Context: an optimization exercise on an open-source flow, tuned for small area. The choices shown serve that exercise and are no tape-out recipe.
In this exercise RTL edits were held to simulation tests only and were not proved equivalent to the original.
The series may have gaps, and a smaller design here may also do less where the tests do not look.

<file path="flow/config.mk">
export PLATFORM = sky130hd
export DESIGN_NAME = FPU_top_level
export DESIGN_NICKNAME = FPU_top_level
export VERILOG_FILES = /design/flow/design.v
export SDC_FILE = /design/flow/constraint.sdc
export NUM_CORES = 4
export LEC_CHECK = 0
export CAP_MARGIN = 20
export CORE_MARGIN = 2
export CORE_UTILIZATION = 40
export SLEW_MARGIN = 20
</file>
<file path="flow/constraint.sdc">
create_clock -name core_clock -period 10.0 [get_ports {clk}]
set_input_delay 2.0000 -clock core_clock [delete_from_list [all_inputs] [get_ports {clk}]]
set_output_delay 2.0000 -clock core_clock [all_outputs]
set_load 0.01 [all_outputs]
</file>
<file path="flow/design.v">
module ADD_step1
  (
   input  [31:0] floating_point1_in,
   input  [31:0] floating_point2_in,
   output 	 sign_shifted,
   output [25:0] frac_shifted,
   output 	 sign_not_shifted,
   output [25:0] frac_not_shifted,
   output [7:0]  exp_max
   );
   reg  [7:0] 	 unsigned_exp_diff;
   reg 		 cmp_out;  
   wire [31:0] 	 floating_point_shift;
   wire [31:0] 	 floating_point_not_shift;
   reg  [31:0] 	 shifted_floating_point;
   int_compare cmp_exponents (
			      .exp1(floating_point1_in[30:23]), 
			      .exp2(floating_point2_in[30:23]),
			      .u_diff(unsigned_exp_diff),
			      .cmp_out(cmp_out)
			      );
   assign floating_point_shift = cmp_out ? floating_point1_in : floating_point2_in;
   assign floating_point_not_shift = cmp_out ? floating_point2_in : floating_point1_in;
   assign exp_max = cmp_out ? floating_point2_in[30:23] : floating_point1_in[30:23];
   right_shift shift_frac_with_smaller_exp (
	       .fraction({1'b1, floating_point_shift[22:0], 2'b0}),
	       .shift_amount(unsigned_exp_diff),
	       .result(frac_shifted)
	       );
   assign frac_not_shifted = {1'b1, floating_point_not_shift[22:0], 2'b0};
   assign sign_not_shifted = floating_point_not_shift[31];
   assign sign_shifted     = floating_point_shift[31];
endmodule
module ADD_step2
  (
   input  [25:0] frac1,
   input         sign1,
   input  [25:0] frac2,
   input         sign2,
   input  [7:0]  exp_max_in, 
   output        sign_out,
   output [25:0] sum,
   output        carry_out,
   output reg [7:0]  exp_max_out
   );
   reg [26:0] 	 frac1_signed;
   reg [26:0] 	 frac2_signed;
   reg [26:0] 	 sum_signed;
   always_comb begin : exp_max_assignment
      if(sum_signed == 0) exp_max_out = 8'b00000000;
      else exp_max_out = exp_max_in;
   end
   u_to_s change_to_signed1(
			    .sign(sign1),
			    .frac_unsigned(frac1),
			    .frac_signed(frac1_signed)
			    );
   u_to_s change_to_signed2(
			    .sign(sign2),
			    .frac_unsigned(frac2),
			    .frac_signed(frac2_signed)
			    );
  adder_26b add_signed_fracs(
			     .frac1(frac1_signed),
			     .frac2(frac2_signed),
			     .sum(sum_signed),
			     .ovf(carry_out)
			     );
   s_to_u change_to_unsigned(
			     .frac_signed(sum_signed),
			     .sign(sign_out),
			     .frac_unsigned(sum)
			     );
endmodule
module ADD_step3
  (
   input 	 ovf_in,
   input 	 unf_in,
   input 	 dz,  
   input 	 inv,
   input [2:0] 	 frm,
   input [7:0] 	 exponent_max_in,
   input 	 sign_in,
   input [25:0]  frac_in,
   input 	 carry_out,
   output [31:0] floating_point_out,
   output [4:0]  flags
   );
   wire        inexact;
   wire        sign;
   wire [7:0]  exponent;
   wire [22:0] frac;
   assign {sign, exponent, frac} = floating_point_out;
   reg [7:0] exp_minus_shift_amount;
   reg [25:0] shifted_frac;
   reg [7:0]  shifted_amount;
   reg [7:0]  exp_out;
   reg        ovf;
   reg        unf;
   left_shift shift_left (
			  .fraction(frac_in),
			  .result(shifted_frac),
			  .shifted_amount(shifted_amount)
			  );
   subtract SUB (
		 .exp1(exponent_max_in),
		 .shifted_amount(shifted_amount),
		 .result(exp_minus_shift_amount)
		 );
   reg [24:0] round_this;
   always_comb begin
      ovf = 0;
      unf = 0;
      if(carry_out == 1) begin
	 round_this = frac_in[25:1];
	 exp_out    = exponent_max_in + 1;
	 if((exponent_max_in == 8'b11111110) && (~unf_in)) ovf = 1;
      end
      else begin
	 round_this = shifted_frac[24:0];
	 exp_out    = exp_minus_shift_amount;
	 if(({1'b0, exponent_max_in} < shifted_amount) && (~ovf_in)) unf = 1;
      end
   end
   reg [31:0] round_out;
   logic round_flag;
   rounder ROUND (
		  .frm(frm),
		  .sign(sign_in),
		  .exp_in(exp_out),
		  .fraction(round_this),
		  .round_out(round_out),
		  .rounded(round_flag)
		  );
   assign inexact                  = ovf_in | ovf | unf_in | unf | round_flag;
   assign flags                    = {inv, dz, (ovf | ovf_in), (unf | unf_in), inexact};
   assign floating_point_out[31]   = round_out[31];
   assign floating_point_out[30:0] = inv    ? 31'b1111111101111111111111111111111 :
				     ovf_in ? 31'b1111111100000000000000000000000 :
				     ovf    ? 31'b1111111100000000000000000000000 :
				     unf_in ? 31'b0000000000000000000000000000000 :
				     unf    ? 31'b0000000000000000000000000000000 :
				     round_out[30:0];
endmodule
module MUL_step1
  (
   input  [31:0] fp1_in,
   input  [31:0] fp2_in,
   output        sign1,
   output        sign2,
   output [7:0]  exp1,
   output [7:0]  exp2,
   output [25:0] product,
   output        carry_out
   );
   assign sign1 = fp1_in[31];
   assign sign2 = fp2_in[31];
   assign exp1  = fp1_in[30:23];
   assign exp2  = fp2_in[30:23];
   mul_26b MUL (
		.frac_in1({1'b1, fp1_in[22:0], 2'b00}),
		.frac_in2({1'b1, fp2_in[22:0], 2'b00}),
		.frac_out(product),
		.overflow(carry_out)
		);
endmodule  
module MUL_step2
  (
   input        sign1,
   input        sign2,
   input  [7:0] exp1,
   input  [7:0] exp2,
   output       sign_out,
   output [7:0] sum_exp,
   output reg   ovf,
   output reg   unf,
   input        carry
   );
   adder_8b add_EXPs(
		     .carry(carry),
		     .exp1(exp1),
		     .exp2(exp2),
		     .sum(sum_exp),
		     .ovf(ovf),
		     .unf(unf)
		     );
   assign sign_out = sign1 ^ sign2;
endmodule
module int_compare(
	input      [7:0] exp1,
	input      [7:0] exp2,
	output     [7:0] u_diff,
	output reg       cmp_out
);
wire [8:0] u_exp1 = {1'b0, exp1};
wire [8:0] u_exp2 = {1'b0, exp2}; 
reg  [8:0] diff;
assign u_diff = diff[7:0];
always_comb begin 
	diff = u_exp1 - u_exp2;
	case(diff[8]) 
		1'b0: cmp_out = 1'b0;
		1'b1: begin
		      cmp_out = 1'b1; 
		      diff = -diff;
		      end
	endcase
end 
endmodule
module right_shift(
	input      [25:0] fraction,
	input      [7:0]  shift_amount,
	output reg [25:0] result
);
	always_comb begin
		case(shift_amount)
			0 : result = fraction;
			1 : result =  {1'd0, fraction[25:1]}; 
			2 : result =  {2'd0, fraction[25:2]};
			3 : result =  {3'd0, fraction[25:3]};
			4 : result =  {4'd0, fraction[25:4]};
			5 : result =  {5'd0, fraction[25:5]};
			6 : result =  {6'd0, fraction[25:6]};
			7 : result =  {7'd0, fraction[25:7]};
			8 : result =  {8'd0, fraction[25:8]};
			9 : result =  {9'd0, fraction[25:9]};
			10: result = {10'd0, fraction[25:10]}; 
			11: result = {11'd0, fraction[25:11]};
			12: result = {12'd0, fraction[25:12]};
			13: result = {13'd0, fraction[25:13]};
			14: result = {14'd0, fraction[25:14]};
			15: result = {15'd0, fraction[25:15]};
			16: result = {16'd0, fraction[25:16]};
			17: result = {17'd0, fraction[25:17]};
			18: result = {18'd0, fraction[25:18]};
			19: result = {19'd0, fraction[25:19]};
			20: result = {20'd0, fraction[25:20]};
			21: result = {21'd0, fraction[25:21]};
			22: result = {22'd0, fraction[25:22]};
			23: result = {23'd0, fraction[25:23]};
			24: result = {24'd0, fraction[25:24]};
			25: result = {25'd0, fraction[25]};
		   default: result = 26'd0;
	        endcase
	end
endmodule
module u_to_s(
	input             sign,
	input      [25:0] frac_unsigned,
	output reg [26:0] frac_signed
);
always_comb begin
	frac_signed = {1'b0, frac_unsigned};
	if(sign == 1) begin
		frac_signed = -frac_signed;
	end
end
endmodule
module s_to_u(
	input      [26:0] frac_signed,
	output reg        sign,
	output     [25:0] frac_unsigned
);
reg [26:0] rfrac_signed;
assign frac_unsigned = rfrac_signed[25:0];
always_comb begin
        sign = 0;
	rfrac_signed = frac_signed;
	if(frac_signed[26] == 1) begin
		rfrac_signed = -frac_signed;
		sign         = 1;
	end
end
endmodule
module adder_26b(
	input      [26:0] frac1,
	input      [26:0] frac2, 
	output reg [26:0] sum, 
	output reg        ovf
);
always_comb begin 
   sum = frac1 + frac2;
   ovf = 0;
   if(frac1[26] == 1 && frac2[26]== 1 && sum[26] == 0) begin
      ovf = 1;
      sum[26] = 1;
   end
   if(frac1[26] == 0 && frac2[26]== 0 && sum[26] == 1) begin
      ovf = 1;
      sum[26] = 0;
   end
end
endmodule
module mul_26b
(
 input  [25:0] frac_in1,
 input  [25:0] frac_in2,
 output [25:0] frac_out,
 output        overflow
 );
   reg 	[51:0] frac_out_52b;
   assign overflow = frac_out_52b[51];
   assign frac_out = frac_out_52b[50:25];
   always_comb begin : MULTIPLY
      frac_out_52b = frac_in1 * frac_in2;
   end
endmodule   
module adder_8b(
	input carry,
	input [7:0]  exp1,
	input [7:0]  exp2, 
	output [7:0] sum, 
	output 	     ovf,
	output 	     unf
);
   reg [7:0] 	     r_exp1;
   reg [7:0] 	     r_exp2;
   reg [7:0] 	     r_sum;
   always_comb begin
      r_exp1 = exp1 - 8'b10000000;
      r_exp2 = exp2 - 8'b10000000;
      r_sum  = r_exp1 + r_exp2;
   end
   assign sum = (exp1 + exp2) - 8'b10000000;  
   assign ovf = r_sum[7] && ~r_exp1[7] && ~r_exp2[7];
   assign unf = ((carry != 1) || (sum != 8'b11111111)) && (~r_sum[7] && r_exp1[7] && r_exp2[7]);
endmodule
module subtract
(
 input  [7:0] exp1,
 input  [7:0] shifted_amount,
 output [7:0] result
);
   reg [8:0]  u_exp1;
   reg [8:0]  u_shifted_amount;
   reg [8:0]  u_result;
always_comb   begin
   u_exp1           = {1'b0, exp1};
   u_shifted_amount = {1'b0,shifted_amount};
   u_result         = u_exp1 - u_shifted_amount;
end
   assign result = u_result[7:0];
endmodule  
module rounder(
	       input      [2:0]  frm,
	       input 		 sign,
	       input      [7:0]  exp_in,
	       input      [24:0] fraction,
	       output reg [31:0] round_out,
	       output            rounded
	       );
   reg        round_amount;
   localparam RNE = 3'b000;
   localparam RZE = 3'b001;
   localparam RDN = 3'b010;
   localparam RUP = 3'b011;
   localparam RMM = 3'b100;
   always_comb begin
      round_amount = 0;
      if(fraction[24:2] != '1) begin
	 if(frm == RNE) begin
	    if(fraction[1:0] == 2'b11)
	      round_amount = 1;
	 end
	 else if(frm == RZE) begin
	    round_amount = 0;
	 end
	 else if(frm == RDN) begin
	 if(sign == 1 && ((fraction[0] == 1) || (fraction[1] == 1)))
	    round_amount = 1;
	 end
	 else if(frm == RUP) begin
	    if(sign == 0 && ((fraction[0] == 1) || (fraction[1] == 1)))
	      round_amount = 1;
	 end
	 else if(frm == RMM) begin
	    if(fraction[1] == 1)
	      round_amount = 1;
	 end
      end  
   end  
   assign rounded   = round_amount;
   assign round_out = {sign, exp_in, fraction[24:2] + round_amount};
endmodule
module left_shift(
	input      [25:0] fraction,
	output reg [25:0] result,
	output reg [7:0] shifted_amount
);
	always_comb begin
	        result = fraction; 
	        shifted_amount = 0;
		casez(fraction) 
			26'b01????????????????????????: begin result = {fraction[24:0], 1'd0}; shifted_amount = 1;  end
			26'b001???????????????????????: begin result = {fraction[23:0], 2'd0}; shifted_amount = 2;  end
			26'b0001??????????????????????: begin result = {fraction[22:0], 3'd0}; shifted_amount = 3;  end 
			26'b00001?????????????????????: begin result = {fraction[21:0], 4'd0}; shifted_amount = 4;  end
			26'b000001????????????????????: begin result = {fraction[20:0], 5'd0}; shifted_amount = 5;  end
			26'b0000001???????????????????: begin result = {fraction[19:0], 6'd0}; shifted_amount = 6;  end
			26'b00000001??????????????????: begin result = {fraction[18:0], 7'd0}; shifted_amount = 7;  end 
			26'b000000001?????????????????: begin result = {fraction[17:0], 8'd0}; shifted_amount = 8;  end
			26'b0000000001????????????????: begin result = {fraction[16:0], 9'd0}; shifted_amount = 9;  end
			26'b00000000001???????????????: begin result = {fraction[15:0],10'd0}; shifted_amount = 10; end
			26'b000000000001??????????????: begin result = {fraction[14:0],11'd0}; shifted_amount = 11; end
			26'b0000000000001?????????????: begin result = {fraction[13:0],12'd0}; shifted_amount = 12; end
			26'b00000000000001????????????: begin result = {fraction[12:0],13'd0}; shifted_amount = 13; end
			26'b000000000000001???????????: begin result = {fraction[11:0],14'd0}; shifted_amount = 14; end
			26'b0000000000000001??????????: begin result = {fraction[10:0],15'd0}; shifted_amount = 15; end
			26'b00000000000000001?????????: begin result = {fraction[9:0], 16'd0}; shifted_amount = 16; end
			26'b000000000000000001????????: begin result = {fraction[8:0], 17'd0}; shifted_amount = 17; end
			26'b0000000000000000001???????: begin result = {fraction[7:0], 18'd0}; shifted_amount = 18; end
			26'b00000000000000000001??????: begin result = {fraction[6:0], 19'd0}; shifted_amount = 19; end
			26'b000000000000000000001?????: begin result = {fraction[5:0], 20'd0}; shifted_amount = 20; end
			26'b0000000000000000000001????: begin result = {fraction[4:0], 21'd0}; shifted_amount = 21; end
			26'b00000000000000000000001???: begin result = {fraction[3:0], 22'd0}; shifted_amount = 22; end
			26'b000000000000000000000001??: begin result = {fraction[2:0], 23'd0}; shifted_amount = 23; end
			26'b0000000000000000000000001?: begin result = {fraction[1:0], 24'd0}; shifted_amount = 24; end
			26'b00000000000000000000000001: begin result = {fraction[0],   25'd0}; shifted_amount = 25; end
		endcase
	end
endmodule
module FPU_top_level
(
 input 	       clk,
 input 	       nrst,
 input  [31:0] floating_point1,
 input  [31:0] floating_point2,
 input  [2:0]  frm,
 input  [6:0]  funct7,
 output [31:0] floating_point_out,
 output [4:0]  flags
 );
   reg [2:0]   frm2;
   reg [2:0]   frm3;
   reg [6:0]   funct7_2;
   reg [6:0]   funct7_3;
   localparam ADD = 7'b0100000;
   localparam MUL = 7'b0000010;
   reg 	       sign_shifted;
   reg [25:0]  frac_shifted;
   reg 	       sign_not_shifted;
   reg [25:0]  frac_not_shifted;
   reg [7:0]   exp_max;
   reg         mul_sign1;
   reg         mul_sign2;
   reg [7:0]   mul_exp1;
   reg [7:0]   mul_exp2;
   reg [25:0]  product;
   reg         mul_carry_out;
   reg [61:0]  step1_to_step2;
   reg [61:0]  nxt_step1_to_step2;
   reg        add_sign_out;
   reg [25:0] add_sum;
   reg 	      add_carry_out;
   reg [7:0]  add_exp_max;
   reg        mul_sign_out;
   reg [7:0]  sum_exp;
   reg        mul_ovf;
   reg        mul_unf;
   reg        inv;
   reg        inv2;
   reg        inv3;
   reg [37:0] step2_to_step3;
   reg [37:0] nxt_step2_to_step3;
        ADD_step1 addStep1(
			   .floating_point1_in(floating_point1),
			   .floating_point2_in(floating_point2),
			   .sign_shifted(sign_shifted),
			   .frac_shifted(frac_shifted),
			   .sign_not_shifted(sign_not_shifted),
			   .frac_not_shifted(frac_not_shifted),
			   .exp_max(exp_max)
			   );
        MUL_step1 mulStep1(
			   .fp1_in(floating_point1),
			   .fp2_in(floating_point2),
			   .sign1(mul_sign1),
			   .sign2(mul_sign2),
			   .exp1(mul_exp1),
			   .exp2(mul_exp2),
			   .product(product),
			   .carry_out(mul_carry_out)
			   );
   always_comb begin : check_for_invalid_op
      inv = 0;
      if(funct7 == ADD) begin
	 if((floating_point1[30:0] == 31'h7F800000) && 
	    (floating_point2[30:0] == 31'h7F800000) && 
	    (floating_point1[31] ^ floating_point2[31])) begin
	        inv = 1;
	 end
      end
      if(funct7 == MUL) begin
	 if(((floating_point1[30:0] == 31'h00000000)  &&
	     (floating_point2[30:0] == 31'h7F800000)) ||
	    ((floating_point1[30:0] == 31'h7F800000)  &&
	     (floating_point2[30:0] == 31'h00000000))) begin
	        inv = 1;
	 end
      end
   end  
   always_comb begin : select_op_step1to2
      nxt_step1_to_step2 = '0;
      case(funct7)
	ADD: begin
	   nxt_step1_to_step2[61]    = sign_shifted;
	   nxt_step1_to_step2[60:35] = frac_shifted;
	   nxt_step1_to_step2[34]    = sign_not_shifted;
	   nxt_step1_to_step2[33:8]  = frac_not_shifted;
	   nxt_step1_to_step2[7:0]   = exp_max;
	end
	MUL: begin
	   nxt_step1_to_step2[61]    = mul_sign1;
	   nxt_step1_to_step2[60]    = mul_sign2;
           nxt_step1_to_step2[59:52] = mul_exp1;
	   nxt_step1_to_step2[51:44] = mul_exp2;
	   nxt_step1_to_step2[43:18] = product;
	   nxt_step1_to_step2[17]    = mul_carry_out;
	end
      endcase  
   end  
   always_ff @ (posedge clk, negedge nrst) begin : STEP1_to_STEP2
      if(nrst == 0) begin
         frm2           <= 0;
	 step1_to_step2 <= 0;
         funct7_2       <= 0;
	 inv2           <= 0;
      end
      else begin
         frm2           <= frm;
	 step1_to_step2 <= nxt_step1_to_step2;
	 funct7_2       <= funct7;
	 inv2           <= inv;
      end
   end 
	 ADD_step2 add_step2 (
			      .frac1(step1_to_step2[60:35]),     
			      .sign1(step1_to_step2[61]),        
			      .frac2(step1_to_step2[33:8]),      
			      .sign2(step1_to_step2[34]),        
			      .exp_max_in(step1_to_step2[7:0]),  
			      .sign_out(add_sign_out),
			      .sum(add_sum),
			      .carry_out(add_carry_out),
			      .exp_max_out(add_exp_max)
			      );
         MUL_step2 mul_step2 (
			      .sign1(step1_to_step2[61]),    
			      .sign2(step1_to_step2[60]),    
			      .exp1(step1_to_step2[59:52]),  
			      .exp2(step1_to_step2[51:44]),  
			      .sign_out(mul_sign_out),
			      .sum_exp(sum_exp),
			      .ovf(mul_ovf),
			      .unf(mul_unf),
			      .carry(step1_to_step2[17])
			      );
   always_comb begin : select_op_step2to3
      nxt_step2_to_step3 = '0;
      case(funct7_2)
	ADD: begin
	   nxt_step2_to_step3[37:36]= 2'b00;
	   nxt_step2_to_step3[35]   = add_sign_out;
	   nxt_step2_to_step3[34:9] = add_sum;
	   nxt_step2_to_step3[8]    = add_carry_out;
	   nxt_step2_to_step3[7:0]  = add_exp_max;
	end
	MUL: begin
	   nxt_step2_to_step3[37]   = mul_ovf;
       	   nxt_step2_to_step3[36]   = mul_unf;	      
	   nxt_step2_to_step3[35]   = mul_sign_out;
	   nxt_step2_to_step3[34:9] = step1_to_step2[43:18];  
	   nxt_step2_to_step3[8]    = step1_to_step2[17];     
	   nxt_step2_to_step3[7:0]  = sum_exp;
	end
      endcase  
   end  
   always_ff @ (posedge clk, negedge nrst) begin : STEP2_to_STEP3
      if(nrst == 0) begin
	 funct7_3       <= 0;
         step2_to_step3 <= 0;
	 frm3           <= 0;
	 inv3           <= 0;
      end
      else begin
	 funct7_3       <= funct7_2;
	 step2_to_step3 <= nxt_step2_to_step3;
	 frm3           <= frm2;
	 inv3           <= inv2;
      end 
   end  
   reg o;
   always_comb begin
      if((step2_to_step3[7:0] == 8'b11111111) && (step2_to_step3[36] == 1'b0) && (step2_to_step3[8] == 0)) o = 1;
      else o = step2_to_step3[37]; 
   end
   ADD_step3 step3 (
		    .ovf_in(o),
		    .unf_in(step2_to_step3[36]),
		    .dz(1'b0),
		    .inv(inv3),
		    .frm(frm3),
		    .exponent_max_in(step2_to_step3[7:0]),
		    .sign_in(step2_to_step3[35]),
		    .frac_in(step2_to_step3[34:9]),
		    .carry_out(step2_to_step3[8]),
		    .floating_point_out(floating_point_out),
		    .flags(flags)
		    );
 endmodule
</file>
<file path="flow/run.sh">
#!/bin/bash
# synth_recipe.tcl (not shown) runs the flow's synth.tcl, then flattens the netlist and writes it again
# the make line also repeats each setting of config.mk as NAME=value (left out here)
make -C /OpenROAD-flow-scripts/flow DESIGN_CONFIG=/design/flow/config.mk WORK_HOME=/design/flow/orfs CLKGATE_MAP_FILE= SYNTH_SCRIPT=/design/flow/synth_recipe.tcl finish
</file>
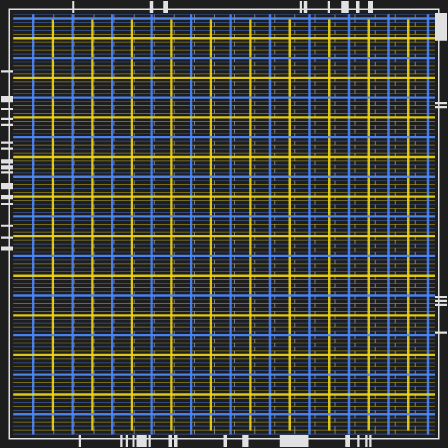
(run_1/floorplan.png)
Pins as bars on the die edge. Tap cells in grey.
legend:
  yellow:
    net: VDD
  blue:
    net: VSS
tap cells: 1080
rows: 106
met1 rails: 107
met4 straps: 21
Die Ht: 294 um
Die Width: 294 um

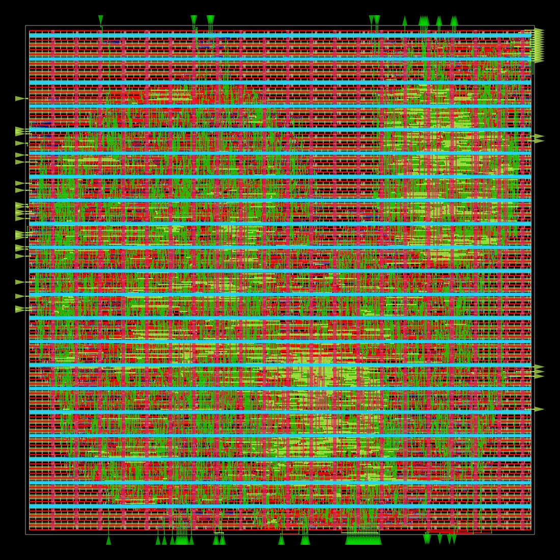
(run_1/top_view.png)
final wirelength: 119000 um
Die Outline Area: 0.0865 mm^2
count of boundary I/O pins: 113
post-route core utilization: 44.3%
Cell Count, Final, Fillers Out: 5299

==> results list, run 1 <==
* Initial antenna violation count: 4
- Critical path startpoint category: input port
- Area growth, synth to finish: 9.99%
- Required time at the endpoint of the critical path: slightly above 10 ns
- Synthesized instance count: roughly 4200
* Share of cell area taken by muxes after synthesis: under 10%
- Max Slew Vio Count: 0
- The first global-routing pass estimated approximately 190000 um of wire.
- The detailed router placed ~32000 vias in this run.
* CP max FO: 26
- In this run, the number of DRC markers left after iteration 0 of detailed routing was between 3000 and 4000.
* Placed cell count: approximately 5300
* Combined area of all synthesized cells: roughly 0.034 mm^2
- Number of register bits inferred by synthesis: 113
* Count of flip-flops with a built-in enable after synthesis: 0
- Outcome: timing/DRC/antenna clean
- Clock net sink count: about 110
* Clock tree from TritonCTS: done
- Vias per cell: between 5 and 6
- For the finished layout, the period the worst path requires is 9.19 ns.
- Buffers added to address setup during post-CTS repair amount to 0.
* Simple-gate share of the synthesized area: 20.5%
- The tool flagged a number of max-cap violations equal to 0.
* Nets@finish: approximately 5000
- Synthesized netlist net count: between 5000 and 6000
- The startpoint identified for the worst hold timing path is frm2[2].
- The first detailed-routing pass ran for 9 iterations.
* Portion of the post-synthesis area used by sequential elements: ~8.4%
* Worst setup skew after layout: 0.0202 ns
- Data arrival time at the worst-slack endpoint: 9.48 ns
- Starting utilization of the core area: 40.3%
* Combinational family with the most area after synthesis: adder cells
* Number of hold violations in the final report: 0
* Mean area per synthesized cell: around 8.0 um^2
- The cell that appears most often on the critical path is fa_1.
- Setup repair after global routing missed its margin: no
* Origin of the worst setup path: floating_point2[1]
* Setup-violating endpoint count in the final report: 0
- Yosys top cell area share: around 29%
* Synthesized-area fraction occupied by xor and xnor cells: roughly 4.2%
- Grouping stages by cell kind, the critical path spends the most delay in adder cells.
- The number of gates resized after CTS was 0.
- After clock tree synthesis, the clock-pin slew on the worst setup and hold paths is 0.06 ns.
- After detailed routing, the average wire length per cell comes to around 22 um.
* Synth top area cells: fa_1 29%, ha_1 8.5%, dfrtp_1 8.4%, inv_1 7.1%, nand2_1 5.8%
- The startpoint identified for the worst register-to-register timing path is step1_to_step2[43].
- Htree depth: 4
- Share of cells above drive strength 1: 6.00%
- Overall Global Routing Usage: about 28%
- The tightest min-delay check is of the reg -> reg type.
- Antenna-violating nets left: 0
* Crit Path Class: in -> reg
- The floorplan has 106 rows.
- Counting along the longest clock path gives a buffer depth of 2.
- At the later pin of the worst-skew pair, clock insertion delay measures 0.45 ns.
- Dividing the final minimum period by the clock period gives around nine tenths.
- Across all setup checks in the final design, the least slack found is 0.815 ns.
* Pin count of the biggest net entering global routing: 59
- At the pin with the least slew margin, the transition time is about 1.0 ns.
- Crit path max-delay cell type: fa_1
- Summed over all nets, the half-perimeter wirelength after detailed placement is ~90000 um.
* Post-Place Setup Slack: 0.413 ns
- Synthesized-area fraction occupied by ao, oa, aoi and oai cells: 17.3%
* Remaining Overflow, GRT: 0
* Number of distinct library cells after synthesis: 96
* Count of buffers from port buffering: 111
- Critical path endpoint category: register
- Total negative slack for setup checks: 0 ns
- Largest area contributor in the netlist: fa_1
- Slowest stage delay, CP: ~0.54 ns
* Warnings, synthesis: 14
- Via count of the first global-routing pass: roughly 32000
- Clock tree synthesis inserted a total of 17 buffers.
- Highest clock frequency the design can meet: 0.109 GHz
* CTS Root Cell: clkbuf_16
* Hold bufs inserted after CTS: 0
- Together, buffers and inverters on the worst path number 8.
* Main flop type after synthesis: dfrtp_1
- Placeable core region: about 0.084 mm^2
- Post-route DRC violation count: 0
- Synth Area in Adders: 37.5%
* Async set-or-reset flop fraction in the synthesized netlist: 100%
- Worst-case headroom to the max-slew limit: between 20 and 30%
- At the end of routability-driven placement, the weighted congestion stood at around 0.96.
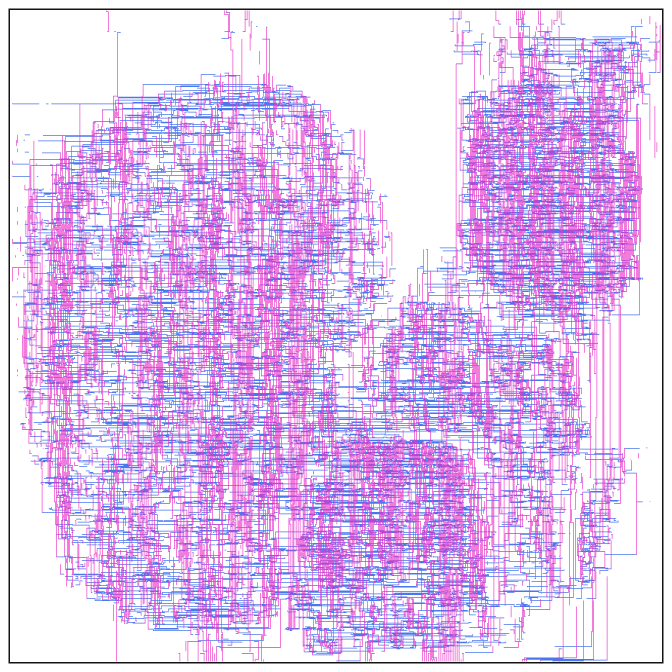
(run_1/layers.png)
Only two layers are drawn.
legend:
  blue:
    layer: M1
    wire_length: 49.1 mm
  magenta:
    layer: M2
    wire_length: 54.8 mm

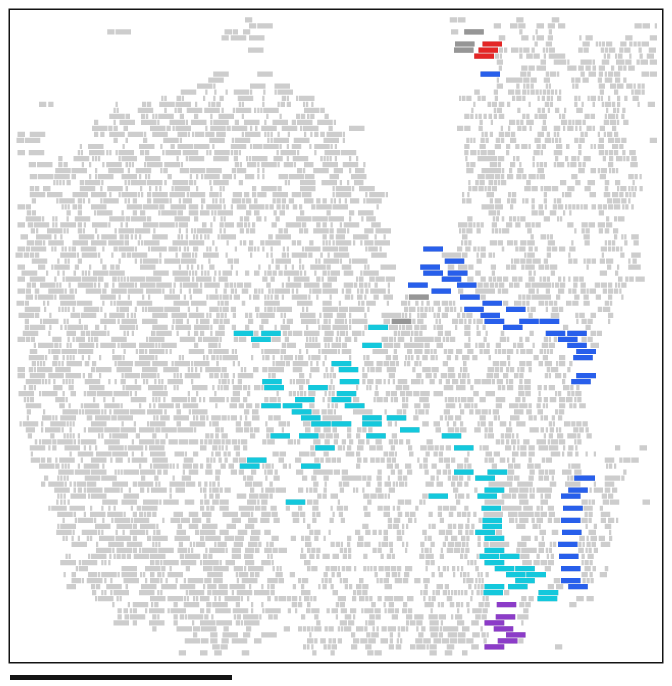
(run_1/ff_map.png)
Bar = 100 um.
legend:
  blue:
    signal: step2_to_step3
    flops: 38
    where: east
  purple:
    signal: funct7_2
    flops: 7
    where: south-east
  cyan:
    signal: step1_to_step2
    flops: 60
  red:
    signal: frm3
    flops: 3
area taken by flip-flops and latches: 0.00283 mm^2
Seq/total area: 7.64%

run 1: metal layers:
layer | global-route usage [%] | share of wire [%] | vias up | wire [um]
li1 | - | - | 14033 | -
met1 | 36.8 | 41 | 15523 | 49100
met2 | 45.1 | 46 | 1653 | 54800
met3 | 3.66 | 8.2 | 328 | 9720
met4 | 11.8 | 4.4 | 0 | 5280
met5 | 0 | 0 | - | 0
run 1: synth_stat cells (11+ instances only):
master     number
o21ai_0       171
o2111ai_1      11
nand2_1       518
a31oi_1        28
a211oi_1       25
o31ai_1        29
o21a_1         18
ha_1          228
mux2i_1        40
and2_1        256
a221o_1        12
xnor2_1       108
o22ai_1       128
xor2_1         52
or4_1          25
a22oi_1        22
nor3_1         70
o22a_1         12
or2_2          16
nand2b_1       32
nand3b_1       24
and3_1         15
or3_1          22
a21o_1         30
nor2b_1        17
nand3_1        65
nor4_1         52
inv_1         637
a32oi_1        18
nor2_1        170
clkbuf_1      286
o221ai_1       20
nand4_1        30
dfrtp_1       113
o211ai_1       26
a2111oi_0      16
fa_1          489
a221oi_1       19
a21oi_1       156
run 1: layout by cell type, fill, tap and decap left out, drive strengths merged, types with 16 or more instances in the layout:
cell	netlist	routed
nor3	75	75
o21a	18	18
nor4	55	55
o211ai	26	26
a32oi	18	18
nand3	65	65
a21o	30	30
ha	228	228
nand4	30	30
or2	16	16
dfrtp	113	113
inv	637	647
a2111oi	17	17
fa	489	489
or3	22	22
a22oi	22	22
mux2i	40	40
o21ai	175	175
nor2	170	170
o221ai	20	20
nor2b	17	17
a31oi	30	30
buf	26	167
a21oi	157	157
and2	258	258
clkbuf	287	17
a211oi	25	25
and3	16	16
or4	26	26
a221oi	19	19
nand2b	32	32
xor2	52	52
clkdlybuf4s50	0	110
nand3b	24	24
o22ai	128	128
o31ai	29	29
xnor2	108	108
nand2	519	519
run 1: final timing paths:
check                                endpoint  slack (ns)  cells after the start
setup / recovery           step1_to_step2[34]        0.81                     26
hold / removal                        frm3[2]        0.35                      0
setup reg to reg            step2_to_step3[5]        3.44                     20
hold reg to reg                       frm3[2]        0.35                      0
max in group asynchronous  step2_to_step3[18]        7.16                      2
min in group asynchronous         funct7_2[2]        1.60                      1
run 1: flip-flops by register name, summed over array words and instances (netlist names):
name	count
funct7_2	7
inv2	1
frm2	3
frm3	3
inv3	1
step2_to_step3	38
step1_to_step2	60
run 1: cells by family after synthesis:
group / Yosys count
simple gates: 1368
buf+inv: 955
compound gates: 864
fa+ha+maj: 717
xor+xnor: 160
flops: 113
mux: 42
other cells: 1
run 1: final cells by class:
type                            instances  area (um^2)
Antenna cell                            3         7.51
Clock buffer                           17          425
Clock inverter                         15          168
Fill cell                            8401        46500
Inverter                              642         2410
Multi-Input combinational cell       3152        27200
Sequential cell                       113         2830
Tap cell                             1080         1350
Timing Repair Buffer                  277         2610
run 1: metrics by stage:
stage                     hold slack, ns  area (um^2)
after floorplan                    0.331        33700
after global placement             0.334        36400
after detailed placement           0.339        36400
after CTS                          0.354        37000
after global routing               0.355        37000
final                              0.353        37000
==> run_1/routed.png <==
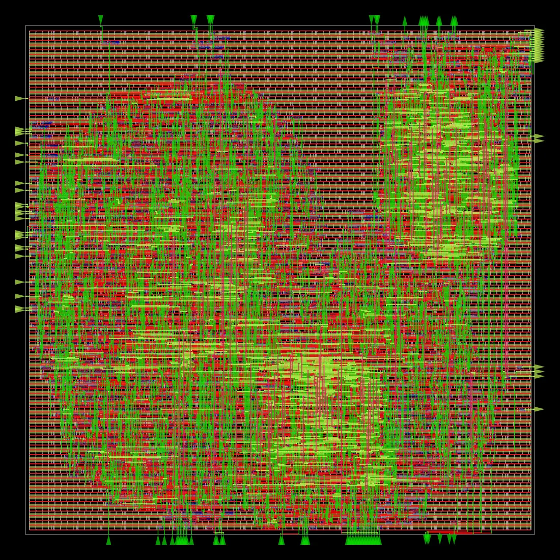

## Run 2: large edit since run 1, in outline
flow/design.v: 610 -> 1512 lines; modules unchanged: 0
  ADD_step3: edited, 70 -> 37 lines
  int_compare: edited, 21 -> 7 lines
  right_shift: edited, 37 -> 8 lines
  mul_26b: edited, 14 -> 1049 lines
  cpa_hi: new, 161 lines
  cpa_lo: new, 99 lines
  adder_8b: edited, 20 -> 8 lines
  subtract: edited, 16 -> 8 lines
  rounder: edited, 41 -> 13 lines
  left_shift: edited, 37 -> 17 lines
  FPU_top_level: edited, 189 -> 105 lines
  removed: ADD_step1, ADD_step2, MUL_step1, MUL_step2, u_to_s, s_to_u, adder_26b
==> module subtract as of run 2 <==
module subtract(
	input  [8:0] a,
	input  [8:0] b,
	input        ci,
	output [8:0] s
);
   assign s = a + b + {8'd0, ci};
endmodule
==> module right_shift as of run 2 <==
module right_shift(
	input      [25:0] fraction,
	input      [7:0]  shift_amount,
	output     [25:0] result
);
   wire [25:0] s = fraction >> shift_amount[4:0];
   assign result = (shift_amount[7:5] == 3'd0) ? s : 26'd0;
endmodule
==> module FPU_top_level as of run 2 <==
module FPU_top_level
(
 input         clk,
 input         nrst,
 input  [31:0] floating_point1,
 input  [31:0] floating_point2,
 input  [2:0]  frm,
 input  [6:0]  funct7,
 output [31:0] floating_point_out,
 output [4:0]  flags
 );
   wire        op_mul = funct7[1];
   wire        swap;
   int_compare cmp (.a(floating_point1[30:0]), .b(floating_point2[30:0]), .lt(swap));
   wire [31:0] big   = swap ? floating_point2 : floating_point1;
   wire [31:0] sml = swap ? floating_point1 : floating_point2;
   wire        rsign = op_mul ? (floating_point1[31] ^ floating_point2[31]) : big[31];
   reg  [1:0]  rmode;    
   always_comb begin
      case (frm)
        3'd0:    rmode = 2'd1;
        3'd2:    rmode = rsign ? 2'd2 : 2'd0;
        3'd3:    rmode = rsign ? 2'd0 : 2'd2;
        3'd4:    rmode = 2'd3;
        default: rmode = 2'd0;
      endcase
   end
   reg  [31:0] r1_big, r1_small;
   reg  [1:0]  r1_rmode;
   reg         r1_mul;
   always_ff @(posedge clk) begin
      r1_big   <= big;
      r1_small <= sml;
      r1_rmode <= rmode;
   end
   always_ff @(posedge clk, negedge nrst) begin
      if (!nrst) r1_mul <= 1'b0;
      else       r1_mul <= op_mul;
   end
   wire        sb = r1_big[31];
   wire        ss = r1_small[31];
   wire [7:0]  eb = r1_big[30:23];
   wire [7:0]  es = r1_small[30:23];
   wire [22:0] mb = r1_big[22:0];
   wire [22:0] ms = r1_small[22:0];
   wire        eff_sub = sb ^ ss;
   wire [8:0]  esum;
   adder_8b exp_add (.a(eb), .b(r1_mul ? es : ~es), .ci(~r1_mul), .s(esum));
   wire [25:0] frac_sh;
   right_shift align (.fraction({1'b1, ms, 2'b00}), .shift_amount(esum[7:0]), .result(frac_sh));
   wire [47:0] px, py;
   mul_26b mul (.ma(mb), .mb(ms), .x(px), .y(py));
   wire        pc21;
   cpa_lo lo (.a(px[20:0]), .b(py[20:0]), .ci(1'b0), .co(pc21));
   wire [26:0] ca = r1_mul ? px[47:21] : {2'b01, mb, 2'b00};
   wire [26:0] cb = r1_mul ? py[47:21] : ({1'b0, frac_sh} ^ {27{eff_sub}});
   wire        cc = r1_mul ? pc21 : eff_sub;
   wire [26:0] t;
   cpa_hi hi (.a(ca), .b(cb), .ci(cc), .s(t));
   wire        zero26 = (t[25:0] == 26'd0);
   wire        add_neg2 = ~eff_sub & sb & zero26;      
   wire        add_zexp = zero26 & ~(~eff_sub & sb);   
   wire        add_carry = t[26] & ~add_neg2;
   wire        add_sign  = sb & ~(eff_sub & zero26);
   wire [7:0]  add_exp   = add_zexp ? 8'd0 : eb;
   wire        add_ovf   = (eb == 8'hFF) & ~add_zexp & ~add_carry;
   wire [7:0]  mul_exp   = {~esum[7], esum[6:0]};
   wire        e127      = (esum == 9'd127);
   wire        mul_unf   = ~esum[8] & ~esum[7] & ~(t[26] & e127);
   wire        mul_ovf   = (esum[8] & esum[7]) | ((esum == 9'd383) & ~t[26]);
   wire        mb_zero = (mb == 23'd0);
   wire        ms_zero = (ms == 23'd0);
   wire        big_inf = (eb == 8'hFF) & mb_zero;
   wire        sml_inf = (es == 8'hFF) & ms_zero;
   wire        sml_zero = (es == 8'h00) & ms_zero;
   wire        inv = r1_mul ? (big_inf & sml_zero) : (big_inf & sml_inf & eff_sub);
   reg  [25:0] r2_frac;
   reg         r2_carry, r2_sign;
   reg  [7:0]  r2_exp;
   reg  [1:0]  r2_rmode;
   reg         r2_ovf, r2_unf, r2_inv;
   always_ff @(posedge clk) begin
      r2_frac  <= t[25:0];
      r2_carry <= r1_mul ? t[26] : add_carry;
      r2_sign  <= r1_mul ? eff_sub : add_sign;
      r2_exp   <= r1_mul ? mul_exp : add_exp;
      r2_rmode <= r1_rmode;
   end
   always_ff @(posedge clk, negedge nrst) begin
      if (!nrst) begin
         r2_ovf <= 1'b0;
         r2_unf <= 1'b0;
         r2_inv <= 1'b0;
      end else begin
         r2_ovf <= r1_mul ? mul_ovf : add_ovf;
         r2_unf <= r1_mul & mul_unf;
         r2_inv <= inv;
      end
   end
   ADD_step3 step3 (
      .ovf_in(r2_ovf), .unf_in(r2_unf), .inv(r2_inv), .rmode(r2_rmode),
      .exponent_max_in(r2_exp), .sign_in(r2_sign), .frac_in(r2_frac),
      .carry_out(r2_carry),
      .floating_point_out(floating_point_out), .flags(flags));
endmodule
==> module cpa_hi as of run 2 <==
module cpa_hi (
  input  [26:0] a,
  input  [26:0] b,
  input          ci,
  output [26:0] s
);
  wire [26:0] p = a ^ b;
  wire [26:0] g0 = a & b;
  wire [26:0] G0, P0;
  assign G0[0] = g0[0] | (p[0] & ci);
  assign P0[0] = 1'b0;
  assign G0[26:1] = g0[26:1];
  assign P0[26:1] = p[26:1];
  wire G1_1 = G0[1] | (P0[1] & G0[0]);
  wire P1_1 = P0[1] & P0[0];
  wire G1_3 = G0[3] | (P0[3] & G0[2]);
  wire P1_3 = P0[3] & P0[2];
  wire G1_5 = G0[5] | (P0[5] & G0[4]);
  wire P1_5 = P0[5] & P0[4];
  wire G1_7 = G0[7] | (P0[7] & G0[6]);
  wire P1_7 = P0[7] & P0[6];
  wire G1_9 = G0[9] | (P0[9] & G0[8]);
  wire P1_9 = P0[9] & P0[8];
  wire G1_11 = G0[11] | (P0[11] & G0[10]);
  wire P1_11 = P0[11] & P0[10];
  wire G1_13 = G0[13] | (P0[13] & G0[12]);
  wire P1_13 = P0[13] & P0[12];
  wire G1_15 = G0[15] | (P0[15] & G0[14]);
  wire P1_15 = P0[15] & P0[14];
  wire G1_17 = G0[17] | (P0[17] & G0[16]);
  wire P1_17 = P0[17] & P0[16];
  wire G1_19 = G0[19] | (P0[19] & G0[18]);
  wire P1_19 = P0[19] & P0[18];
  wire G1_21 = G0[21] | (P0[21] & G0[20]);
  wire P1_21 = P0[21] & P0[20];
  wire G1_23 = G0[23] | (P0[23] & G0[22]);
  wire P1_23 = P0[23] & P0[22];
  wire G1_25 = G0[25] | (P0[25] & G0[24]);
  wire P1_25 = P0[25] & P0[24];
  wire G2_2 = G0[2] | (P0[2] & G1_1);
  wire P2_2 = P0[2] & P1_1;
  wire G2_3 = G1_3 | (P1_3 & G1_1);
  wire P2_3 = P1_3 & P1_1;
  wire G2_6 = G0[6] | (P0[6] & G1_5);
  wire P2_6 = P0[6] & P1_5;
  wire G2_7 = G1_7 | (P1_7 & G1_5);
  wire P2_7 = P1_7 & P1_5;
  wire G2_10 = G0[10] | (P0[10] & G1_9);
  wire P2_10 = P0[10] & P1_9;
  wire G2_11 = G1_11 | (P1_11 & G1_9);
  wire P2_11 = P1_11 & P1_9;
  wire G2_14 = G0[14] | (P0[14] & G1_13);
  wire P2_14 = P0[14] & P1_13;
  wire G2_15 = G1_15 | (P1_15 & G1_13);
  wire P2_15 = P1_15 & P1_13;
  wire G2_18 = G0[18] | (P0[18] & G1_17);
  wire P2_18 = P0[18] & P1_17;
  wire G2_19 = G1_19 | (P1_19 & G1_17);
  wire P2_19 = P1_19 & P1_17;
  wire G2_22 = G0[22] | (P0[22] & G1_21);
  wire P2_22 = P0[22] & P1_21;
  wire G2_23 = G1_23 | (P1_23 & G1_21);
  wire P2_23 = P1_23 & P1_21;
  wire G2_26 = G0[26] | (P0[26] & G1_25);
  wire P2_26 = P0[26] & P1_25;
  wire G3_4 = G0[4] | (P0[4] & G2_3);
  wire P3_4 = P0[4] & P2_3;
  wire G3_5 = G1_5 | (P1_5 & G2_3);
  wire P3_5 = P1_5 & P2_3;
  wire G3_6 = G2_6 | (P2_6 & G2_3);
  wire P3_6 = P2_6 & P2_3;
  wire G3_7 = G2_7 | (P2_7 & G2_3);
  wire P3_7 = P2_7 & P2_3;
  wire G3_12 = G0[12] | (P0[12] & G2_11);
  wire P3_12 = P0[12] & P2_11;
  wire G3_13 = G1_13 | (P1_13 & G2_11);
  wire P3_13 = P1_13 & P2_11;
  wire G3_14 = G2_14 | (P2_14 & G2_11);
  wire P3_14 = P2_14 & P2_11;
  wire G3_15 = G2_15 | (P2_15 & G2_11);
  wire P3_15 = P2_15 & P2_11;
  wire G3_20 = G0[20] | (P0[20] & G2_19);
  wire P3_20 = P0[20] & P2_19;
  wire G3_21 = G1_21 | (P1_21 & G2_19);
  wire P3_21 = P1_21 & P2_19;
  wire G3_22 = G2_22 | (P2_22 & G2_19);
  wire P3_22 = P2_22 & P2_19;
  wire G3_23 = G2_23 | (P2_23 & G2_19);
  wire P3_23 = P2_23 & P2_19;
  wire G4_8 = G0[8] | (P0[8] & G3_7);
  wire P4_8 = P0[8] & P3_7;
  wire G4_9 = G1_9 | (P1_9 & G3_7);
  wire P4_9 = P1_9 & P3_7;
  wire G4_10 = G2_10 | (P2_10 & G3_7);
  wire P4_10 = P2_10 & P3_7;
  wire G4_11 = G2_11 | (P2_11 & G3_7);
  wire P4_11 = P2_11 & P3_7;
  wire G4_12 = G3_12 | (P3_12 & G3_7);
  wire P4_12 = P3_12 & P3_7;
  wire G4_13 = G3_13 | (P3_13 & G3_7);
  wire P4_13 = P3_13 & P3_7;
  wire G4_14 = G3_14 | (P3_14 & G3_7);
  wire P4_14 = P3_14 & P3_7;
  wire G4_15 = G3_15 | (P3_15 & G3_7);
  wire P4_15 = P3_15 & P3_7;
  wire G4_24 = G0[24] | (P0[24] & G3_23);
  wire P4_24 = P0[24] & P3_23;
  wire G4_25 = G1_25 | (P1_25 & G3_23);
  wire P4_25 = P1_25 & P3_23;
  wire G4_26 = G2_26 | (P2_26 & G3_23);
  wire P4_26 = P2_26 & P3_23;
  wire G5_16 = G0[16] | (P0[16] & G4_15);
  wire P5_16 = P0[16] & P4_15;
  wire G5_17 = G1_17 | (P1_17 & G4_15);
  wire P5_17 = P1_17 & P4_15;
  wire G5_18 = G2_18 | (P2_18 & G4_15);
  wire P5_18 = P2_18 & P4_15;
  wire G5_19 = G2_19 | (P2_19 & G4_15);
  wire P5_19 = P2_19 & P4_15;
  wire G5_20 = G3_20 | (P3_20 & G4_15);
  wire P5_20 = P3_20 & P4_15;
  wire G5_21 = G3_21 | (P3_21 & G4_15);
  wire P5_21 = P3_21 & P4_15;
  wire G5_22 = G3_22 | (P3_22 & G4_15);
  wire P5_22 = P3_22 & P4_15;
  wire G5_23 = G3_23 | (P3_23 & G4_15);
  wire P5_23 = P3_23 & P4_15;
  wire G5_24 = G4_24 | (P4_24 & G4_15);
  wire P5_24 = P4_24 & P4_15;
  wire G5_25 = G4_25 | (P4_25 & G4_15);
  wire P5_25 = P4_25 & P4_15;
  wire G5_26 = G4_26 | (P4_26 & G4_15);
  wire P5_26 = P4_26 & P4_15;
  assign s[0] = p[0] ^ ci;
  assign s[1] = p[1] ^ G0[0];
  assign s[2] = p[2] ^ G1_1;
  assign s[3] = p[3] ^ G2_2;
  assign s[4] = p[4] ^ G2_3;
  assign s[5] = p[5] ^ G3_4;
  assign s[6] = p[6] ^ G3_5;
  assign s[7] = p[7] ^ G3_6;
  assign s[8] = p[8] ^ G3_7;
  assign s[9] = p[9] ^ G4_8;
  assign s[10] = p[10] ^ G4_9;
  assign s[11] = p[11] ^ G4_10;
  assign s[12] = p[12] ^ G4_11;
  assign s[13] = p[13] ^ G4_12;
  assign s[14] = p[14] ^ G4_13;
  assign s[15] = p[15] ^ G4_14;
  assign s[16] = p[16] ^ G4_15;
  assign s[17] = p[17] ^ G5_16;
  assign s[18] = p[18] ^ G5_17;
  assign s[19] = p[19] ^ G5_18;
  assign s[20] = p[20] ^ G5_19;
  assign s[21] = p[21] ^ G5_20;
  assign s[22] = p[22] ^ G5_21;
  assign s[23] = p[23] ^ G5_22;
  assign s[24] = p[24] ^ G5_23;
  assign s[25] = p[25] ^ G5_24;
  assign s[26] = p[26] ^ G5_25;
endmodule
==> module cpa_lo as of run 2 <==
module cpa_lo (
  input  [20:0] a,
  input  [20:0] b,
  input          ci,
  output         co
);
  wire [20:0] p = a ^ b;
  wire [20:0] g0 = a & b;
  wire [20:0] G0, P0;
  assign G0[0] = g0[0] | (p[0] & ci);
  assign P0[0] = 1'b0;
  assign G0[20:1] = g0[20:1];
  assign P0[20:1] = p[20:1];
  wire G1_1 = G0[1] | (P0[1] & G0[0]);
  wire P1_1 = P0[1] & P0[0];
  wire G1_3 = G0[3] | (P0[3] & G0[2]);
  wire P1_3 = P0[3] & P0[2];
  wire G1_5 = G0[5] | (P0[5] & G0[4]);
  wire P1_5 = P0[5] & P0[4];
  wire G1_7 = G0[7] | (P0[7] & G0[6]);
  wire P1_7 = P0[7] & P0[6];
  wire G1_9 = G0[9] | (P0[9] & G0[8]);
  wire P1_9 = P0[9] & P0[8];
  wire G1_11 = G0[11] | (P0[11] & G0[10]);
  wire P1_11 = P0[11] & P0[10];
  wire G1_13 = G0[13] | (P0[13] & G0[12]);
  wire P1_13 = P0[13] & P0[12];
  wire G1_15 = G0[15] | (P0[15] & G0[14]);
  wire P1_15 = P0[15] & P0[14];
  wire G1_17 = G0[17] | (P0[17] & G0[16]);
  wire P1_17 = P0[17] & P0[16];
  wire G1_19 = G0[19] | (P0[19] & G0[18]);
  wire P1_19 = P0[19] & P0[18];
  wire G2_2 = G0[2] | (P0[2] & G1_1);
  wire P2_2 = P0[2] & P1_1;
  wire G2_3 = G1_3 | (P1_3 & G1_1);
  wire P2_3 = P1_3 & P1_1;
  wire G2_6 = G0[6] | (P0[6] & G1_5);
  wire P2_6 = P0[6] & P1_5;
  wire G2_7 = G1_7 | (P1_7 & G1_5);
  wire P2_7 = P1_7 & P1_5;
  wire G2_10 = G0[10] | (P0[10] & G1_9);
  wire P2_10 = P0[10] & P1_9;
  wire G2_11 = G1_11 | (P1_11 & G1_9);
  wire P2_11 = P1_11 & P1_9;
  wire G2_14 = G0[14] | (P0[14] & G1_13);
  wire P2_14 = P0[14] & P1_13;
  wire G2_15 = G1_15 | (P1_15 & G1_13);
  wire P2_15 = P1_15 & P1_13;
  wire G2_18 = G0[18] | (P0[18] & G1_17);
  wire P2_18 = P0[18] & P1_17;
  wire G2_19 = G1_19 | (P1_19 & G1_17);
  wire P2_19 = P1_19 & P1_17;
  wire G3_4 = G0[4] | (P0[4] & G2_3);
  wire P3_4 = P0[4] & P2_3;
  wire G3_5 = G1_5 | (P1_5 & G2_3);
  wire P3_5 = P1_5 & P2_3;
  wire G3_6 = G2_6 | (P2_6 & G2_3);
  wire P3_6 = P2_6 & P2_3;
  wire G3_7 = G2_7 | (P2_7 & G2_3);
  wire P3_7 = P2_7 & P2_3;
  wire G3_12 = G0[12] | (P0[12] & G2_11);
  wire P3_12 = P0[12] & P2_11;
  wire G3_13 = G1_13 | (P1_13 & G2_11);
  wire P3_13 = P1_13 & P2_11;
  wire G3_14 = G2_14 | (P2_14 & G2_11);
  wire P3_14 = P2_14 & P2_11;
  wire G3_15 = G2_15 | (P2_15 & G2_11);
  wire P3_15 = P2_15 & P2_11;
  wire G3_20 = G0[20] | (P0[20] & G2_19);
  wire P3_20 = P0[20] & P2_19;
  wire G4_8 = G0[8] | (P0[8] & G3_7);
  wire P4_8 = P0[8] & P3_7;
  wire G4_9 = G1_9 | (P1_9 & G3_7);
  wire P4_9 = P1_9 & P3_7;
  wire G4_10 = G2_10 | (P2_10 & G3_7);
  wire P4_10 = P2_10 & P3_7;
  wire G4_11 = G2_11 | (P2_11 & G3_7);
  wire P4_11 = P2_11 & P3_7;
  wire G4_12 = G3_12 | (P3_12 & G3_7);
  wire P4_12 = P3_12 & P3_7;
  wire G4_13 = G3_13 | (P3_13 & G3_7);
  wire P4_13 = P3_13 & P3_7;
  wire G4_14 = G3_14 | (P3_14 & G3_7);
  wire P4_14 = P3_14 & P3_7;
  wire G4_15 = G3_15 | (P3_15 & G3_7);
  wire P4_15 = P3_15 & P3_7;
  wire G5_16 = G0[16] | (P0[16] & G4_15);
  wire P5_16 = P0[16] & P4_15;
  wire G5_17 = G1_17 | (P1_17 & G4_15);
  wire P5_17 = P1_17 & P4_15;
  wire G5_18 = G2_18 | (P2_18 & G4_15);
  wire P5_18 = P2_18 & P4_15;
  wire G5_19 = G2_19 | (P2_19 & G4_15);
  wire P5_19 = P2_19 & P4_15;
  wire G5_20 = G3_20 | (P3_20 & G4_15);
  wire P5_20 = P3_20 & P4_15;
  assign co = G5_20;
endmodule
==> module left_shift as of run 2 <==
module left_shift(
	input      [25:0] fraction,
	output     [25:0] result,
	output     [4:0]  shifted_amount
);
   wire [25:0] s4 = fraction;
   assign shifted_amount[4] = (s4[25:10] == 16'd0);
   wire [25:0] s3 = shifted_amount[4] ? {s4[9:0], 16'd0} : s4;
   assign shifted_amount[3] = (s3[25:18] == 8'd0);
   wire [25:0] s2 = shifted_amount[3] ? {s3[17:0], 8'd0} : s3;
   assign shifted_amount[2] = (s2[25:22] == 4'd0);
   wire [25:0] s1 = shifted_amount[2] ? {s2[21:0], 4'd0} : s2;
   assign shifted_amount[1] = (s1[25:24] == 2'd0);
   wire [25:0] s0 = shifted_amount[1] ? {s1[23:0], 2'd0} : s1;
   assign shifted_amount[0] = ~s0[25];
   assign result = shifted_amount[0] ? {s0[24:0], 1'b0} : s0;
endmodule
==> module int_compare as of run 2 <==
module int_compare(
	input  [30:0] a,
	input  [30:0] b,
	output        lt     
);
   assign lt = a < b;
endmodule
==> module adder_8b as of run 2 <==
module adder_8b(
	input  [7:0] a,
	input  [7:0] b,
	input        ci,
	output [8:0] s
);
   assign s = {1'b0, a} + {1'b0, b} + {8'd0, ci};
endmodule
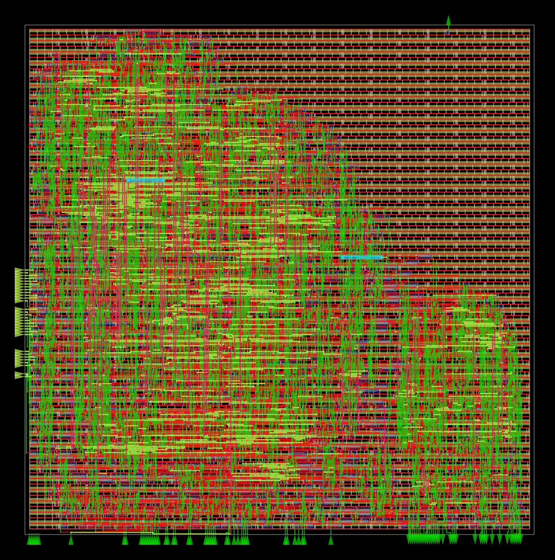
(run_2/routed.png)
routed vias: 21783
routed wire length on met2: 38900 um

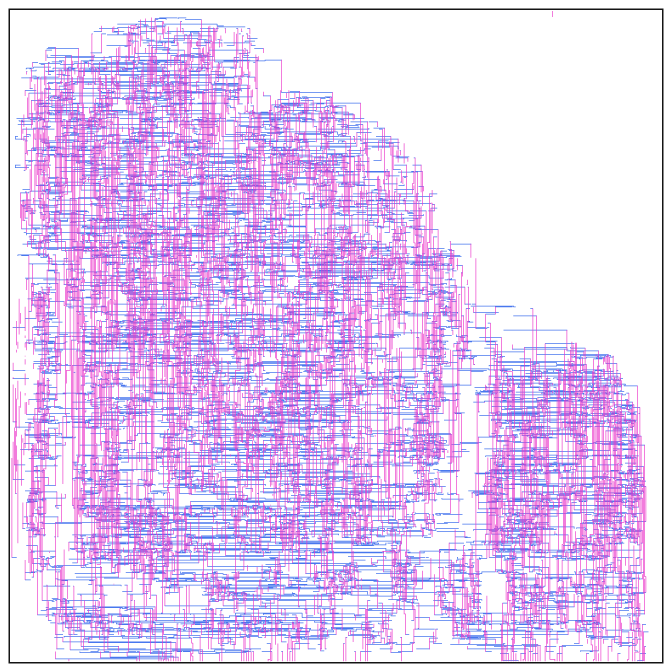
(run_2/layers.png)
Only two layers are drawn.
legend:
  blue:
    layer: M1
    wire_length: 34.5 mm
  magenta:
    layer: M2
    wire_length: 38.9 mm

==> results list, run 2 <==
* Outcome: timing/DRC/antenna clean
* Setup-violating endpoint count in the final report: 0 (unchanged)
* Number of CTS-inserted buffers: 9 (-8)
* Area taken by flip-flops and latches: 0.00218 mm^2 (-23%)
- Area growth, synth to finish: 9.95% (about the same)
* Number of standard-cell rows in the floorplan: 89 (-16%)
- Warnings, synthesis: 1 (-13)
- The final wirelength came to 84500 um (-29%).
- Maximum number of buffers from clock root to sink: 2 (unchanged)
* Cell Count, Final, Fillers Out: 3587 (-32%)
- Setup repair after global routing left no endpoint under its margin.
* Synthesized netlist net count: 3298 (-34%)
- The relative slew slack came to 25.4% (-2.6 points).
- The number of antenna-violating nets in the routed design came to 0 (unchanged).
- First-pass GRT wire length: 131000 um (-30%)
- The clock latency reported for the late side of the worst-skew pair came to 0.37 ns (-0.08 ns).
- Total negative slack for setup checks: 0 ns (unchanged)
- The die width is 247 um (-16%).
* Synth top area cells: fa_1 22%, xnor2_1 11%, dfxtp_1 8.8%, a22oi_1 7.9%, ha_1 7.3%
- Synthesized instance count: 2819 (-33%)
- Clock net sink count: 108 (-4.4%)
- The clock transition at the registers of the reported paths is 0.08 ns (+0.02 ns).
* Required time at the endpoint of the critical path: 10.22 ns (-0.08 ns)
* Crit path max-delay cell type: ha_1
* Average wire length per cell after detail routing: 23.6 um (+5.0%)
- Htree depth: 3 (-1)
* Weighted congestion reported at the end of routability-driven placement: 0.966 (+0.38%)
* Nets@finish: 3287 (-34%)
- Placeable core region: 0.0587 mm^2 (-30%)
- The total iterations of the first detailed-routing run was 6 (-3).
- The post-synthesis cell area is 0.0236 mm^2 (-30%).
* Top Registers: r1_big: 32 flops, r1_small: 32 flops, r2_frac: 26 flops
- The number of setup buffers added after CTS is 0 (unchanged).
- The post-layout worst setup margin is 0.420 ns (-0.394 ns).
- The delay of the slowest cell on the worst path came to 0.74 ns (+0.20 ns).
* Estimated wirelength of the detail-placed design: 64500 um (-28%)
- Worst min-delay path class: reg -> reg
* Area of the multi-input gates: 0.0194 mm^2 (-29%)
* Number of register bits inferred by synthesis: 108 (-4.4%)
- Most used standard cells in the synthesized netlist: 298 x inv_1, 286 x xnor2_1, 265 x fa_1
- Portion of the post-synthesis area used by sequential elements: 9.25% (+0.85 points)
- Count of boundary I/O pins: 113 (unchanged)
* Die Ht: 247 um (-16%)
- Post-route DRC violation count: 0 (unchanged)
* Max Cap Violations: 0 (unchanged)
- The share of synthesized registers carrying an async set or reset came to 3.70% (-96 points).
* Placed cell count: 3570 (-32%)
- The maximum number of pins on one net before global-route repair is 69 (+17%).
- The routed via count divided by cell count is 6.07 (+2.0%).
- Commonest non-fill, non-tap cell in the layout: inv_1
- Mean area per synthesized cell: 8.37 um^2 (+4.9%)
- Broken down by cell family, the worst path's largest delay share belongs to adder cells.
- The maximum clock frequency is 0.104 GHz (-4.1%).
* Most Frequent Cell on Critical Path: fa_1
- The maximum fanout count along the critical path came to 13 (-50%).
* Critical path endpoint category: register
- Count leader, synth: inv_1
- Starting utilization of the core area: 40.2% (-0.082 points)
- The initial detailed-routing violation count is 2206 (-39%).
## run 2: timing repair
action | CTS | global route
setup endpoints to repair | 0 | 11
gates resized for setup | 0 | 6
hold buffers | 0 | 0
## run 2: final cells by class
type	instances	share of cell area, %
Multi-Input combinational cell	2154	74.6
Sequential cell	108	8.42
Timing Repair Buffer	225	7.52
Inverter	310	4.49
Tap cell	773	3.73
Clock buffer	10	0.882
Clock inverter	6	0.362
Antenna cell	1	0.00964
## run 2: stage by stage
stage,utilization [%]
after detailed placement,43.6
after CTS,44.2
after floorplan,-
after global placement,43.6
after global routing,44.2
final,44.2
## run 2: logic make-up (layout without fill, tap and decap cells)
logic type | after synthesis | count (layout) | synth area share, %
multiplexers | 109 | 109 | 4.84
other | 1 | 2 | 0.0159
AND/OR/NAND/NOR | 531 | 531 | 11.5
AO/OA/AOI/OAI | 755 | 755 | 22.5
flip-flops | 108 | 108 | 9.25
buffers and inverters | 557 | 551 | 9.02
XOR/XNOR | 355 | 355 | 13.2
adder cells (fa/ha/maj) | 403 | 403 | 29.8
## run 2: path summary, 6_finish.rpt
| path | slack, ns | from | to | cells after the start |
|---|---|---|---|---|
| max | 0.42 | r1_small[6] | r2_exp[0] | 37 |
| min | 0.34 | r1_rmode[0] | r2_rmode[0] | 0 |
| max reg2reg | 0.42 | r1_small[6] | r2_exp[0] | 37 |
| min reg2reg | 0.34 | r1_rmode[0] | r2_rmode[0] | 0 |
| max in group asynchronous | 7.98 | nrst | r1_mul | 1 |
| min in group asynchronous | 1.83 | nrst | r2_inv | 1 |
## run 2: routing by layer
layer  track usage (%)  share of wire (%)
met1              36.3                 41
met2              44.7                 46
met3              4.99                8.3
met4              12.2                4.7
met5                 0              0.040
==> run_2/floorplan.png <==
Pins as bars on the die edge. Tap cells in grey.
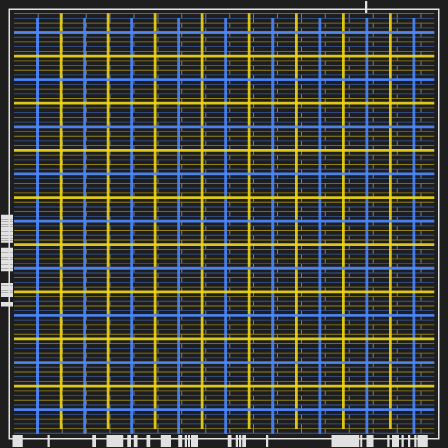

==> run 3, diff against run 2 <==
--- a/flow/config.mk
+++ b/flow/config.mk
@@ -5,6 +5,7 @@
 export SDC_FILE = /design/flow/constraint.sdc
 export NUM_CORES = 4
 export LEC_CHECK = 0
+export ABC_AREA = 1
 export CAP_MARGIN = 20
 export CORE_MARGIN = 2
 export CORE_UTILIZATION = 40
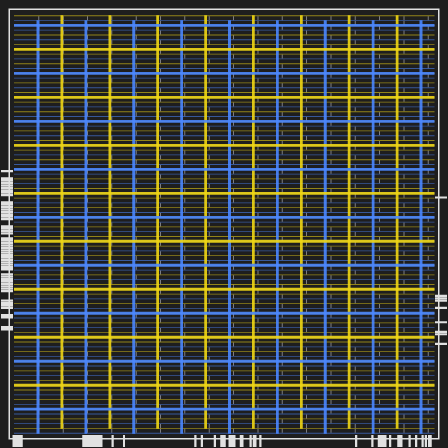
(run_3/floorplan.png)
Pins as bars on the die edge. Tap cells in grey.
legend:
  blue:
    net: VSS
  yellow:
    net: VDD
met5 straps: 17
met4 straps: 17

==> results list, run 3 <==
- The run finished with no timing, DRC or antenna violations.
- Async set-or-reset flop fraction in the synthesized netlist: 3.70% (unchanged)
- Routed vias: 21781 (-0.0092%)
* Hold bufs inserted after CTS: 0 (unchanged)
- Clock-pin slew on the worst setup and hold paths: 0.09 ns (about the same)
- The DRC violation count after routing was 0 (unchanged).
* Area growth, synth to finish: 10.4%
- The maximum clock frequency was 0.107 GHz (+2.1%).
- CP max FO: 12 (-1)
- The maximum number of pins on one net before global-route repair came to 101 (+46%).
- The number of antenna-violating nets in the routed design is 0 (unchanged).
- Clock latency at the later pin of the worst-skew pair: 0.38 ns (about the same)
- Synthesized netlist net count: 3561 (+8.0%)
- Warnings, synthesis: 1 (unchanged)
- In the post-synthesis netlist, the biggest area contributors are fa_1 23%, xor2_1 13%, dfxtp_1 9.1%, ha_1 7.6%, nand2_1 7.6%.
* Reg-to-reg startpoint: r1_small[5]
- In the final layout, the registers with the most flip-flops are r1_big: 32 flops, r1_small: 32 flops, r2_frac: 26 flops.
- The worst hold path terminates at r2_rmode[1].
- Initial DRC count: 2215 (+0.41%)
- Number of register bits inferred by synthesis: 108 (unchanged)
- The max-capacitance violation count is 0 (unchanged).
- The initial core utilization is 40.4% (+0.18 points).
* Origin of the worst setup path: r1_small[5]
- Maximum number of buffers from clock root to sink: 2 (unchanged)
* Number of CTS-inserted buffers: 9 (unchanged)
* Setup-violating endpoint count in the final report: 0 (unchanged)
* Average wire length per cell after detail routing: 21.0 um (-11%)
- The kind of cell with the highest combined delay along the critical path is adder cells.
- The setup slack of the worst register-to-register path is 0.62 ns (+0.20 ns).
- Die Ht: 243 um (-1.7%)
- The detailed-placement wirelength estimate was 64700 um (+0.28%).
* Cell Count, Final, Fillers Out: 3868 (+7.8%)
* Count of flip-flops with a built-in enable after synthesis: 0
- The relative slew slack was 31.3% (+5.8 points).
* Count leader, synth: nand2_1
* Portion of the post-synthesis area used by sequential elements: 9.58% (+0.33 points)
* Critical path endpoint category: register
- The post-synthesis cell area is 0.0228 mm^2 (-3.5%).
- The delay of the slowest cell on the worst path came to 0.56 ns (-0.18 ns).
* Clock net sink count: 108 (unchanged)
- On the critical path, the stage with the largest delay is an instance of fa_1.
* Placed cell count: 3848 (+7.8%)
- Worst hold path startpoint: r1_rmode[1]
- Worst Reg-to-Reg Cells: 43 (+16%)
* Placeable core region: 0.0564 mm^2 (-3.9%)
- The final wirelength came to 81200 um (-3.9%).
- The number of instances on the worst hold path was 0 (unchanged).
- Required time at the endpoint of the critical path: 10.21 ns (about the same)
- Overall Global Routing Usage: a little over a quarter
- Nets@finish: 3586 (+9.1%)
- The total iterations of the first detailed-routing run was 5 (-1).
- The instance count of the mapped netlist came to 3082 (+9.3%).
- Summed over its instances, the top area cell type makes up 23.3% of the synthesized netlist area.
- Number of standard-cell rows in the floorplan: 87 (-2.2%)
- The die width came to 243 um (-1.7%).
- Htree depth: 3 (unchanged)
- The tightest min-delay check is of the reg -> reg type.
* End of the worst register-to-register path: r2_exp[1]
- After synthesis, the most frequently instantiated cells are 460 x nand2_1, 452 x inv_1, 332 x xor2_1.
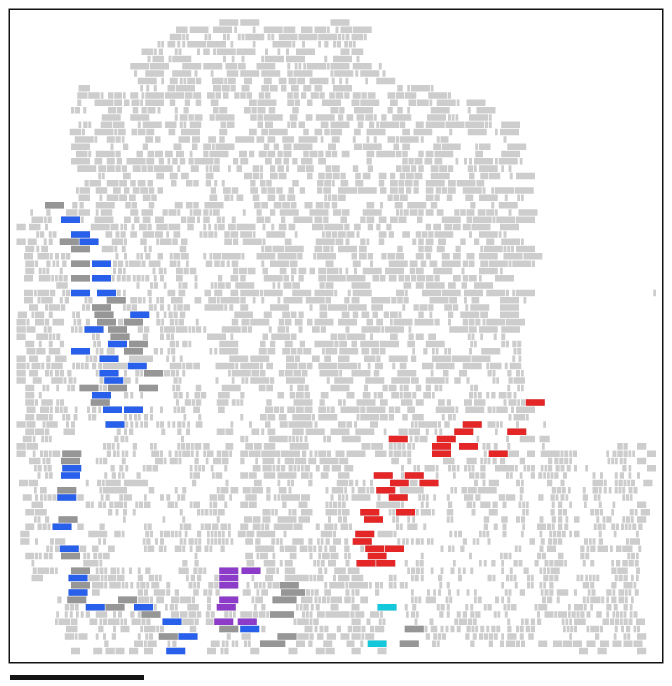
(run_3/ff_map.png)
Bar = 50 um.
legend:
  cyan:
    signal: r1_rmode
    flops: 2
  red:
    signal: r2_frac
    flops: 26
    where: south
  purple:
    signal: r2_exp
    flops: 8
  blue:
    signal: r1_big
    flops: 32
not coloured: 40
Seq/total area: 8.68%
post-route core utilization: 44.6%

## run 3: cell count changes after synthesis, sizes merged, moves of 33 or more
cell    delta
xor2     +263
o21ai    +114
mux2      -41
o22ai    +255
xnor2    -258
nor2      +61
mux2i     -54
nor3      -33
a21o      -49
nand2    +319
nand3    +129
inv      +166
a22oi    -247
clkbuf    -46
## run 3: cell families (layout without fill, tap and decap cells)
| family | Yosys count | after routing | synth area share (%) |
|---|---|---|---|
| simple gates | 880 | 880 | 17.3 |
| buf+inv | 678 | 708 | 11.6 |
| compound gates | 638 | 638 | 16.2 |
| fa+ha+maj | 403 | 403 | 30.9 |
| xor+xnor | 360 | 360 | 13.8 |
| flops | 108 | 108 | 9.58 |
| mux | 14 | 14 | 0.615 |
| other cells | 1 | 1 | 0.0165 |
## run 3: metrics by stage
step	setup WS [ns]	TNS (ns)
2_1_floorplan	1.38	0
3_3_place_gp	0.378	0
3_5_place_dp	0.340	0
4_1_cts	0.289	0
5_1_grt	-0.0167	-0.0167
6_report	0.615	0
## run 3: timing repair
item | in CTS | in global routing
buffers inserted | 0 | 4
endpoints found under the setup margin | 0 | 11
gates resized for setup | 0 | 12
## run 3: per-layer routing
layer  share of wire, %  up-vias  track usage, %  wire length, um
met5                  0        -               0                0
met4                4.1        0            10.1             3340
met3                8.9      218            5.25             7240
met2                 45     1083            43.4            36500
met1                 42    10441            36.3            34100
li1                   -    10039               -                -
## run 3: worst register-to-register path, delay by kind of cell (launching register included)
family,cells,cell delay [ns]
simple gates,19,2.55
flops,1,0.45
compound gates,6,1.07
fa+ha+maj,10,3.97
buf+inv,7,1.04
xor+xnor,1,0.18
## run 3: worst max path at each step
stage | end | slack [ns] | cells past startpoint
after floorplan | r2_exp[1] | 1.38 | 45
after global placement | r2_exp[1] | 0.38 | 47
after detailed placement | r2_exp[1] | 0.34 | 47
after CTS | r2_exp[1] | 0.29 | 44
after global routing | r2_exp[1] | -0.02 | 46
final | r2_exp[1] | 0.62 | 43
## run 3: final cells by class
class | count | area [um^2] | share of cell area [%]
clock buffers | 9 | 225 | 0.896
clock inverters | 7 | 86.3 | 0.343
well taps | 756 | 946 | 3.76
inverters | 479 | 1810 | 7.20
repair buffers | 213 | 1870 | 7.45
flip-flops and latches | 108 | 2180 | 8.68
multi-input cells | 2296 | 18000 | 71.7
==> run_3/routed.png <==
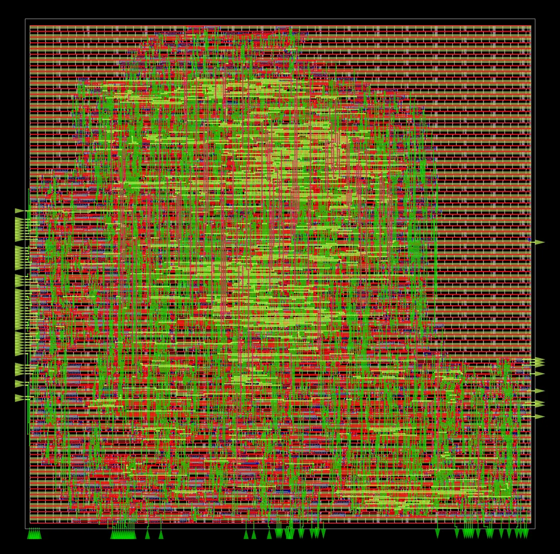

==> run 4: too many edits to list; what changed since run 3 <==
flow/design.v: 1512 -> 1441 lines; modules unchanged: 7
  ADD_step3: edited, 37 -> 49 lines
  cpa_hi: edited, 161 -> 131 lines
  cpa_lo: edited, 99 -> 55 lines
  FPU_top_level: edited, 105 -> 96 lines
==> module FPU_top_level as of run 4 <==
module FPU_top_level
(
 input         clk,
 input         nrst,
 input  [31:0] floating_point1,
 input  [31:0] floating_point2,
 input  [2:0]  frm,
 input  [6:0]  funct7,
 output [31:0] floating_point_out,
 output [4:0]  flags
 );
   wire        op_mul = funct7[1];
   wire        swap;
   int_compare cmp (.a(floating_point1[30:0]), .b(floating_point2[30:0]), .lt(swap));
   wire [31:0] big   = swap ? floating_point2 : floating_point1;
   wire [31:0] sml = swap ? floating_point1 : floating_point2;
   wire        rsign = op_mul ? (floating_point1[31] ^ floating_point2[31]) : big[31];
   reg  [1:0]  rmode;    
   always_comb begin
      case (frm)
        3'd0:    rmode = 2'd1;
        3'd2:    rmode = rsign ? 2'd2 : 2'd0;
        3'd3:    rmode = rsign ? 2'd0 : 2'd2;
        3'd4:    rmode = 2'd3;
        default: rmode = 2'd0;
      endcase
   end
   reg  [31:0] r1_big, r1_small;
   reg  [1:0]  r1_rmode;
   reg         r1_mul;
   always_ff @(posedge clk) begin
      r1_big   <= big;
      r1_small <= sml;
      r1_rmode <= rmode;
   end
   always_ff @(posedge clk, negedge nrst) begin
      if (!nrst) r1_mul <= 1'b0;
      else       r1_mul <= op_mul;
   end
   wire        sb = r1_big[31];
   wire        ss = r1_small[31];
   wire [7:0]  eb = r1_big[30:23];
   wire [7:0]  es = r1_small[30:23];
   wire [22:0] mb = r1_big[22:0];
   wire [22:0] ms = r1_small[22:0];
   wire        eff_sub = sb ^ ss;
   wire [8:0]  esum;
   adder_8b exp_add (.a(eb), .b(r1_mul ? es : ~es), .ci(~r1_mul), .s(esum));
   wire [25:0] frac_sh;
   right_shift align (.fraction({1'b1, ms, 2'b00}), .shift_amount(esum[7:0]), .result(frac_sh));
   wire [47:0] px, py;
   mul_26b mul (.ma(mb), .mb(ms), .x(px), .y(py));
   wire        pc21;
   cpa_lo lo (.a(px[20:0]), .b(py[20:0]), .ci(1'b0), .co(pc21));
   wire [26:0] ca = r1_mul ? px[47:21] : {2'b01, mb, 2'b00};
   wire [26:0] cb = r1_mul ? py[47:21] : ({1'b0, frac_sh} ^ {27{eff_sub}});
   wire        cc = r1_mul ? pc21 : eff_sub;
   wire [26:0] t;
   cpa_hi hi (.a(ca), .b(cb), .ci(cc), .s(t));
   wire [7:0]  mul_exp = {~esum[7], esum[6:0]};
   wire        mul_big = esum[8] & esum[7];      
   wire        mul_low = ~esum[8] & ~esum[7];    
   wire        mb_zero = (mb == 23'd0);
   wire        ms_zero = (ms == 23'd0);
   wire        big_inf = (eb == 8'hFF) & mb_zero;
   wire        sml_inf = (es == 8'hFF) & ms_zero;
   wire        sml_zero = (es == 8'h00) & ms_zero;
   wire        inv = r1_mul ? (big_inf & sml_zero) : (big_inf & sml_inf & eff_sub);
   reg  [26:0] r2_t;
   reg         r2_sign, r2_x;
   reg  [7:0]  r2_exp;
   reg  [1:0]  r2_rmode;
   reg         r2_mul, r2_y, r2_inv;
   always_ff @(posedge clk) begin
      r2_t     <= t;
      r2_sign  <= r1_mul ? eff_sub : sb;
      r2_exp   <= r1_mul ? mul_exp : eb;
      r2_x     <= r1_mul ? mul_big : eff_sub;
      r2_rmode <= r1_rmode;
   end
   always_ff @(posedge clk, negedge nrst) begin
      if (!nrst) begin
         r2_mul <= 1'b0;
         r2_y   <= 1'b0;
         r2_inv <= 1'b0;
      end else begin
         r2_mul <= r1_mul;
         r2_y   <= r1_mul & mul_low;
         r2_inv <= inv;
      end
   end
   ADD_step3 step3 (
      .mul(r2_mul), .x(r2_x), .y(r2_y), .inv(r2_inv), .rmode(r2_rmode),
      .exponent_in(r2_exp), .sign_in(r2_sign), .sum(r2_t),
      .floating_point_out(floating_point_out), .flags(flags));
endmodule
==> module cpa_lo as of run 4 <==
module cpa_lo (
  input  [20:0] a,
  input  [20:0] b,
  input          ci,
  output         co
);
  wire [20:0] p = a ^ b;
  wire [20:0] g0 = a & b;
  wire [20:0] G0, P0;
  assign G0[0] = g0[0] | (p[0] & ci);
  assign P0[0] = 1'b0;
  assign G0[20:1] = g0[20:1];
  assign P0[20:1] = p[20:1];
  wire G1_1 = G0[1] | (P0[1] & G0[0]);
  wire P1_1 = P0[1] & P0[0];
  wire G2_2 = G0[2] | (P0[2] & G1_1);
  wire P2_2 = P0[2] & P1_1;
  wire G3_3 = G0[3] | (P0[3] & G2_2);
  wire P3_3 = P0[3] & P2_2;
  wire G4_4 = G0[4] | (P0[4] & G3_3);
  wire P4_4 = P0[4] & P3_3;
  wire G5_5 = G0[5] | (P0[5] & G4_4);
  wire P5_5 = P0[5] & P4_4;
  wire G6_6 = G0[6] | (P0[6] & G5_5);
  wire P6_6 = P0[6] & P5_5;
  wire G7_7 = G0[7] | (P0[7] & G6_6);
  wire P7_7 = P0[7] & P6_6;
  wire G8_8 = G0[8] | (P0[8] & G7_7);
  wire P8_8 = P0[8] & P7_7;
  wire G9_9 = G0[9] | (P0[9] & G8_8);
  wire P9_9 = P0[9] & P8_8;
  wire G10_10 = G0[10] | (P0[10] & G9_9);
  wire P10_10 = P0[10] & P9_9;
  wire G11_11 = G0[11] | (P0[11] & G10_10);
  wire P11_11 = P0[11] & P10_10;
  wire G12_12 = G0[12] | (P0[12] & G11_11);
  wire P12_12 = P0[12] & P11_11;
  wire G13_13 = G0[13] | (P0[13] & G12_12);
  wire P13_13 = P0[13] & P12_12;
  wire G14_14 = G0[14] | (P0[14] & G13_13);
  wire P14_14 = P0[14] & P13_13;
  wire G15_15 = G0[15] | (P0[15] & G14_14);
  wire P15_15 = P0[15] & P14_14;
  wire G16_16 = G0[16] | (P0[16] & G15_15);
  wire P16_16 = P0[16] & P15_15;
  wire G17_17 = G0[17] | (P0[17] & G16_16);
  wire P17_17 = P0[17] & P16_16;
  wire G18_18 = G0[18] | (P0[18] & G17_17);
  wire P18_18 = P0[18] & P17_17;
  wire G19_19 = G0[19] | (P0[19] & G18_18);
  wire P19_19 = P0[19] & P18_18;
  wire G20_20 = G0[20] | (P0[20] & G19_19);
  wire P20_20 = P0[20] & P19_19;
  assign co = G20_20;
endmodule
==> module cpa_hi as of run 4 <==
module cpa_hi (
  input  [26:0] a,
  input  [26:0] b,
  input          ci,
  output [26:0] s
);
  wire [26:0] p = a ^ b;
  wire [26:0] g0 = a & b;
  wire [26:0] G0, P0;
  assign G0[0] = g0[0] | (p[0] & ci);
  assign P0[0] = 1'b0;
  assign G0[26:1] = g0[26:1];
  assign P0[26:1] = p[26:1];
  wire G1_1 = G0[1] | (P0[1] & G0[0]);
  wire P1_1 = P0[1] & P0[0];
  wire G1_3 = G0[3] | (P0[3] & G0[2]);
  wire P1_3 = P0[3] & P0[2];
  wire G1_5 = G0[5] | (P0[5] & G0[4]);
  wire P1_5 = P0[5] & P0[4];
  wire G1_7 = G0[7] | (P0[7] & G0[6]);
  wire P1_7 = P0[7] & P0[6];
  wire G1_9 = G0[9] | (P0[9] & G0[8]);
  wire P1_9 = P0[9] & P0[8];
  wire G1_11 = G0[11] | (P0[11] & G0[10]);
  wire P1_11 = P0[11] & P0[10];
  wire G1_13 = G0[13] | (P0[13] & G0[12]);
  wire P1_13 = P0[13] & P0[12];
  wire G1_15 = G0[15] | (P0[15] & G0[14]);
  wire P1_15 = P0[15] & P0[14];
  wire G1_17 = G0[17] | (P0[17] & G0[16]);
  wire P1_17 = P0[17] & P0[16];
  wire G1_19 = G0[19] | (P0[19] & G0[18]);
  wire P1_19 = P0[19] & P0[18];
  wire G1_21 = G0[21] | (P0[21] & G0[20]);
  wire P1_21 = P0[21] & P0[20];
  wire G1_23 = G0[23] | (P0[23] & G0[22]);
  wire P1_23 = P0[23] & P0[22];
  wire G1_25 = G0[25] | (P0[25] & G0[24]);
  wire P1_25 = P0[25] & P0[24];
  wire G2_3 = G1_3 | (P1_3 & G1_1);
  wire P2_3 = P1_3 & P1_1;
  wire G2_7 = G1_7 | (P1_7 & G1_5);
  wire P2_7 = P1_7 & P1_5;
  wire G2_11 = G1_11 | (P1_11 & G1_9);
  wire P2_11 = P1_11 & P1_9;
  wire G2_15 = G1_15 | (P1_15 & G1_13);
  wire P2_15 = P1_15 & P1_13;
  wire G2_19 = G1_19 | (P1_19 & G1_17);
  wire P2_19 = P1_19 & P1_17;
  wire G2_23 = G1_23 | (P1_23 & G1_21);
  wire P2_23 = P1_23 & P1_21;
  wire G3_7 = G2_7 | (P2_7 & G2_3);
  wire P3_7 = P2_7 & P2_3;
  wire G3_15 = G2_15 | (P2_15 & G2_11);
  wire P3_15 = P2_15 & P2_11;
  wire G3_23 = G2_23 | (P2_23 & G2_19);
  wire P3_23 = P2_23 & P2_19;
  wire G4_15 = G3_15 | (P3_15 & G3_7);
  wire P4_15 = P3_15 & P3_7;
  wire G5_23 = G3_23 | (P3_23 & G4_15);
  wire P5_23 = P3_23 & P4_15;
  wire G6_11 = G2_11 | (P2_11 & G3_7);
  wire P6_11 = P2_11 & P3_7;
  wire G6_19 = G2_19 | (P2_19 & G4_15);
  wire P6_19 = P2_19 & P4_15;
  wire G7_5 = G1_5 | (P1_5 & G2_3);
  wire P7_5 = P1_5 & P2_3;
  wire G7_9 = G1_9 | (P1_9 & G3_7);
  wire P7_9 = P1_9 & P3_7;
  wire G7_13 = G1_13 | (P1_13 & G6_11);
  wire P7_13 = P1_13 & P6_11;
  wire G7_17 = G1_17 | (P1_17 & G4_15);
  wire P7_17 = P1_17 & P4_15;
  wire G7_21 = G1_21 | (P1_21 & G6_19);
  wire P7_21 = P1_21 & P6_19;
  wire G7_25 = G1_25 | (P1_25 & G5_23);
  wire P7_25 = P1_25 & P5_23;
  wire G8_2 = G0[2] | (P0[2] & G1_1);
  wire P8_2 = P0[2] & P1_1;
  wire G8_4 = G0[4] | (P0[4] & G2_3);
  wire P8_4 = P0[4] & P2_3;
  wire G8_6 = G0[6] | (P0[6] & G7_5);
  wire P8_6 = P0[6] & P7_5;
  wire G8_8 = G0[8] | (P0[8] & G3_7);
  wire P8_8 = P0[8] & P3_7;
  wire G8_10 = G0[10] | (P0[10] & G7_9);
  wire P8_10 = P0[10] & P7_9;
  wire G8_12 = G0[12] | (P0[12] & G6_11);
  wire P8_12 = P0[12] & P6_11;
  wire G8_14 = G0[14] | (P0[14] & G7_13);
  wire P8_14 = P0[14] & P7_13;
  wire G8_16 = G0[16] | (P0[16] & G4_15);
  wire P8_16 = P0[16] & P4_15;
  wire G8_18 = G0[18] | (P0[18] & G7_17);
  wire P8_18 = P0[18] & P7_17;
  wire G8_20 = G0[20] | (P0[20] & G6_19);
  wire P8_20 = P0[20] & P6_19;
  wire G8_22 = G0[22] | (P0[22] & G7_21);
  wire P8_22 = P0[22] & P7_21;
  wire G8_24 = G0[24] | (P0[24] & G5_23);
  wire P8_24 = P0[24] & P5_23;
  wire G8_26 = G0[26] | (P0[26] & G7_25);
  wire P8_26 = P0[26] & P7_25;
  assign s[0] = p[0] ^ ci;
  assign s[1] = p[1] ^ G0[0];
  assign s[2] = p[2] ^ G1_1;
  assign s[3] = p[3] ^ G8_2;
  assign s[4] = p[4] ^ G2_3;
  assign s[5] = p[5] ^ G8_4;
  assign s[6] = p[6] ^ G7_5;
  assign s[7] = p[7] ^ G8_6;
  assign s[8] = p[8] ^ G3_7;
  assign s[9] = p[9] ^ G8_8;
  assign s[10] = p[10] ^ G7_9;
  assign s[11] = p[11] ^ G8_10;
  assign s[12] = p[12] ^ G6_11;
  assign s[13] = p[13] ^ G8_12;
  assign s[14] = p[14] ^ G7_13;
  assign s[15] = p[15] ^ G8_14;
  assign s[16] = p[16] ^ G4_15;
  assign s[17] = p[17] ^ G8_16;
  assign s[18] = p[18] ^ G7_17;
  assign s[19] = p[19] ^ G8_18;
  assign s[20] = p[20] ^ G6_19;
  assign s[21] = p[21] ^ G8_20;
  assign s[22] = p[22] ^ G7_21;
  assign s[23] = p[23] ^ G8_22;
  assign s[24] = p[24] ^ G5_23;
  assign s[25] = p[25] ^ G8_24;
  assign s[26] = p[26] ^ G7_25;
endmodule
==> module ADD_step3 as of run 4 <==
module ADD_step3
  (
   input         mul,
   input         x,
   input         y,
   input         inv,
   input  [1:0]  rmode,       
   input  [7:0]  exponent_in,
   input         sign_in,
   input  [26:0] sum,
   output [31:0] floating_point_out,
   output [4:0]  flags
   );
   wire [25:0] frac = sum[25:0];
   wire        t26  = sum[26];
   wire [25:0] norm;
   wire [4:0]  lz;
   left_shift nrm (.fraction(frac), .result(norm), .shifted_amount(lz));
   wire        fzero = lz[4] & lz[3] & lz[2];
   wire        add_z    = ~mul & fzero;
   wire        neg2     = add_z & ~x & sign_in;    
   wire        zexp     = add_z & ~(~x & sign_in);
   wire        carry    = t26 & ~neg2;
   wire [7:0]  exp      = zexp ? 8'd0 : exponent_in;
   wire        sign     = sign_in & ~(add_z & x);
   wire        e255_in  = (exponent_in == 8'hFF);
   wire        ovf_in   = mul ? (x | (e255_in & ~y & ~t26))
                              : (e255_in & ~zexp & ~carry);
   wire        unf_in   = y & ~(t26 & e255_in);
   wire [24:0] round_this = t26 ? frac[25:1] : norm[24:0];
   wire [4:0]  lzn = ~lz | {5{fzero}};
   wire [8:0]  exp_out;
   subtract sub (.a({1'b0, exp}),
                 .b(carry ? 9'd0 : {4'b1111, lzn}),
                 .ci(1'b1), .s(exp_out));
   wire        ovf = carry & (exp == 8'hFE) & ~unf_in;
   wire        unf = ~carry & exp_out[8] & ~ovf_in;
   wire [22:0] frac_r;
   wire        rounded;
   rounder rnd (.rmode(rmode), .fraction(round_this), .frac_out(frac_r), .rounded(rounded));
   wire        ovf_all = ovf | ovf_in;
   wire        unf_all = unf | unf_in;
   assign flags = {inv, 1'b0, ovf_all, unf_all, ovf_all | unf_all | rounded};
   assign floating_point_out[31]   = sign;
   assign floating_point_out[30:0] = inv     ? 31'h7FBFFFFF :
                                     ovf_all ? 31'h7F800000 :
                                     unf_all ? 31'h00000000 :
                                     {exp_out[7:0], frac_r};
endmodule
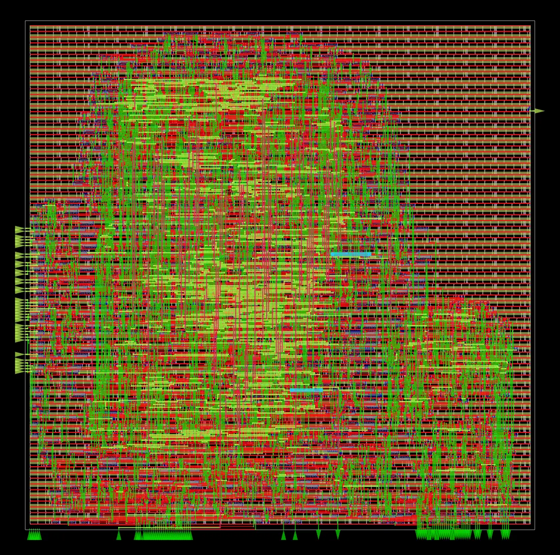
(run_4/routed.png)
routed wire length on met2: 35000 um
Top Layer Used: met5
wire length the detailed router placed on met1: 33500 um
average wire length per cell after detail routing: 20.7 um

==> results list, run 4 <==
- After detailed routing, the number of vias per cell comes to between 5 and 6.
- The via count was 21325 (-2.1%).
* Commonest non-fill, non-tap cell in the layout: inv_1
- Worst-case headroom to the max-slew limit: 30.3% (-0.99 points)
* Total negative slack for setup checks: 0 ns (unchanged)
- The setup slack of the worst register-to-register path was 0.90 ns (+0.28 ns).
- The post-layout net count came to 3552 (-0.95%).
- Commonest non-fill, non-tap cells in the layout: 504 x inv_1, 463 x nand2_1, 322 x xor2_1, 273 x fa_1, 264 x o22ai_1
- Htree depth: 3 (unchanged)
- Area growth, synth to finish: 8.83%
- The worst register-to-register path ends at r2_t[24].
- The number of buffers inserted by hold repair at cts was 0 (unchanged).
- The number of setup buffers added after CTS is 0 (unchanged).
- The count of warnings emitted by yosys came to 1 (unchanged).
* Estimated wirelength of the detail-placed design: 60800 um (-6.0%)
- The tightest min-delay check is of the reg -> reg type.
* Number of antenna repair diodes: 0
* First-pass GRT wire length: between 100000 and 150000 um
- Setup repair after global routing left no endpoint under its margin.
- Initial antenna violation count: 2
* Number of hold violations in the final report: 0
- Pre-antenna DRT Iters: 6 (+1)
* Count of flip-flops with a built-in enable after synthesis: 0 (unchanged)
- Number of register bits inferred by synthesis: 109 (+0.93%)
* Remaining Overflow, GRT: 0
- Final wirelength: 79200 um (-2.5%)
- The number of CTS-inserted buffers is 9 (unchanged).
- The most critical setup path has its endpoint at floating_point_out[20].
- Async set-or-reset flop fraction in the synthesized netlist: 3.67% (-0.034 points)
* Die Width: 242 um (-0.35%)
- Die Outline Area: slightly below 0.06 mm^2
* Number of distinct library cells after synthesis: 55
- Initial DRC count: 2102 (-5.1%)
- STA classifies the critical path startpoint as a register.
- The max-capacitance violation count is 0 (unchanged).
- The root buffer cell chosen for the clock tree is clkbuf_16.
- Most used standard cells in the synthesized netlist: 504 x inv_1, 463 x nand2_1, 322 x xor2_1
- Number of standard-cell rows in the floorplan: 87 (unchanged)
- The DRC violation count after routing was 0 (unchanged).
* CP max FO: 32 (+20)
* Required time at the endpoint of the critical path: 8.00 ns (-2.21 ns)
* Pin count of the biggest net entering global routing: 85 (-16%)
- The most critical setup path has its startpoint at r2_t[12].
* Antenna-violating nets left: 0 (unchanged)
- The post-synthesis sequential area ratio was 9.74% (+0.16 points).
- The post-cts gate resize count was 0 (unchanged).
- Die Ht: 242 um (-0.35%)
* Crit path max-delay cell type: clkdlybuf4s50_1
* Worst Reg-to-Reg Cells: 57 (+33%)
* Top Registers: r1_big: 32 flops, r1_small: 32 flops, r2_t: 27 flops
- Placeable core region: 0.0562 mm^2 (-0.39%)
- The maximum clock frequency was 0.109 GHz (+2.7%).
- Clock net sink count: 109 (+0.93%)
- Outcome: timing/DRC/antenna clean
* Clock latency at the later pin of the worst-skew pair: 0.37 ns (about the same)
- Count leader, synth: inv_1
- Final critical-path required period: about 9 ns
- Setup-violating endpoint count in the final report: 0 (unchanged)
- The area share of the leading cell type in the synthesized netlist is 24.2% (+0.88 points).
* Starting utilization of the core area: 40.3% (-0.14 points)
- Reg-to-reg startpoint: r1_small[1]
* Maximum number of buffers from clock root to sink: 2 (unchanged)
* Post-route core utilization: 43.8% (-0.78 points)
- The synthesized net count came to 3572 (+0.31%).
- Critical path endpoint category: output port
* Worst setup skew after layout: around 0.011 ns
- Combined area of all synthesized cells: 0.0226 mm^2 (-0.72%)
* Clock-pin slew on the worst setup and hold paths: 0.07 ns (-0.02 ns)
- fa_1 takes more of the synthesized area than any other cell.
- Overall Global Routing Usage: 26.7% (-0.41 points)
- Slowest stage delay, CP: 0.54 ns (-0.02 ns)
- Synthesized instance count: 3086 (+0.13%)
- After synthesis, the cell types taking the most area are fa_1 24%, xor2_1 12%, dfxtp_1 9.3%, inv_1 8.4%, nand2_1 7.7%.
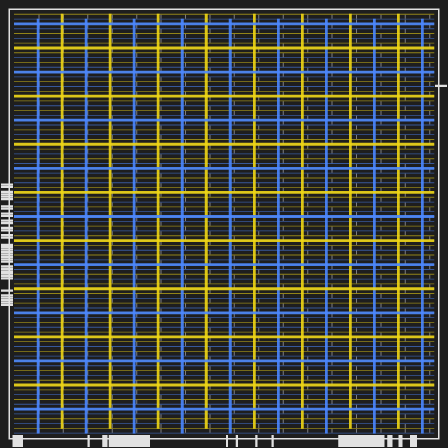
(run_4/floorplan.png)
Pins as bars on the die edge. Tap cells in grey.
legend:
  yellow:
    net: VDD
  blue:
    net: VSS
tap cells: 756
met5 straps: 17
rows: 87
met4 straps: 17
met1 rails: 88

[run 4: area by class of cell]
class	instances	area, um^2
Multi-Input combinational cell	2232	17600
Inverter	548	2060
Clock inverter	6	95.1
Fill cell	5827	31600
Sequential cell	109	2200
Clock buffer	10	229
Timing Repair Buffer	166	1510
Tap cell	756	946
[run 4: logic make-up after synthesis]
group / after synthesis / share of synthesized area, %
other: 1 / 0.0166
muxes: 6 / 0.266
AOI/OAI and AO/OA: 688 / 17.6
DFF: 109 / 9.74
and+or+nand+nor: 783 / 14.6
buffers and inverters: 745 / 12.7
xor gates and xnor gates: 344 / 13.3
adders and majority gates: 410 / 31.7
[run 4: how the worst min path moves through the flow]
stage | start | end | slack [ns] | depth (start not counted)
after global placement | r1_rmode[1] | r2_rmode[1] | 0.31 | 0
after CTS | r1_rmode[0] | r2_rmode[0] | 0.33 | 0
final | r1_rmode[0] | r2_rmode[0] | 0.33 | 0
after global routing | r1_rmode[1] | r2_rmode[1] | 0.34 | 0
after detailed placement | r1_rmode[0] | r2_rmode[0] | 0.31 | 0
after floorplan | r1_rmode[0] | r2_rmode[0] | 0.31 | 0
[run 4: layer usage]
metal | vias up | track usage [%] | wire, um
met5 | - | 0 | 31
met4 | 4 | 10.6 | 3420
met3 | 231 | 4.77 | 7260
met2 | 1129 | 41.7 | 35000
met1 | 10114 | 36.6 | 33500
li1 | 9847 | - | -
[run 4: metrics by stage]
stage	hold slack, ns	setup slack [ns]	std cells	cell area, um^2
floorplan	0.310	2.01	3086	22600
global placement	0.313	1.09	3811	24300
detailed placement	0.314	0.895	3811	24300
CTS	0.331	0.857	3827	24600
global route	0.343	0.0549	3827	24600
finish	0.328	0.863	3827	24600
[run 4: worst max-delay path: cells and delay by family, from the launching register on]
family / cells / cell delay, ns
AO/OA/AOI/OAI: 9 / 1.46
adder cells (fa/ha/maj): 2 / 0.39
buffers and inverters: 6 / 1.40
flip-flops: 1 / 0.38
AND/OR/NAND/NOR: 19 / 3.11
==> run_4/closeup.png <==
Window x 111 to 131, y 63 to 83 um. Cells in grey, sequential cells in the stronger grey; small squares are vias.
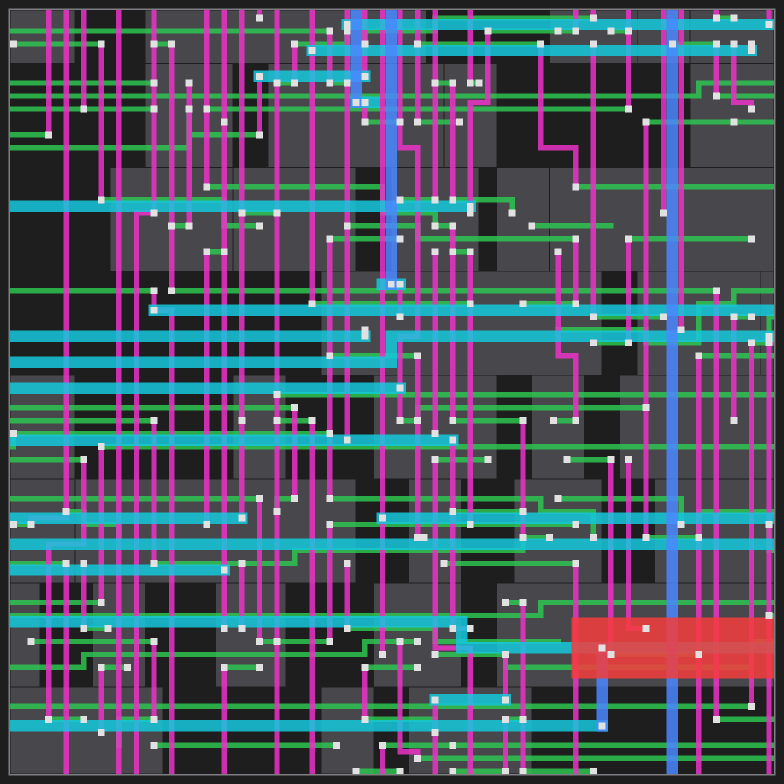

==> run 5, diff against run 4 <==
--- a/flow/design.v
+++ b/flow/design.v
@@ -52,7 +52,15 @@
 	input  [30:0] b,
 	output        lt     
 );
-   assign lt = a < b;
+   wire [31:0] c;    
+   assign c[0] = 1'b0;
+   genvar i;
+   generate
+      for (i = 0; i < 31; i = i + 1) begin : g
+         assign c[i+1] = (~a[i] & b[i]) | (~(a[i] ^ b[i]) & c[i]);
+      end
+   endgenerate
+   assign lt = c[31];
 endmodule
 module right_shift(
 	input      [25:0] fraction,
@@ -1303,7 +1311,16 @@
 	input        ci,
 	output [8:0] s
 );
-   assign s = {1'b0, a} + {1'b0, b} + {8'd0, ci};
+   wire [8:0] c;
+   assign c[0] = ci;
+   genvar i;
+   generate
+      for (i = 0; i < 8; i = i + 1) begin : g
+         assign s[i]   = a[i] ^ b[i] ^ c[i];
+         assign c[i+1] = (a[i] & b[i]) | (c[i] & (a[i] ^ b[i]));
+      end
+   endgenerate
+   assign s[8] = c[8];
 endmodule
 module subtract(
 	input  [8:0] a,
@@ -1311,7 +1328,15 @@
 	input        ci,
 	output [8:0] s
 );
-   assign s = a + b + {8'd0, ci};
+   wire [9:0] c;
+   assign c[0] = ci;
+   genvar i;
+   generate
+      for (i = 0; i < 9; i = i + 1) begin : g
+         assign s[i]   = a[i] ^ b[i] ^ c[i];
+         assign c[i+1] = (a[i] & b[i]) | (c[i] & (a[i] ^ b[i]));
+      end
+   endgenerate
 endmodule
 module rounder(
 	input  [1:0]  rmode,      
==> flow/flow/run.sh (new file) <==
#!/bin/bash
# Own layout flow: the standard synthesis, then full-adder polarity clean-up
# of the netlist (flow/fixinv.py: removes inverters between full adders; the
# registers are untouched), then the standard layout with the smallest buffer
# on the ports.  Each step's full output goes to a log file in this folder.
set -euo pipefail
W=$(pwd)
R=$W/orfs/results/$FLOW_PLATFORM/FPU_top_level/base

bash standard.sh synth > synth.log 2>&1

cp "$R/1_2_yosys.v" "$W/1_2_yosys.standard.v"
python3 flow/fixinv.py "$W/1_2_yosys.standard.v" "$R/1_2_yosys.v" > fixinv.log 2>&1
rm -f "$R/1_synth.odb" "$R/1_synth.sdc"

export BUFFER_PORTS_ARGS="-buffer_cell sky130_fd_sc_hd__buf_1"
bash standard.sh finish > layout.log 2>&1
==> flow/flow/fixinv.py (new file) <==
#!/usr/bin/env python3
"""Remove inverters around full-adder cells in a flat sky130 gate netlist.

A full adder is self-dual: fa(~a, ~b, ~c) = (~cout, ~sum).  The script picks,
for every fa cell, whether to implement it in true or complemented form so
that as few nets as possible need an inverter, then rebuilds the inverters.
Registers and every other cell are left as they are.

usage: fixinv.py IN.v OUT.v
"""
import re
import sys
import collections

src = open(sys.argv[1]).read()

m = re.search(r'\bmodule\s', src)
cell_re = re.compile(r'^\s*(sky130_fd_sc_hd__\w+)\s+(\\\S+\s|\S+)\s*\((.*?)\);\s*$', re.S | re.M)
pin_re = re.compile(r'\.(\w+)\(\s*(\\\S+\s|[^()\s]+)\s*\)')

OUTPINS = {'X', 'Y', 'Q', 'Q_N', 'SUM', 'COUT', 'HI', 'LO'}

cells = []  # [type, name, [(pin, net)], span]
for mm in cell_re.finditer(src):
    typ, name, body = mm.group(1), mm.group(2), mm.group(3)
    pins = [(p, n.strip()) for p, n in pin_re.findall(body)]
    cells.append([typ, name, pins, mm.span()])

# output ports of the module
hdr = src[:cells[0][3][0]] if cells else src
outputs = set()
for mm in re.finditer(r'^\s*output\s+(?:\[(\d+):(\d+)\]\s*)?(\\\S+\s|\w+)\s*;', src, re.M):
    nm = mm.group(3).strip()
    if mm.group(1):
        hi, lo = int(mm.group(1)), int(mm.group(2))
        for i in range(min(hi, lo), max(hi, lo) + 1):
            outputs.add(f'{nm}[{i}]')
    else:
        outputs.add(nm)


def is_inv(t):
    return re.match(r'sky130_fd_sc_hd__(clk)?inv_\d+$', t) is not None


def is_fa(t):
    return re.match(r'sky130_fd_sc_hd__fa_\d+$', t) is not None


driver = {}
for ci, (typ, name, pins, span) in enumerate(cells):
    for p, n in pins:
        if p in OUTPINS:
            driver[n] = (ci, p)

# inverters that may be removed: output does not drive a port
removable = set()
for ci, (typ, name, pins, span) in enumerate(cells):
    if is_inv(typ):
        y = dict(pins)['Y']
        if y not in outputs:
            removable.add(ci)


def root(n):
    par = 0
    seen = 0
    while n in driver and driver[n][0] in removable:
        n = dict(cells[driver[n][0]][2])['A']
        par ^= 1
        seen += 1
        if seen > 100:
            raise SystemExit('inverter loop')
    return n, par


# load requirements: list of (cell index, pin, source net, parity)
loads = []
for ci, (typ, name, pins, span) in enumerate(cells):
    if ci in removable:
        continue
    for p, n in pins:
        if p in OUTPINS or p == 'CLK':
            continue
        s, par = root(n)
        loads.append((ci, p, s, par))

fa_cells = [ci for ci, c in enumerate(cells) if is_fa(c[0])]
flip = collections.defaultdict(int)

# per source: loads that need it
by_src = collections.defaultdict(list)
for li, (ci, p, s, par) in enumerate(loads):
    by_src[s].append(li)


def phys(s):
    d = driver.get(s)
    if d and is_fa(cells[d[0]][0]):
        return flip[d[0]]
    return 0


def need(li):
    ci, p, s, par = loads[li]
    return par ^ (flip[ci] if is_fa(cells[ci][0]) else 0)


def src_cost(s):
    ph = phys(s)
    return 1 if any(need(li) != ph for li in by_src[s]) else 0


def touched(ci):
    srcs = set()
    for p, n in cells[ci][2]:
        if p in OUTPINS:
            srcs.add(n)
        elif p != 'CLK':
            srcs.add(root(n)[0])
    return srcs


tsets = {ci: list(touched(ci)) for ci in fa_cells}
before = sum(src_cost(s) for s in by_src)
import random
rng = random.Random(1)
cur = before
best = cur
best_flip = dict(flip)
T = 0.6
steps = 60 * len(fa_cells) + 1000
for k in range(steps):
    ci = fa_cells[rng.randrange(len(fa_cells))]
    ss = tsets[ci]
    c0 = sum(src_cost(s) for s in ss)
    flip[ci] ^= 1
    c1 = sum(src_cost(s) for s in ss)
    d = c1 - c0
    temp = T * (1 - k / steps) + 1e-3
    if d <= 0 or rng.random() < pow(2.718, -d / temp):
        cur += d
        if cur < best:
            best = cur
            best_flip = dict(flip)
    else:
        flip[ci] ^= 1
flip = collections.defaultdict(int, best_flip)
improved = True
while improved:
    improved = False
    for ci in fa_cells:
        ss = tsets[ci]
        c0 = sum(src_cost(s) for s in ss)
        flip[ci] ^= 1
        if sum(src_cost(s) for s in ss) < c0:
            improved = True
        else:
            flip[ci] ^= 1
after = sum(src_cost(s) for s in by_src)

# rebuild connections
newpin = {}  # (ci, pin) -> net
invs = []
ninv = 0
for s, lis in by_src.items():
    ph = phys(s)
    inv_net = None
    for li in lis:
        ci, p, _, _ = loads[li]
        if need(li) == ph:
            newpin[(ci, p)] = s
        else:
            if inv_net is None:
                ninv += 1
                inv_net = f'_fixinv_{ninv}_'
                invs.append((f'_fixinv_cell_{ninv}_', s, inv_net))
            newpin[(ci, p)] = inv_net

out = []
pos = 0
for ci, (typ, name, pins, span) in enumerate(cells):
    out.append(src[pos:span[0]])
    pos = span[1]
    if ci in removable:
        continue
    plist = []
    for p, n in pins:
        n2 = newpin.get((ci, p), n)
        if n2.startswith('\\') and not n2.endswith(' '):
            n2 += ' '
        plist.append(f'    .{p}({n2})')
    out.append(f'  {typ} {name.strip()} ' + ('' if name.strip().startswith('\\') is False else '') + '(\n' + ',\n'.join(plist) + '\n  );')
tail = src[pos:]
decl = ''.join(f'  wire {net};\n' for _, _, net in invs)
icells = ''.join(f'  sky130_fd_sc_hd__inv_1 {cn} (\n    .A({s}{" " if s.startswith(chr(92)) and not s.endswith(" ") else ""}),\n    .Y({net})\n  );\n'
                 for cn, s, net in invs)
endm = tail.rfind('endmodule')
tail = tail[:endm] + icells + tail[endm:]
text = ''.join(out) + tail
# declare new wires after the module header (before the first cell)
first = text.find('  sky130_fd_sc_hd__')
text = text[:first] + decl + text[first:]
open(sys.argv[2], 'w').write(text)
nrem = len(removable)
print(f'fixinv: {len(fa_cells)} fa cells, {sum(flip.values())} flipped; '
      f'inverted sources {before} -> {after}; inverters removed {nrem}, added {ninv}')
==> flow/standard.sh (new file) <==
#!/bin/bash
# synth_recipe.tcl (not shown) runs the flow's synth.tcl, then flattens the netlist and writes it again
# the make line also repeats each setting of config.mk as NAME=value (left out here)
make -C /OpenROAD-flow-scripts/flow DESIGN_CONFIG=/design/flow/config.mk WORK_HOME=/design/flow/orfs CLKGATE_MAP_FILE= SYNTH_SCRIPT=/design/flow/synth_recipe.tcl "${@:-finish}"
--- a/flow/config.mk
+++ b/flow/config.mk
@@ -9,4 +9,5 @@
 export CAP_MARGIN = 20
 export CORE_MARGIN = 2
 export CORE_UTILIZATION = 40
+export GPL_TIMING_DRIVEN = 0
 export SLEW_MARGIN = 20
removed: flow/run.sh
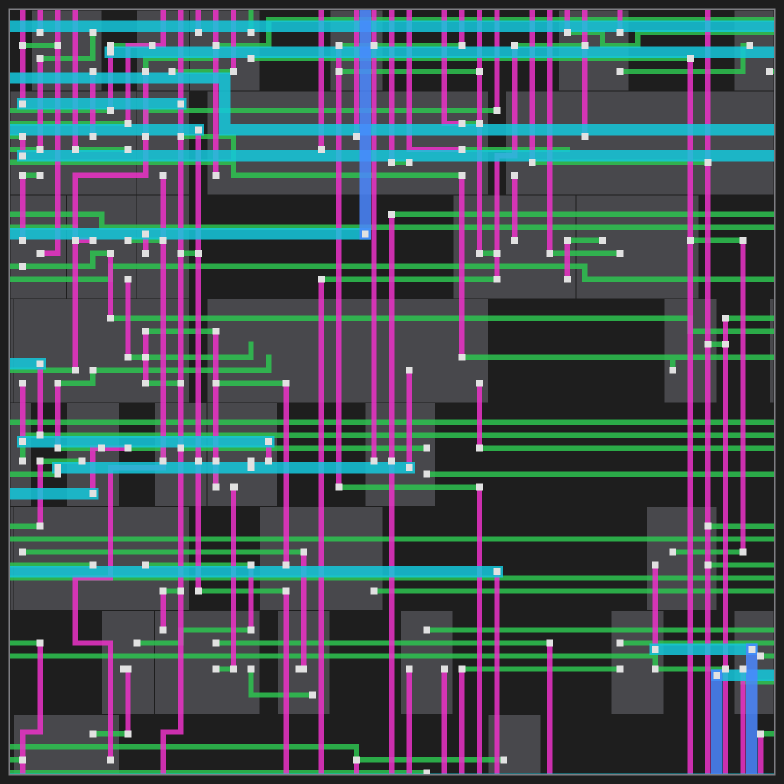
(run_5/closeup.png)
Window x 108 to 128, y 61 to 81 um. Cells in grey, sequential cells in the stronger grey; small squares are vias.
legend:
  magenta:
    layer: M2
  cyan:
    layer: M3
  blue:
    layer: M4
  green:
    layer: M1
most frequent: o21ai_0 (6), inv_1 (6), nand2_1 (4)
cells with their middle in the window: 33
sequential cells in the window: 0

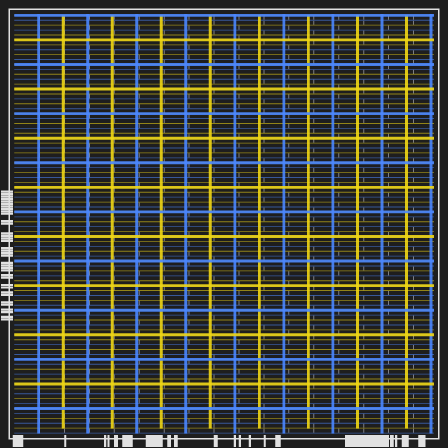
(run_5/floorplan.png)
Pins as bars on the die edge. Tap cells in grey.
legend:
  blue:
    net: VSS
  yellow:
    net: VDD
met4 straps: 17
met5 straps: 17

==> results list, run 5 <==
* Outcome: timing/DRC/antenna clean
- Critical path endpoint category: register
- The antenna diode count is 0 (unchanged).
* Crit Path Class: reg -> reg
- Die Outline Area: 0.0561 mm^2 (-4.0%)
* Via count of the first global-routing pass: ~22000
- Final instance area: 0.0239 mm^2 (-2.9%)
- Pin placement for this block handled ~110 I/O pins.
- Share of cells above drive strength 1: under 10%
- Min-Delay Path Depth: 0 (unchanged)
- Period Utilization, post-route: 96.3%
- In this run the critical register-to-register path is launched from r1_small[11].
- Leaving out fill and tap cells, the most frequent cell in the layout is inv_1.
* Placed Instance Area: 0.0230 mm^2 (-5.4%)
- The congestion estimate from routability-driven global placement came to 1.03.
* Capturing element of the worst setup path: r2_t[25]
- The buffering stage count on the worst path with inverters included is 3 (-3).
* Average wire length per cell after detail routing: 27.9 um (+35%)
- Required time at the endpoint of the critical path: 10.26 ns (+2.26 ns)
- Top Registers: r1_big: 32 flops, r1_small: 32 flops, r2_t: 27 flops
- CTS Root Cell: clkbuf_16
- Transition time at the pin with the least slew margin: ~1.2 ns
* Post-route core utilization: 44.5% (+0.70 points)
- The number of pins with negative max-slew slack in the final report is 0.
- The initial detailed-routing violation count came to 2406 (+14%).
- The number of CTS-inserted buffers came to 9 (unchanged).
* Synthesized netlist net count: 3350 (-6.2%)
* First-pass GRT wire length: 149000 um (+21%)
- In this design, the largest share of critical-path delay is due to adder cells.
- The buffer levels on the longest clock path came to 2 (unchanged).
- Number of standard-cell rows in the floorplan: 85 (-2.3%)
* Final wirelength: 104000 um (+31%)
- Setup-violating endpoint count in the final report: 0 (unchanged)
- The maximum number of pins on one net before global-route repair was 20 (-76%).
- The initial core utilization came to 40.4% (+0.13 points).
* Clock tree from TritonCTS: done
* Initial antenna violation count: 1 (-1)
* Logic depth of the worst path, buffers included: 42 (+17%)
- Htree depth: 3 (unchanged)
* Worst setup skew after layout: 0.0168 ns (+0.00559 ns)
- Data arrival time at the worst-slack endpoint: 9.89 ns
- Die Width: 237 um (-2.0%)
- Tracing the worst setup path back leads to its startpoint at r1_small[11].
* CP max FO: 10 (-69%)
- End of the worst register-to-register path: r2_t[25]
* Worst min-delay path class: reg -> reg
* Worst Reg-to-Reg Cells: 42 (-26%)
- The post-layout net count is 3506 (-1.3%).
- The count of endpoints failing hold in the final timing report is 0 (unchanged).
- Commonest non-fill, non-tap cells in the layout: 430 x inv_1, 391 x nand2_1, 318 x xor2_1, 285 x fa_1, 265 x o22ai_1
- The DRC violation count after routing came to 0 (unchanged).
- The via count was 21845 (+2.4%).
- Crit path max-delay cell type: clkbuf_1
* Antenna-violating nets left: 0 (unchanged)
- The detailed-placement wirelength estimate was 83400 um (+37%).
* Pre-antenna DRT Iters: 6 (unchanged)
- The combined global-route utilization of all metal layers was 36.8% (+10 points).
- Hold bufs inserted after CTS: 0 (unchanged)
- Die Ht: 237 um (-2.0%)
- Placeable core region: 0.0537 mm^2 (-4.4%)
- The leftover overflow at the end of global routing is 0 (unchanged).
* Final critical-path required period: 9.63 ns (+0.495 ns)
- The relative slew slack is 22.0% (-8.3 points).
* Warnings, synthesis: 1 (unchanged)
- Clock-pin slew on the worst setup and hold paths: 0.08 ns (about the same)
- Area growth, synth to finish: 10.2%
* Count of buffers from port buffering: ~110
- The maximum clock frequency was 0.104 GHz (-5.1%).
- The clock latency reported for the late side of the worst-skew pair is 0.38 ns (about the same).
* Synthesized instance count: 2864 (-7.2%)
* Slowest stage delay, CP: 0.80 ns (+0.26 ns)
* Critical path startpoint category: register
- The post-synthesis cell area was 0.0217 mm^2 (-4.1%).
- The count of clock tree sinks came to 109 (unchanged).
- Vias per cell: 5.87 (+5.4%)
* Mean area per synthesized cell: roughly 7.6 um^2
- Fill count: 5562 (-4.5%)
- The max-capacitance violation count was 0 (unchanged).
-- run 5: worst min path at each step --
stage / startpoint / end / slack, ns
3_3_place_gp: r1_rmode[0] / r2_rmode[0] / 0.31
2_1_floorplan: r1_rmode[0] / r2_rmode[0] / 0.31
3_5_place_dp: r1_rmode[0] / r2_rmode[0] / 0.32
4_1_cts: r1_rmode[0] / r2_rmode[0] / 0.34
5_1_grt: r1_rmode[0] / r2_rmode[0] / 0.34
6_report: r1_rmode[0] / r2_rmode[0] / 0.33
-- run 5: final cells by class --
class                           instances  area (um^2)  share of cell area (%)
Inverter                              442         1700                    7.11
Multi-Input combinational cell       2117        17200                    71.8
Clock inverter                          7         81.3                   0.340
Clock buffer                            9          225                   0.942
Buffer                                193          887                    3.71
Timing Repair Buffer                  148          749                    3.13
Sequential cell                       109         2220                    9.29
Tap cell                              696          871                    3.64
-- run 5: timing repair --
action                                  4_1_cts  5_1_grt
setup buffers                                 2       40
endpoints found under the setup margin       19       33
resized for setup                            41      161
pin swaps                                     0        3
hold endpoints to repair                      0        0
-- run 5: metrics by stage --
stage	worst slack, ns	TNS [ns]	instances	hold slack (ns)
3_5_place_dp	-0.694	-3.24	3666	0.318
5_1_grt	-0.0111	-0.0170	3721	0.342
2_1_floorplan	1.51	0	2864	0.310
4_1_cts	0.00582	0	3683	0.336
6_report	0.368	0	3721	0.332
3_3_place_gp	-1.33	-11.08	3665	0.314
-- run 5: per-layer routing --
layer  vias to the layer above  routed length [um]  track usage, %
met2                      1227               43400            54.1
met1                     10805               45100            51.9
met4                         2                3110            10.3
met3                       187               12100            11.4
li1                       9624                   -               -
met5                         -                  13               0
==> run_5/routed.png <==
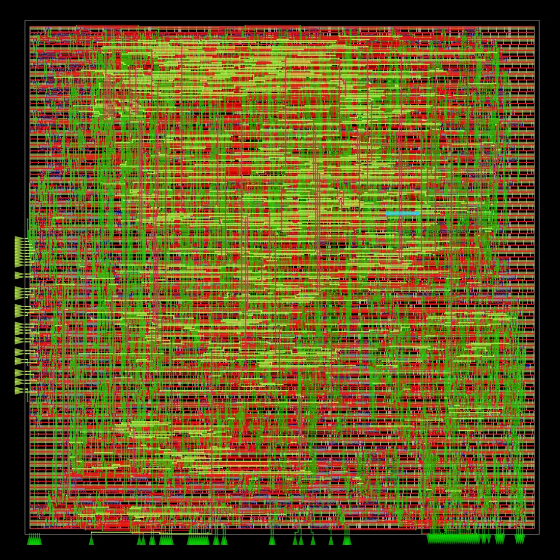

==> run 6, diff against run 5 <==
--- a/flow/config.mk
+++ b/flow/config.mk
@@ -9,5 +9,4 @@
 export CAP_MARGIN = 20
 export CORE_MARGIN = 2
 export CORE_UTILIZATION = 40
-export GPL_TIMING_DRIVEN = 0
 export SLEW_MARGIN = 20
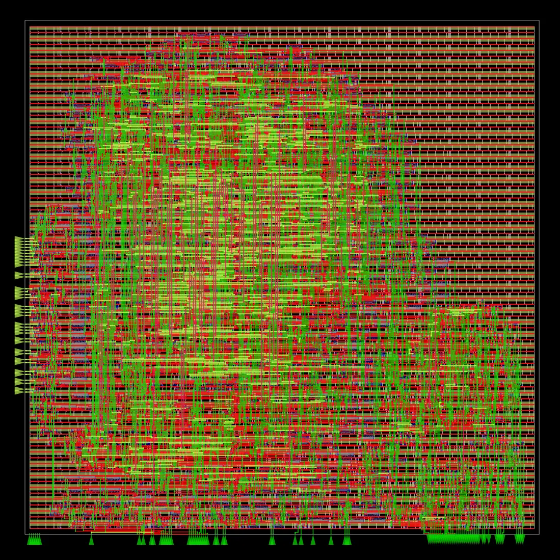
(run_6/routed.png)
final wirelength: 78800 um
wire length the detailed router placed on met1: 32700 um
average wire length per cell after detail routing: 22.0 um
total length of routed met3 wires: 7190 um
Overall Global Routing Usage: 27.8%

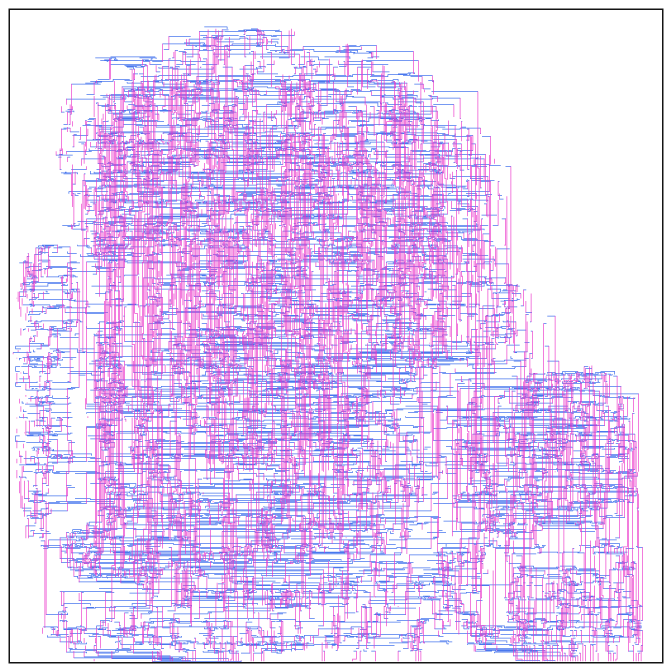
(run_6/layers.png)
Only two layers are drawn.
legend:
  blue:
    layer: M1
    wire_length: 32.7 mm
  magenta:
    layer: M2
    wire_length: 35.1 mm
routed vias: 20426

==> results list, run 6 <==
* Clock tree from TritonCTS: done
* Clock-pin slew on the worst setup and hold paths: 0.08 ns (about the same)
- Share of cells above drive strength 1: 5.37% (-1.6 points)
- The delay of the slowest cell on the worst path was 0.40 ns (-0.40 ns).
* Setup-violating endpoint count in the final report: 0 (unchanged)
- Warnings, synthesis: 1 (unchanged)
- Outcome: timing/DRC/antenna clean
- Clock net sink count: 109 (unchanged)
- Transition time at the pin with the least slew margin: 1.10 ns (-0.0724 ns)
* Htree depth: 3 (unchanged)
* Total negative slack for setup checks: 0 ns (unchanged)
* Count of boundary I/O pins: 113 (unchanged)
- STA classifies the critical path endpoint as an output port.
* Final critical-path required period: 9.54 ns (-0.0878 ns)
- Top Registers: r1_big: 32 flops, r1_small: 32 flops, r2_t: 27 flops
- First-pass GRT wire length: 120000 um (-20%)
- The post-layout net count came to 3368 (-3.9%).
* Min-Delay Path Depth: 0 (unchanged)
- The DRC violation count after routing was 0 (unchanged).
- The relative slew slack is 26.8% (+4.7 points).
- Crit Path Class: reg -> out
* Number of standard-cell rows in the floorplan: 85 (unchanged)
- Die Width: 237 um (unchanged)
- The number of CTS-inserted buffers is 9 (unchanged).
- Placeable core region: 0.0537 mm^2 (unchanged)
* Pre-antenna DRT Iters: 5 (-1)
* Highest clock frequency the design can meet: 0.105 GHz (+0.92%)
- CP max FO: 22 (+12)
* Remaining Overflow, GRT: 0 (unchanged)
- Area growth, synth to finish: 7.19%
- Synthesized netlist net count: 3350 (unchanged)
* Worst setup skew after layout: 0.00894 ns (-0.00785 ns)
- STA classifies the critical path startpoint as a register.
* Crit path max-delay cell type: fa_1
- The max-capacitance violation count was 0 (unchanged).
- The routed via count divided by cell count was 5.70 (-2.9%).
- The count of input and output buffers was 105 (unchanged).
* Data arrival time at the worst-slack endpoint: 7.54 ns (-2.35 ns)
- Most Frequent Cell on Critical Path: fa_1
* Clock latency at the later pin of the worst-skew pair: 0.38 ns (about the same)
* Required time at the endpoint of the critical path: 8.00 ns (-2.26 ns)
- Number of antenna repair diodes: 0 (unchanged)
- Pin count of the biggest net entering global routing: 121 (+510%)
- Synthesized instance count: 2864 (unchanged)
* Maximum number of buffers from clock root to sink: 2 (unchanged)
- The overall die area was 0.0561 mm^2 (unchanged).
* Estimated wirelength of the detail-placed design: 60600 um (-27%)
- Initial DRC count: 2123 (-12%)
* Worst Reg-to-Reg Cells: 48 (+14%)
* Final instance area: 0.0232 mm^2 (-2.7%)
- Max Slew Vio Count: 0 (unchanged)
* CTS Root Cell: clkbuf_16
- In this run the worst hold path is classified as reg -> reg.
* Period Utilization, post-route: 95.4% (-0.88 points)
- Combined area of all synthesized cells: 0.0217 mm^2 (unchanged)
- Via count of the first global-routing pass: 20251 (-5.9%)
- Mean area per synthesized cell: 7.57 um^2 (unchanged)
* Number of hold violations in the final report: 0 (unchanged)
- Initial antenna violation count: 0 (-1)
- Placed Instance Area: 0.0229 mm^2 (-0.40%)
- Weighted congestion reported at the end of routability-driven placement: 0.970 (-5.5%)
- The initial core utilization was 40.4% (unchanged).
- Commonest non-fill, non-tap cell in the layout: inv_1
* Commonest non-fill, non-tap cells in the layout: 438 x inv_1, 391 x nand2_1, 319 x xor2_1, 285 x fa_1, 266 x o22ai_1
- Antenna-violating nets left: 0 (unchanged)
* Die Ht: 237 um (unchanged)
-- run 6: critical path: cells and delay by family, from the launching register on --
| family | cells | cell delay [ns] |
|---|---|---|
| fa+ha+maj | 8 | 2.69 |
| simple gates | 14 | 2.14 |
| compound gates | 5 | 0.98 |
| buf+inv | 7 | 0.96 |
| flops | 1 | 0.36 |
-- run 6: final timing paths --
kind | start | endpoint | slack [ns]
hold / removal | r1_rmode[1] | r2_rmode[1] | 0.33
hold reg to reg | r1_rmode[1] | r2_rmode[1] | 0.33
setup / recovery | r2_t[20] | floating_point_out[8] | 0.46
min in group asynchronous | nrst | r1_mul | 1.46
setup reg to reg | r1_small[6] | r2_t[25] | 0.97
max in group asynchronous | nrst | r1_mul | 8.32
-- run 6: layout make-up --
class | count | area (um^2)
repair buffers | 202 | 1120
multi-input cells | 2118 | 17100
inverters | 442 | 1670
flip-flops and latches | 109 | 2200
well taps | 696 | 871
clock inverters | 5 | 41.3
fillers | 5491 | 30500
clock buffers | 11 | 253
-- run 6: routing by layer --
metal	global-route usage (%)	share of wire, %	vias up	wire (um)
met4	13.0	4.9	0	3830
li1	-	-	9321	-
met3	5.05	9.1	236	7190
met2	43.7	45	1105	35100
met1	37.1	41	9764	32700
met5	0	0	-	0
-- run 6: per-stage QoR --
| stage | cells | util (%) | hold slack [ns] | setup slack [ns] |
|---|---|---|---|---|
| 6_report | 3583 | 43.3 | 0.330 | 0.455 |
| 5_1_grt | 3583 | 43.3 | 0.338 | -0.0515 |
| 4_1_cts | 3577 | 43.2 | 0.333 | 0.00583 |
| 3_5_place_dp | 3561 | 42.6 | 0.316 | 0.439 |
| 3_3_place_gp | 3561 | 42.6 | 0.313 | 0.519 |
| 2_1_floorplan | 2864 | - | 0.310 | 1.51 |
-- run 6: repair_timing --
item                       in CTS  in global routing
setup endpoints to repair       0                 28
buffers inserted                0                  5
gates resized for setup         0                  7
hold buffers                    0                  0
==> run_6/ff_map.png <==
Bar = 50 um.
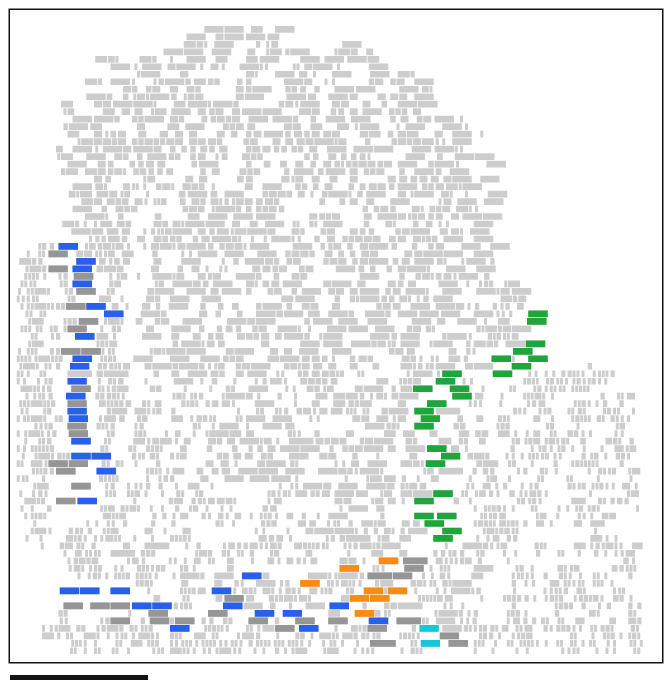

==> run 7, diff against run 6 <==
==> flow/flow/run.sh (replaced) <==
#!/bin/bash
# Own layout flow: the standard synthesis; full-adder polarity clean-up of the
# netlist (flow/fixinv.py); an area re-mapping of the other combinational
# cells with ABC (flow/reabc.tcl; registers and adders untouched); then the
# standard layout with the smallest buffer on the ports.  Each step's full
# output goes to a log file in this folder.
set -euo pipefail
W=$(pwd)
R=$W/orfs/results/$FLOW_PLATFORM/FPU_top_level/base
export LIB=$FLOW_HOME/platforms/$FLOW_PLATFORM/lib/sky130_fd_sc_hd__tt_025C_1v80.lib

bash standard.sh synth > synth.log 2>&1

cp "$R/1_2_yosys.v" "$W/1_2_yosys.standard.v"
python3 flow/fixinv.py "$W/1_2_yosys.standard.v" "$W/1_2_yosys.fixinv.v" > fixinv.log 2>&1
NETIN=$W/1_2_yosys.fixinv.v NETOUT=$W/1_2_yosys.reabc.v \
  ABC_SCRIPT='+strash;dch;map,-a;topo;upsize;dnsize' \
  yosys -c flow/reabc.tcl > reabc.log 2>&1
cp "$W/1_2_yosys.reabc.v" "$R/1_2_yosys.v"
rm -f "$R/1_synth.odb" "$R/1_synth.sdc"

export BUFFER_PORTS_ARGS="-buffer_cell sky130_fd_sc_hd__buf_1"
bash standard.sh finish > layout.log 2>&1
==> flow/flow/reabc.tcl (new file) <==
# Re-map the combinational logic of the standard netlist for area.  Registers
# and full/half adders stay as they are (black boxes); every other cell is
# read as its liberty function and mapped again by ABC.
yosys read_liberty -ignore_miss_func $::env(LIB)
yosys blackbox sky130_fd_sc_hd__dfxtp_1 sky130_fd_sc_hd__dfrtp_1 sky130_fd_sc_hd__fa_1 sky130_fd_sc_hd__ha_1 sky130_fd_sc_hd__conb_1
yosys read_verilog $::env(NETIN)
yosys hierarchy -top $::env(FLOW_TOP)
yosys flatten
yosys opt -purge
yosys abc -liberty $::env(LIB) -dont_use sky130_fd_sc_hd__lpflow_bleeder_1 -dont_use sky130_fd_sc_hd__lpflow_clkbufkapwr_1 -dont_use sky130_fd_sc_hd__lpflow_clkbufkapwr_16 -dont_use sky130_fd_sc_hd__lpflow_clkbufkapwr_2 -dont_use sky130_fd_sc_hd__lpflow_clkbufkapwr_4 -dont_use sky130_fd_sc_hd__lpflow_clkbufkapwr_8 -dont_use sky130_fd_sc_hd__lpflow_clkinvkapwr_1 -dont_use sky130_fd_sc_hd__lpflow_clkinvkapwr_16 -dont_use sky130_fd_sc_hd__lpflow_clkinvkapwr_2 -dont_use sky130_fd_sc_hd__lpflow_clkinvkapwr_4 -dont_use sky130_fd_sc_hd__lpflow_clkinvkapwr_8 -dont_use sky130_fd_sc_hd__lpflow_decapkapwr_12 -dont_use sky130_fd_sc_hd__lpflow_decapkapwr_3 -dont_use sky130_fd_sc_hd__lpflow_decapkapwr_4 -dont_use sky130_fd_sc_hd__lpflow_decapkapwr_6 -dont_use sky130_fd_sc_hd__lpflow_decapkapwr_8 -dont_use sky130_fd_sc_hd__lpflow_inputiso0n_1 -dont_use sky130_fd_sc_hd__lpflow_inputiso0p_1 -dont_use sky130_fd_sc_hd__lpflow_inputiso1n_1 -dont_use sky130_fd_sc_hd__lpflow_inputiso1p_1 -dont_use sky130_fd_sc_hd__lpflow_inputisolatch_1 -dont_use sky130_fd_sc_hd__lpflow_isobufsrc_1 -dont_use sky130_fd_sc_hd__lpflow_isobufsrc_16 -dont_use sky130_fd_sc_hd__lpflow_isobufsrc_2 -dont_use sky130_fd_sc_hd__lpflow_isobufsrc_4 -dont_use sky130_fd_sc_hd__lpflow_isobufsrc_8 -dont_use sky130_fd_sc_hd__lpflow_isobufsrckapwr_16 -dont_use sky130_fd_sc_hd__lpflow_lsbuf_lh_hl_isowell_tap_1 -dont_use sky130_fd_sc_hd__lpflow_lsbuf_lh_hl_isowell_tap_2 -dont_use sky130_fd_sc_hd__lpflow_lsbuf_lh_hl_isowell_tap_4 -dont_use sky130_fd_sc_hd__lpflow_lsbuf_lh_isowell_4 -dont_use sky130_fd_sc_hd__lpflow_lsbuf_lh_isowell_tap_1 -dont_use sky130_fd_sc_hd__lpflow_lsbuf_lh_isowell_tap_2 -dont_use sky130_fd_sc_hd__lpflow_lsbuf_lh_isowell_tap_4 -dont_use sky130_fd_sc_hd__probe_p_8 -dont_use sky130_fd_sc_hd__probec_p_8  -script $::env(ABC_SCRIPT)
yosys opt_clean -purge
yosys rename -hide w:* i:* o:* %u %d
yosys rename -hide c:* t:sky130_fd_sc_hd__df* %d
yosys stat -liberty $::env(LIB)
yosys write_verilog -noattr $::env(NETOUT)
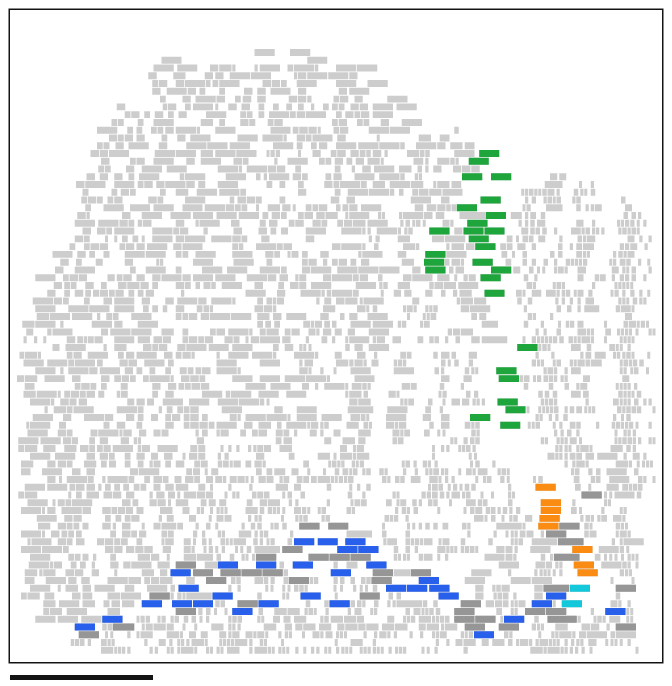
(run_7/ff_map.png)
Bar = 50 um.
legend:
  orange:
    signal: r2_exp
    flops: 8
    where: south-east
  green:
    signal: r2_t
    flops: 27
  cyan:
    signal: r1_rmode
    flops: 2
  blue:
    signal: r1_big
    flops: 32

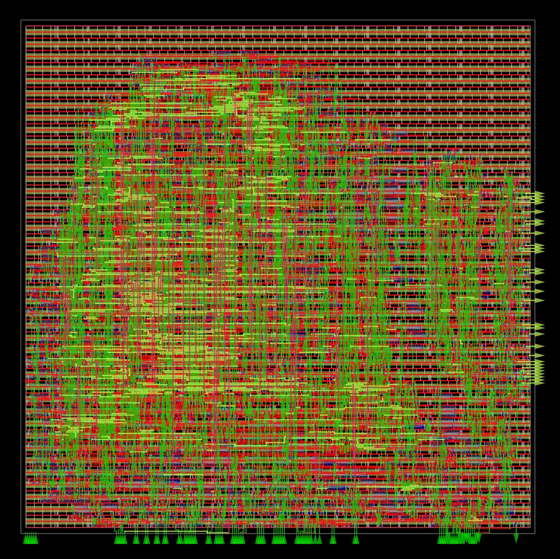
(run_7/routed.png)
Top Layer Used: met4
average wire length per cell after detail routing: 22.7 um

==> results list, run 7 <==
- Outcome: timing/DRC/antenna clean
* Max Cap Violations: 0 (unchanged)
- Global-route layer with the greatest usage: met2
* Warnings, synthesis: 1 (unchanged)
- The post-layout utilization of the core was 45.1% (+1.9 points).
* Weighted congestion reported at the end of routability-driven placement: 0.999 (+3.0%)
* Crit Path Class: reg -> out
* Initial DRC count: 1925 (-9.3%)
- The number of pins with negative max-slew slack in the final report is 0 (unchanged).
- The met3 wire length was 5760 um (-20%).
* Post-Place Setup Slack: 0.226 ns (-0.214 ns)
* Maximum number of buffers from clock root to sink: 2 (unchanged)
* Area growth, synth to finish: 12.0%
* Met3 Usage GRT: 4.47% (-0.58 points)
- Remaining Overflow, GRT: 0 (unchanged)
-- run 7: layout make-up --
cell class,instances,area (um^2)
clock buffers,9,225
clock inverters,7,78.8
fillers,5118,27400
inverters,275,1060
multi-input cells,2040,17000
flip-flops and latches,109,2210
well taps,672,841
repair buffers,203,1140
repair inverters,1,7.51
-- run 7: final timing paths --
kind                       slack [ns]         from                      to  cells after the start
setup / recovery                 0.61     r2_t[15]  floating_point_out[16]                     34
hold / removal                   0.36  r1_rmode[0]             r2_rmode[0]                      0
setup reg to reg                 0.64  r1_small[1]                r2_t[25]                     46
hold reg to reg                  0.36  r1_rmode[0]             r2_rmode[0]                      0
max in group asynchronous        8.34         nrst                  r1_mul                      1
min in group asynchronous        1.44         nrst                    r2_y                      1
-- run 7: timing repair --
action,4_1_cts,5_1_grt
setup buffers,1,3
cloned,0,1
pin swaps,1,0
resized for setup,0,34
endpoints found under the setup margin,14,26

## afterwards: timing with drivers on the ports
Ports are ideal in the flow. The routed layouts listed here were re-timed in OpenROAD.
Step 1: set_driving_cell puts a clkbuf_16 on clk and a buf_2 on each other input, an assumption about the parent block.
Step 2, shift: input delay + t, output delay - t, t = (earliest + latest rising clock arrival at the registers) / 2. This alone moves slack from input paths to output paths.
Three values: ideal ports, drivers, drivers and shift; two values: the first two.
run | shift t [ns] | setup WS [ns] | hold slack, ns | cell pins on the clock port's net
run 1 | 0.489 | 0.815 / 0.838 / 0.357 | 0.353 / 0.353 / 0.353 | 1
run 2 | 0.413 | 0.420 / 0.420 / 0.420 | 0.336 / 0.336 / 0.336 | 1
run 3 | 0.421 | 0.615 / 0.615 / 0.615 | 0.335 / 0.335 / 0.335 | 1
run 4 | 0.412 | 0.863 / 0.815 / 0.902 | 0.328 / 0.328 / 0.328 | 1
run 5 | 0.427 | 0.368 / 0.368 / 0.368 | 0.332 / 0.332 / 0.332 | 1
run 6 | 0.425 | 0.455 / 0.403 / 0.828 | 0.330 / 0.330 / 0.330 | 1
run 7 | 0.422 | 0.607 / 0.559 / 0.643 | 0.360 / 0.360 / 0.360 | 1
After both steps every run listed still meets setup and hold. For run 1, which loses most, drivers alone change the setup slack by +0.023 ns; drivers and shift together by -0.458 ns.
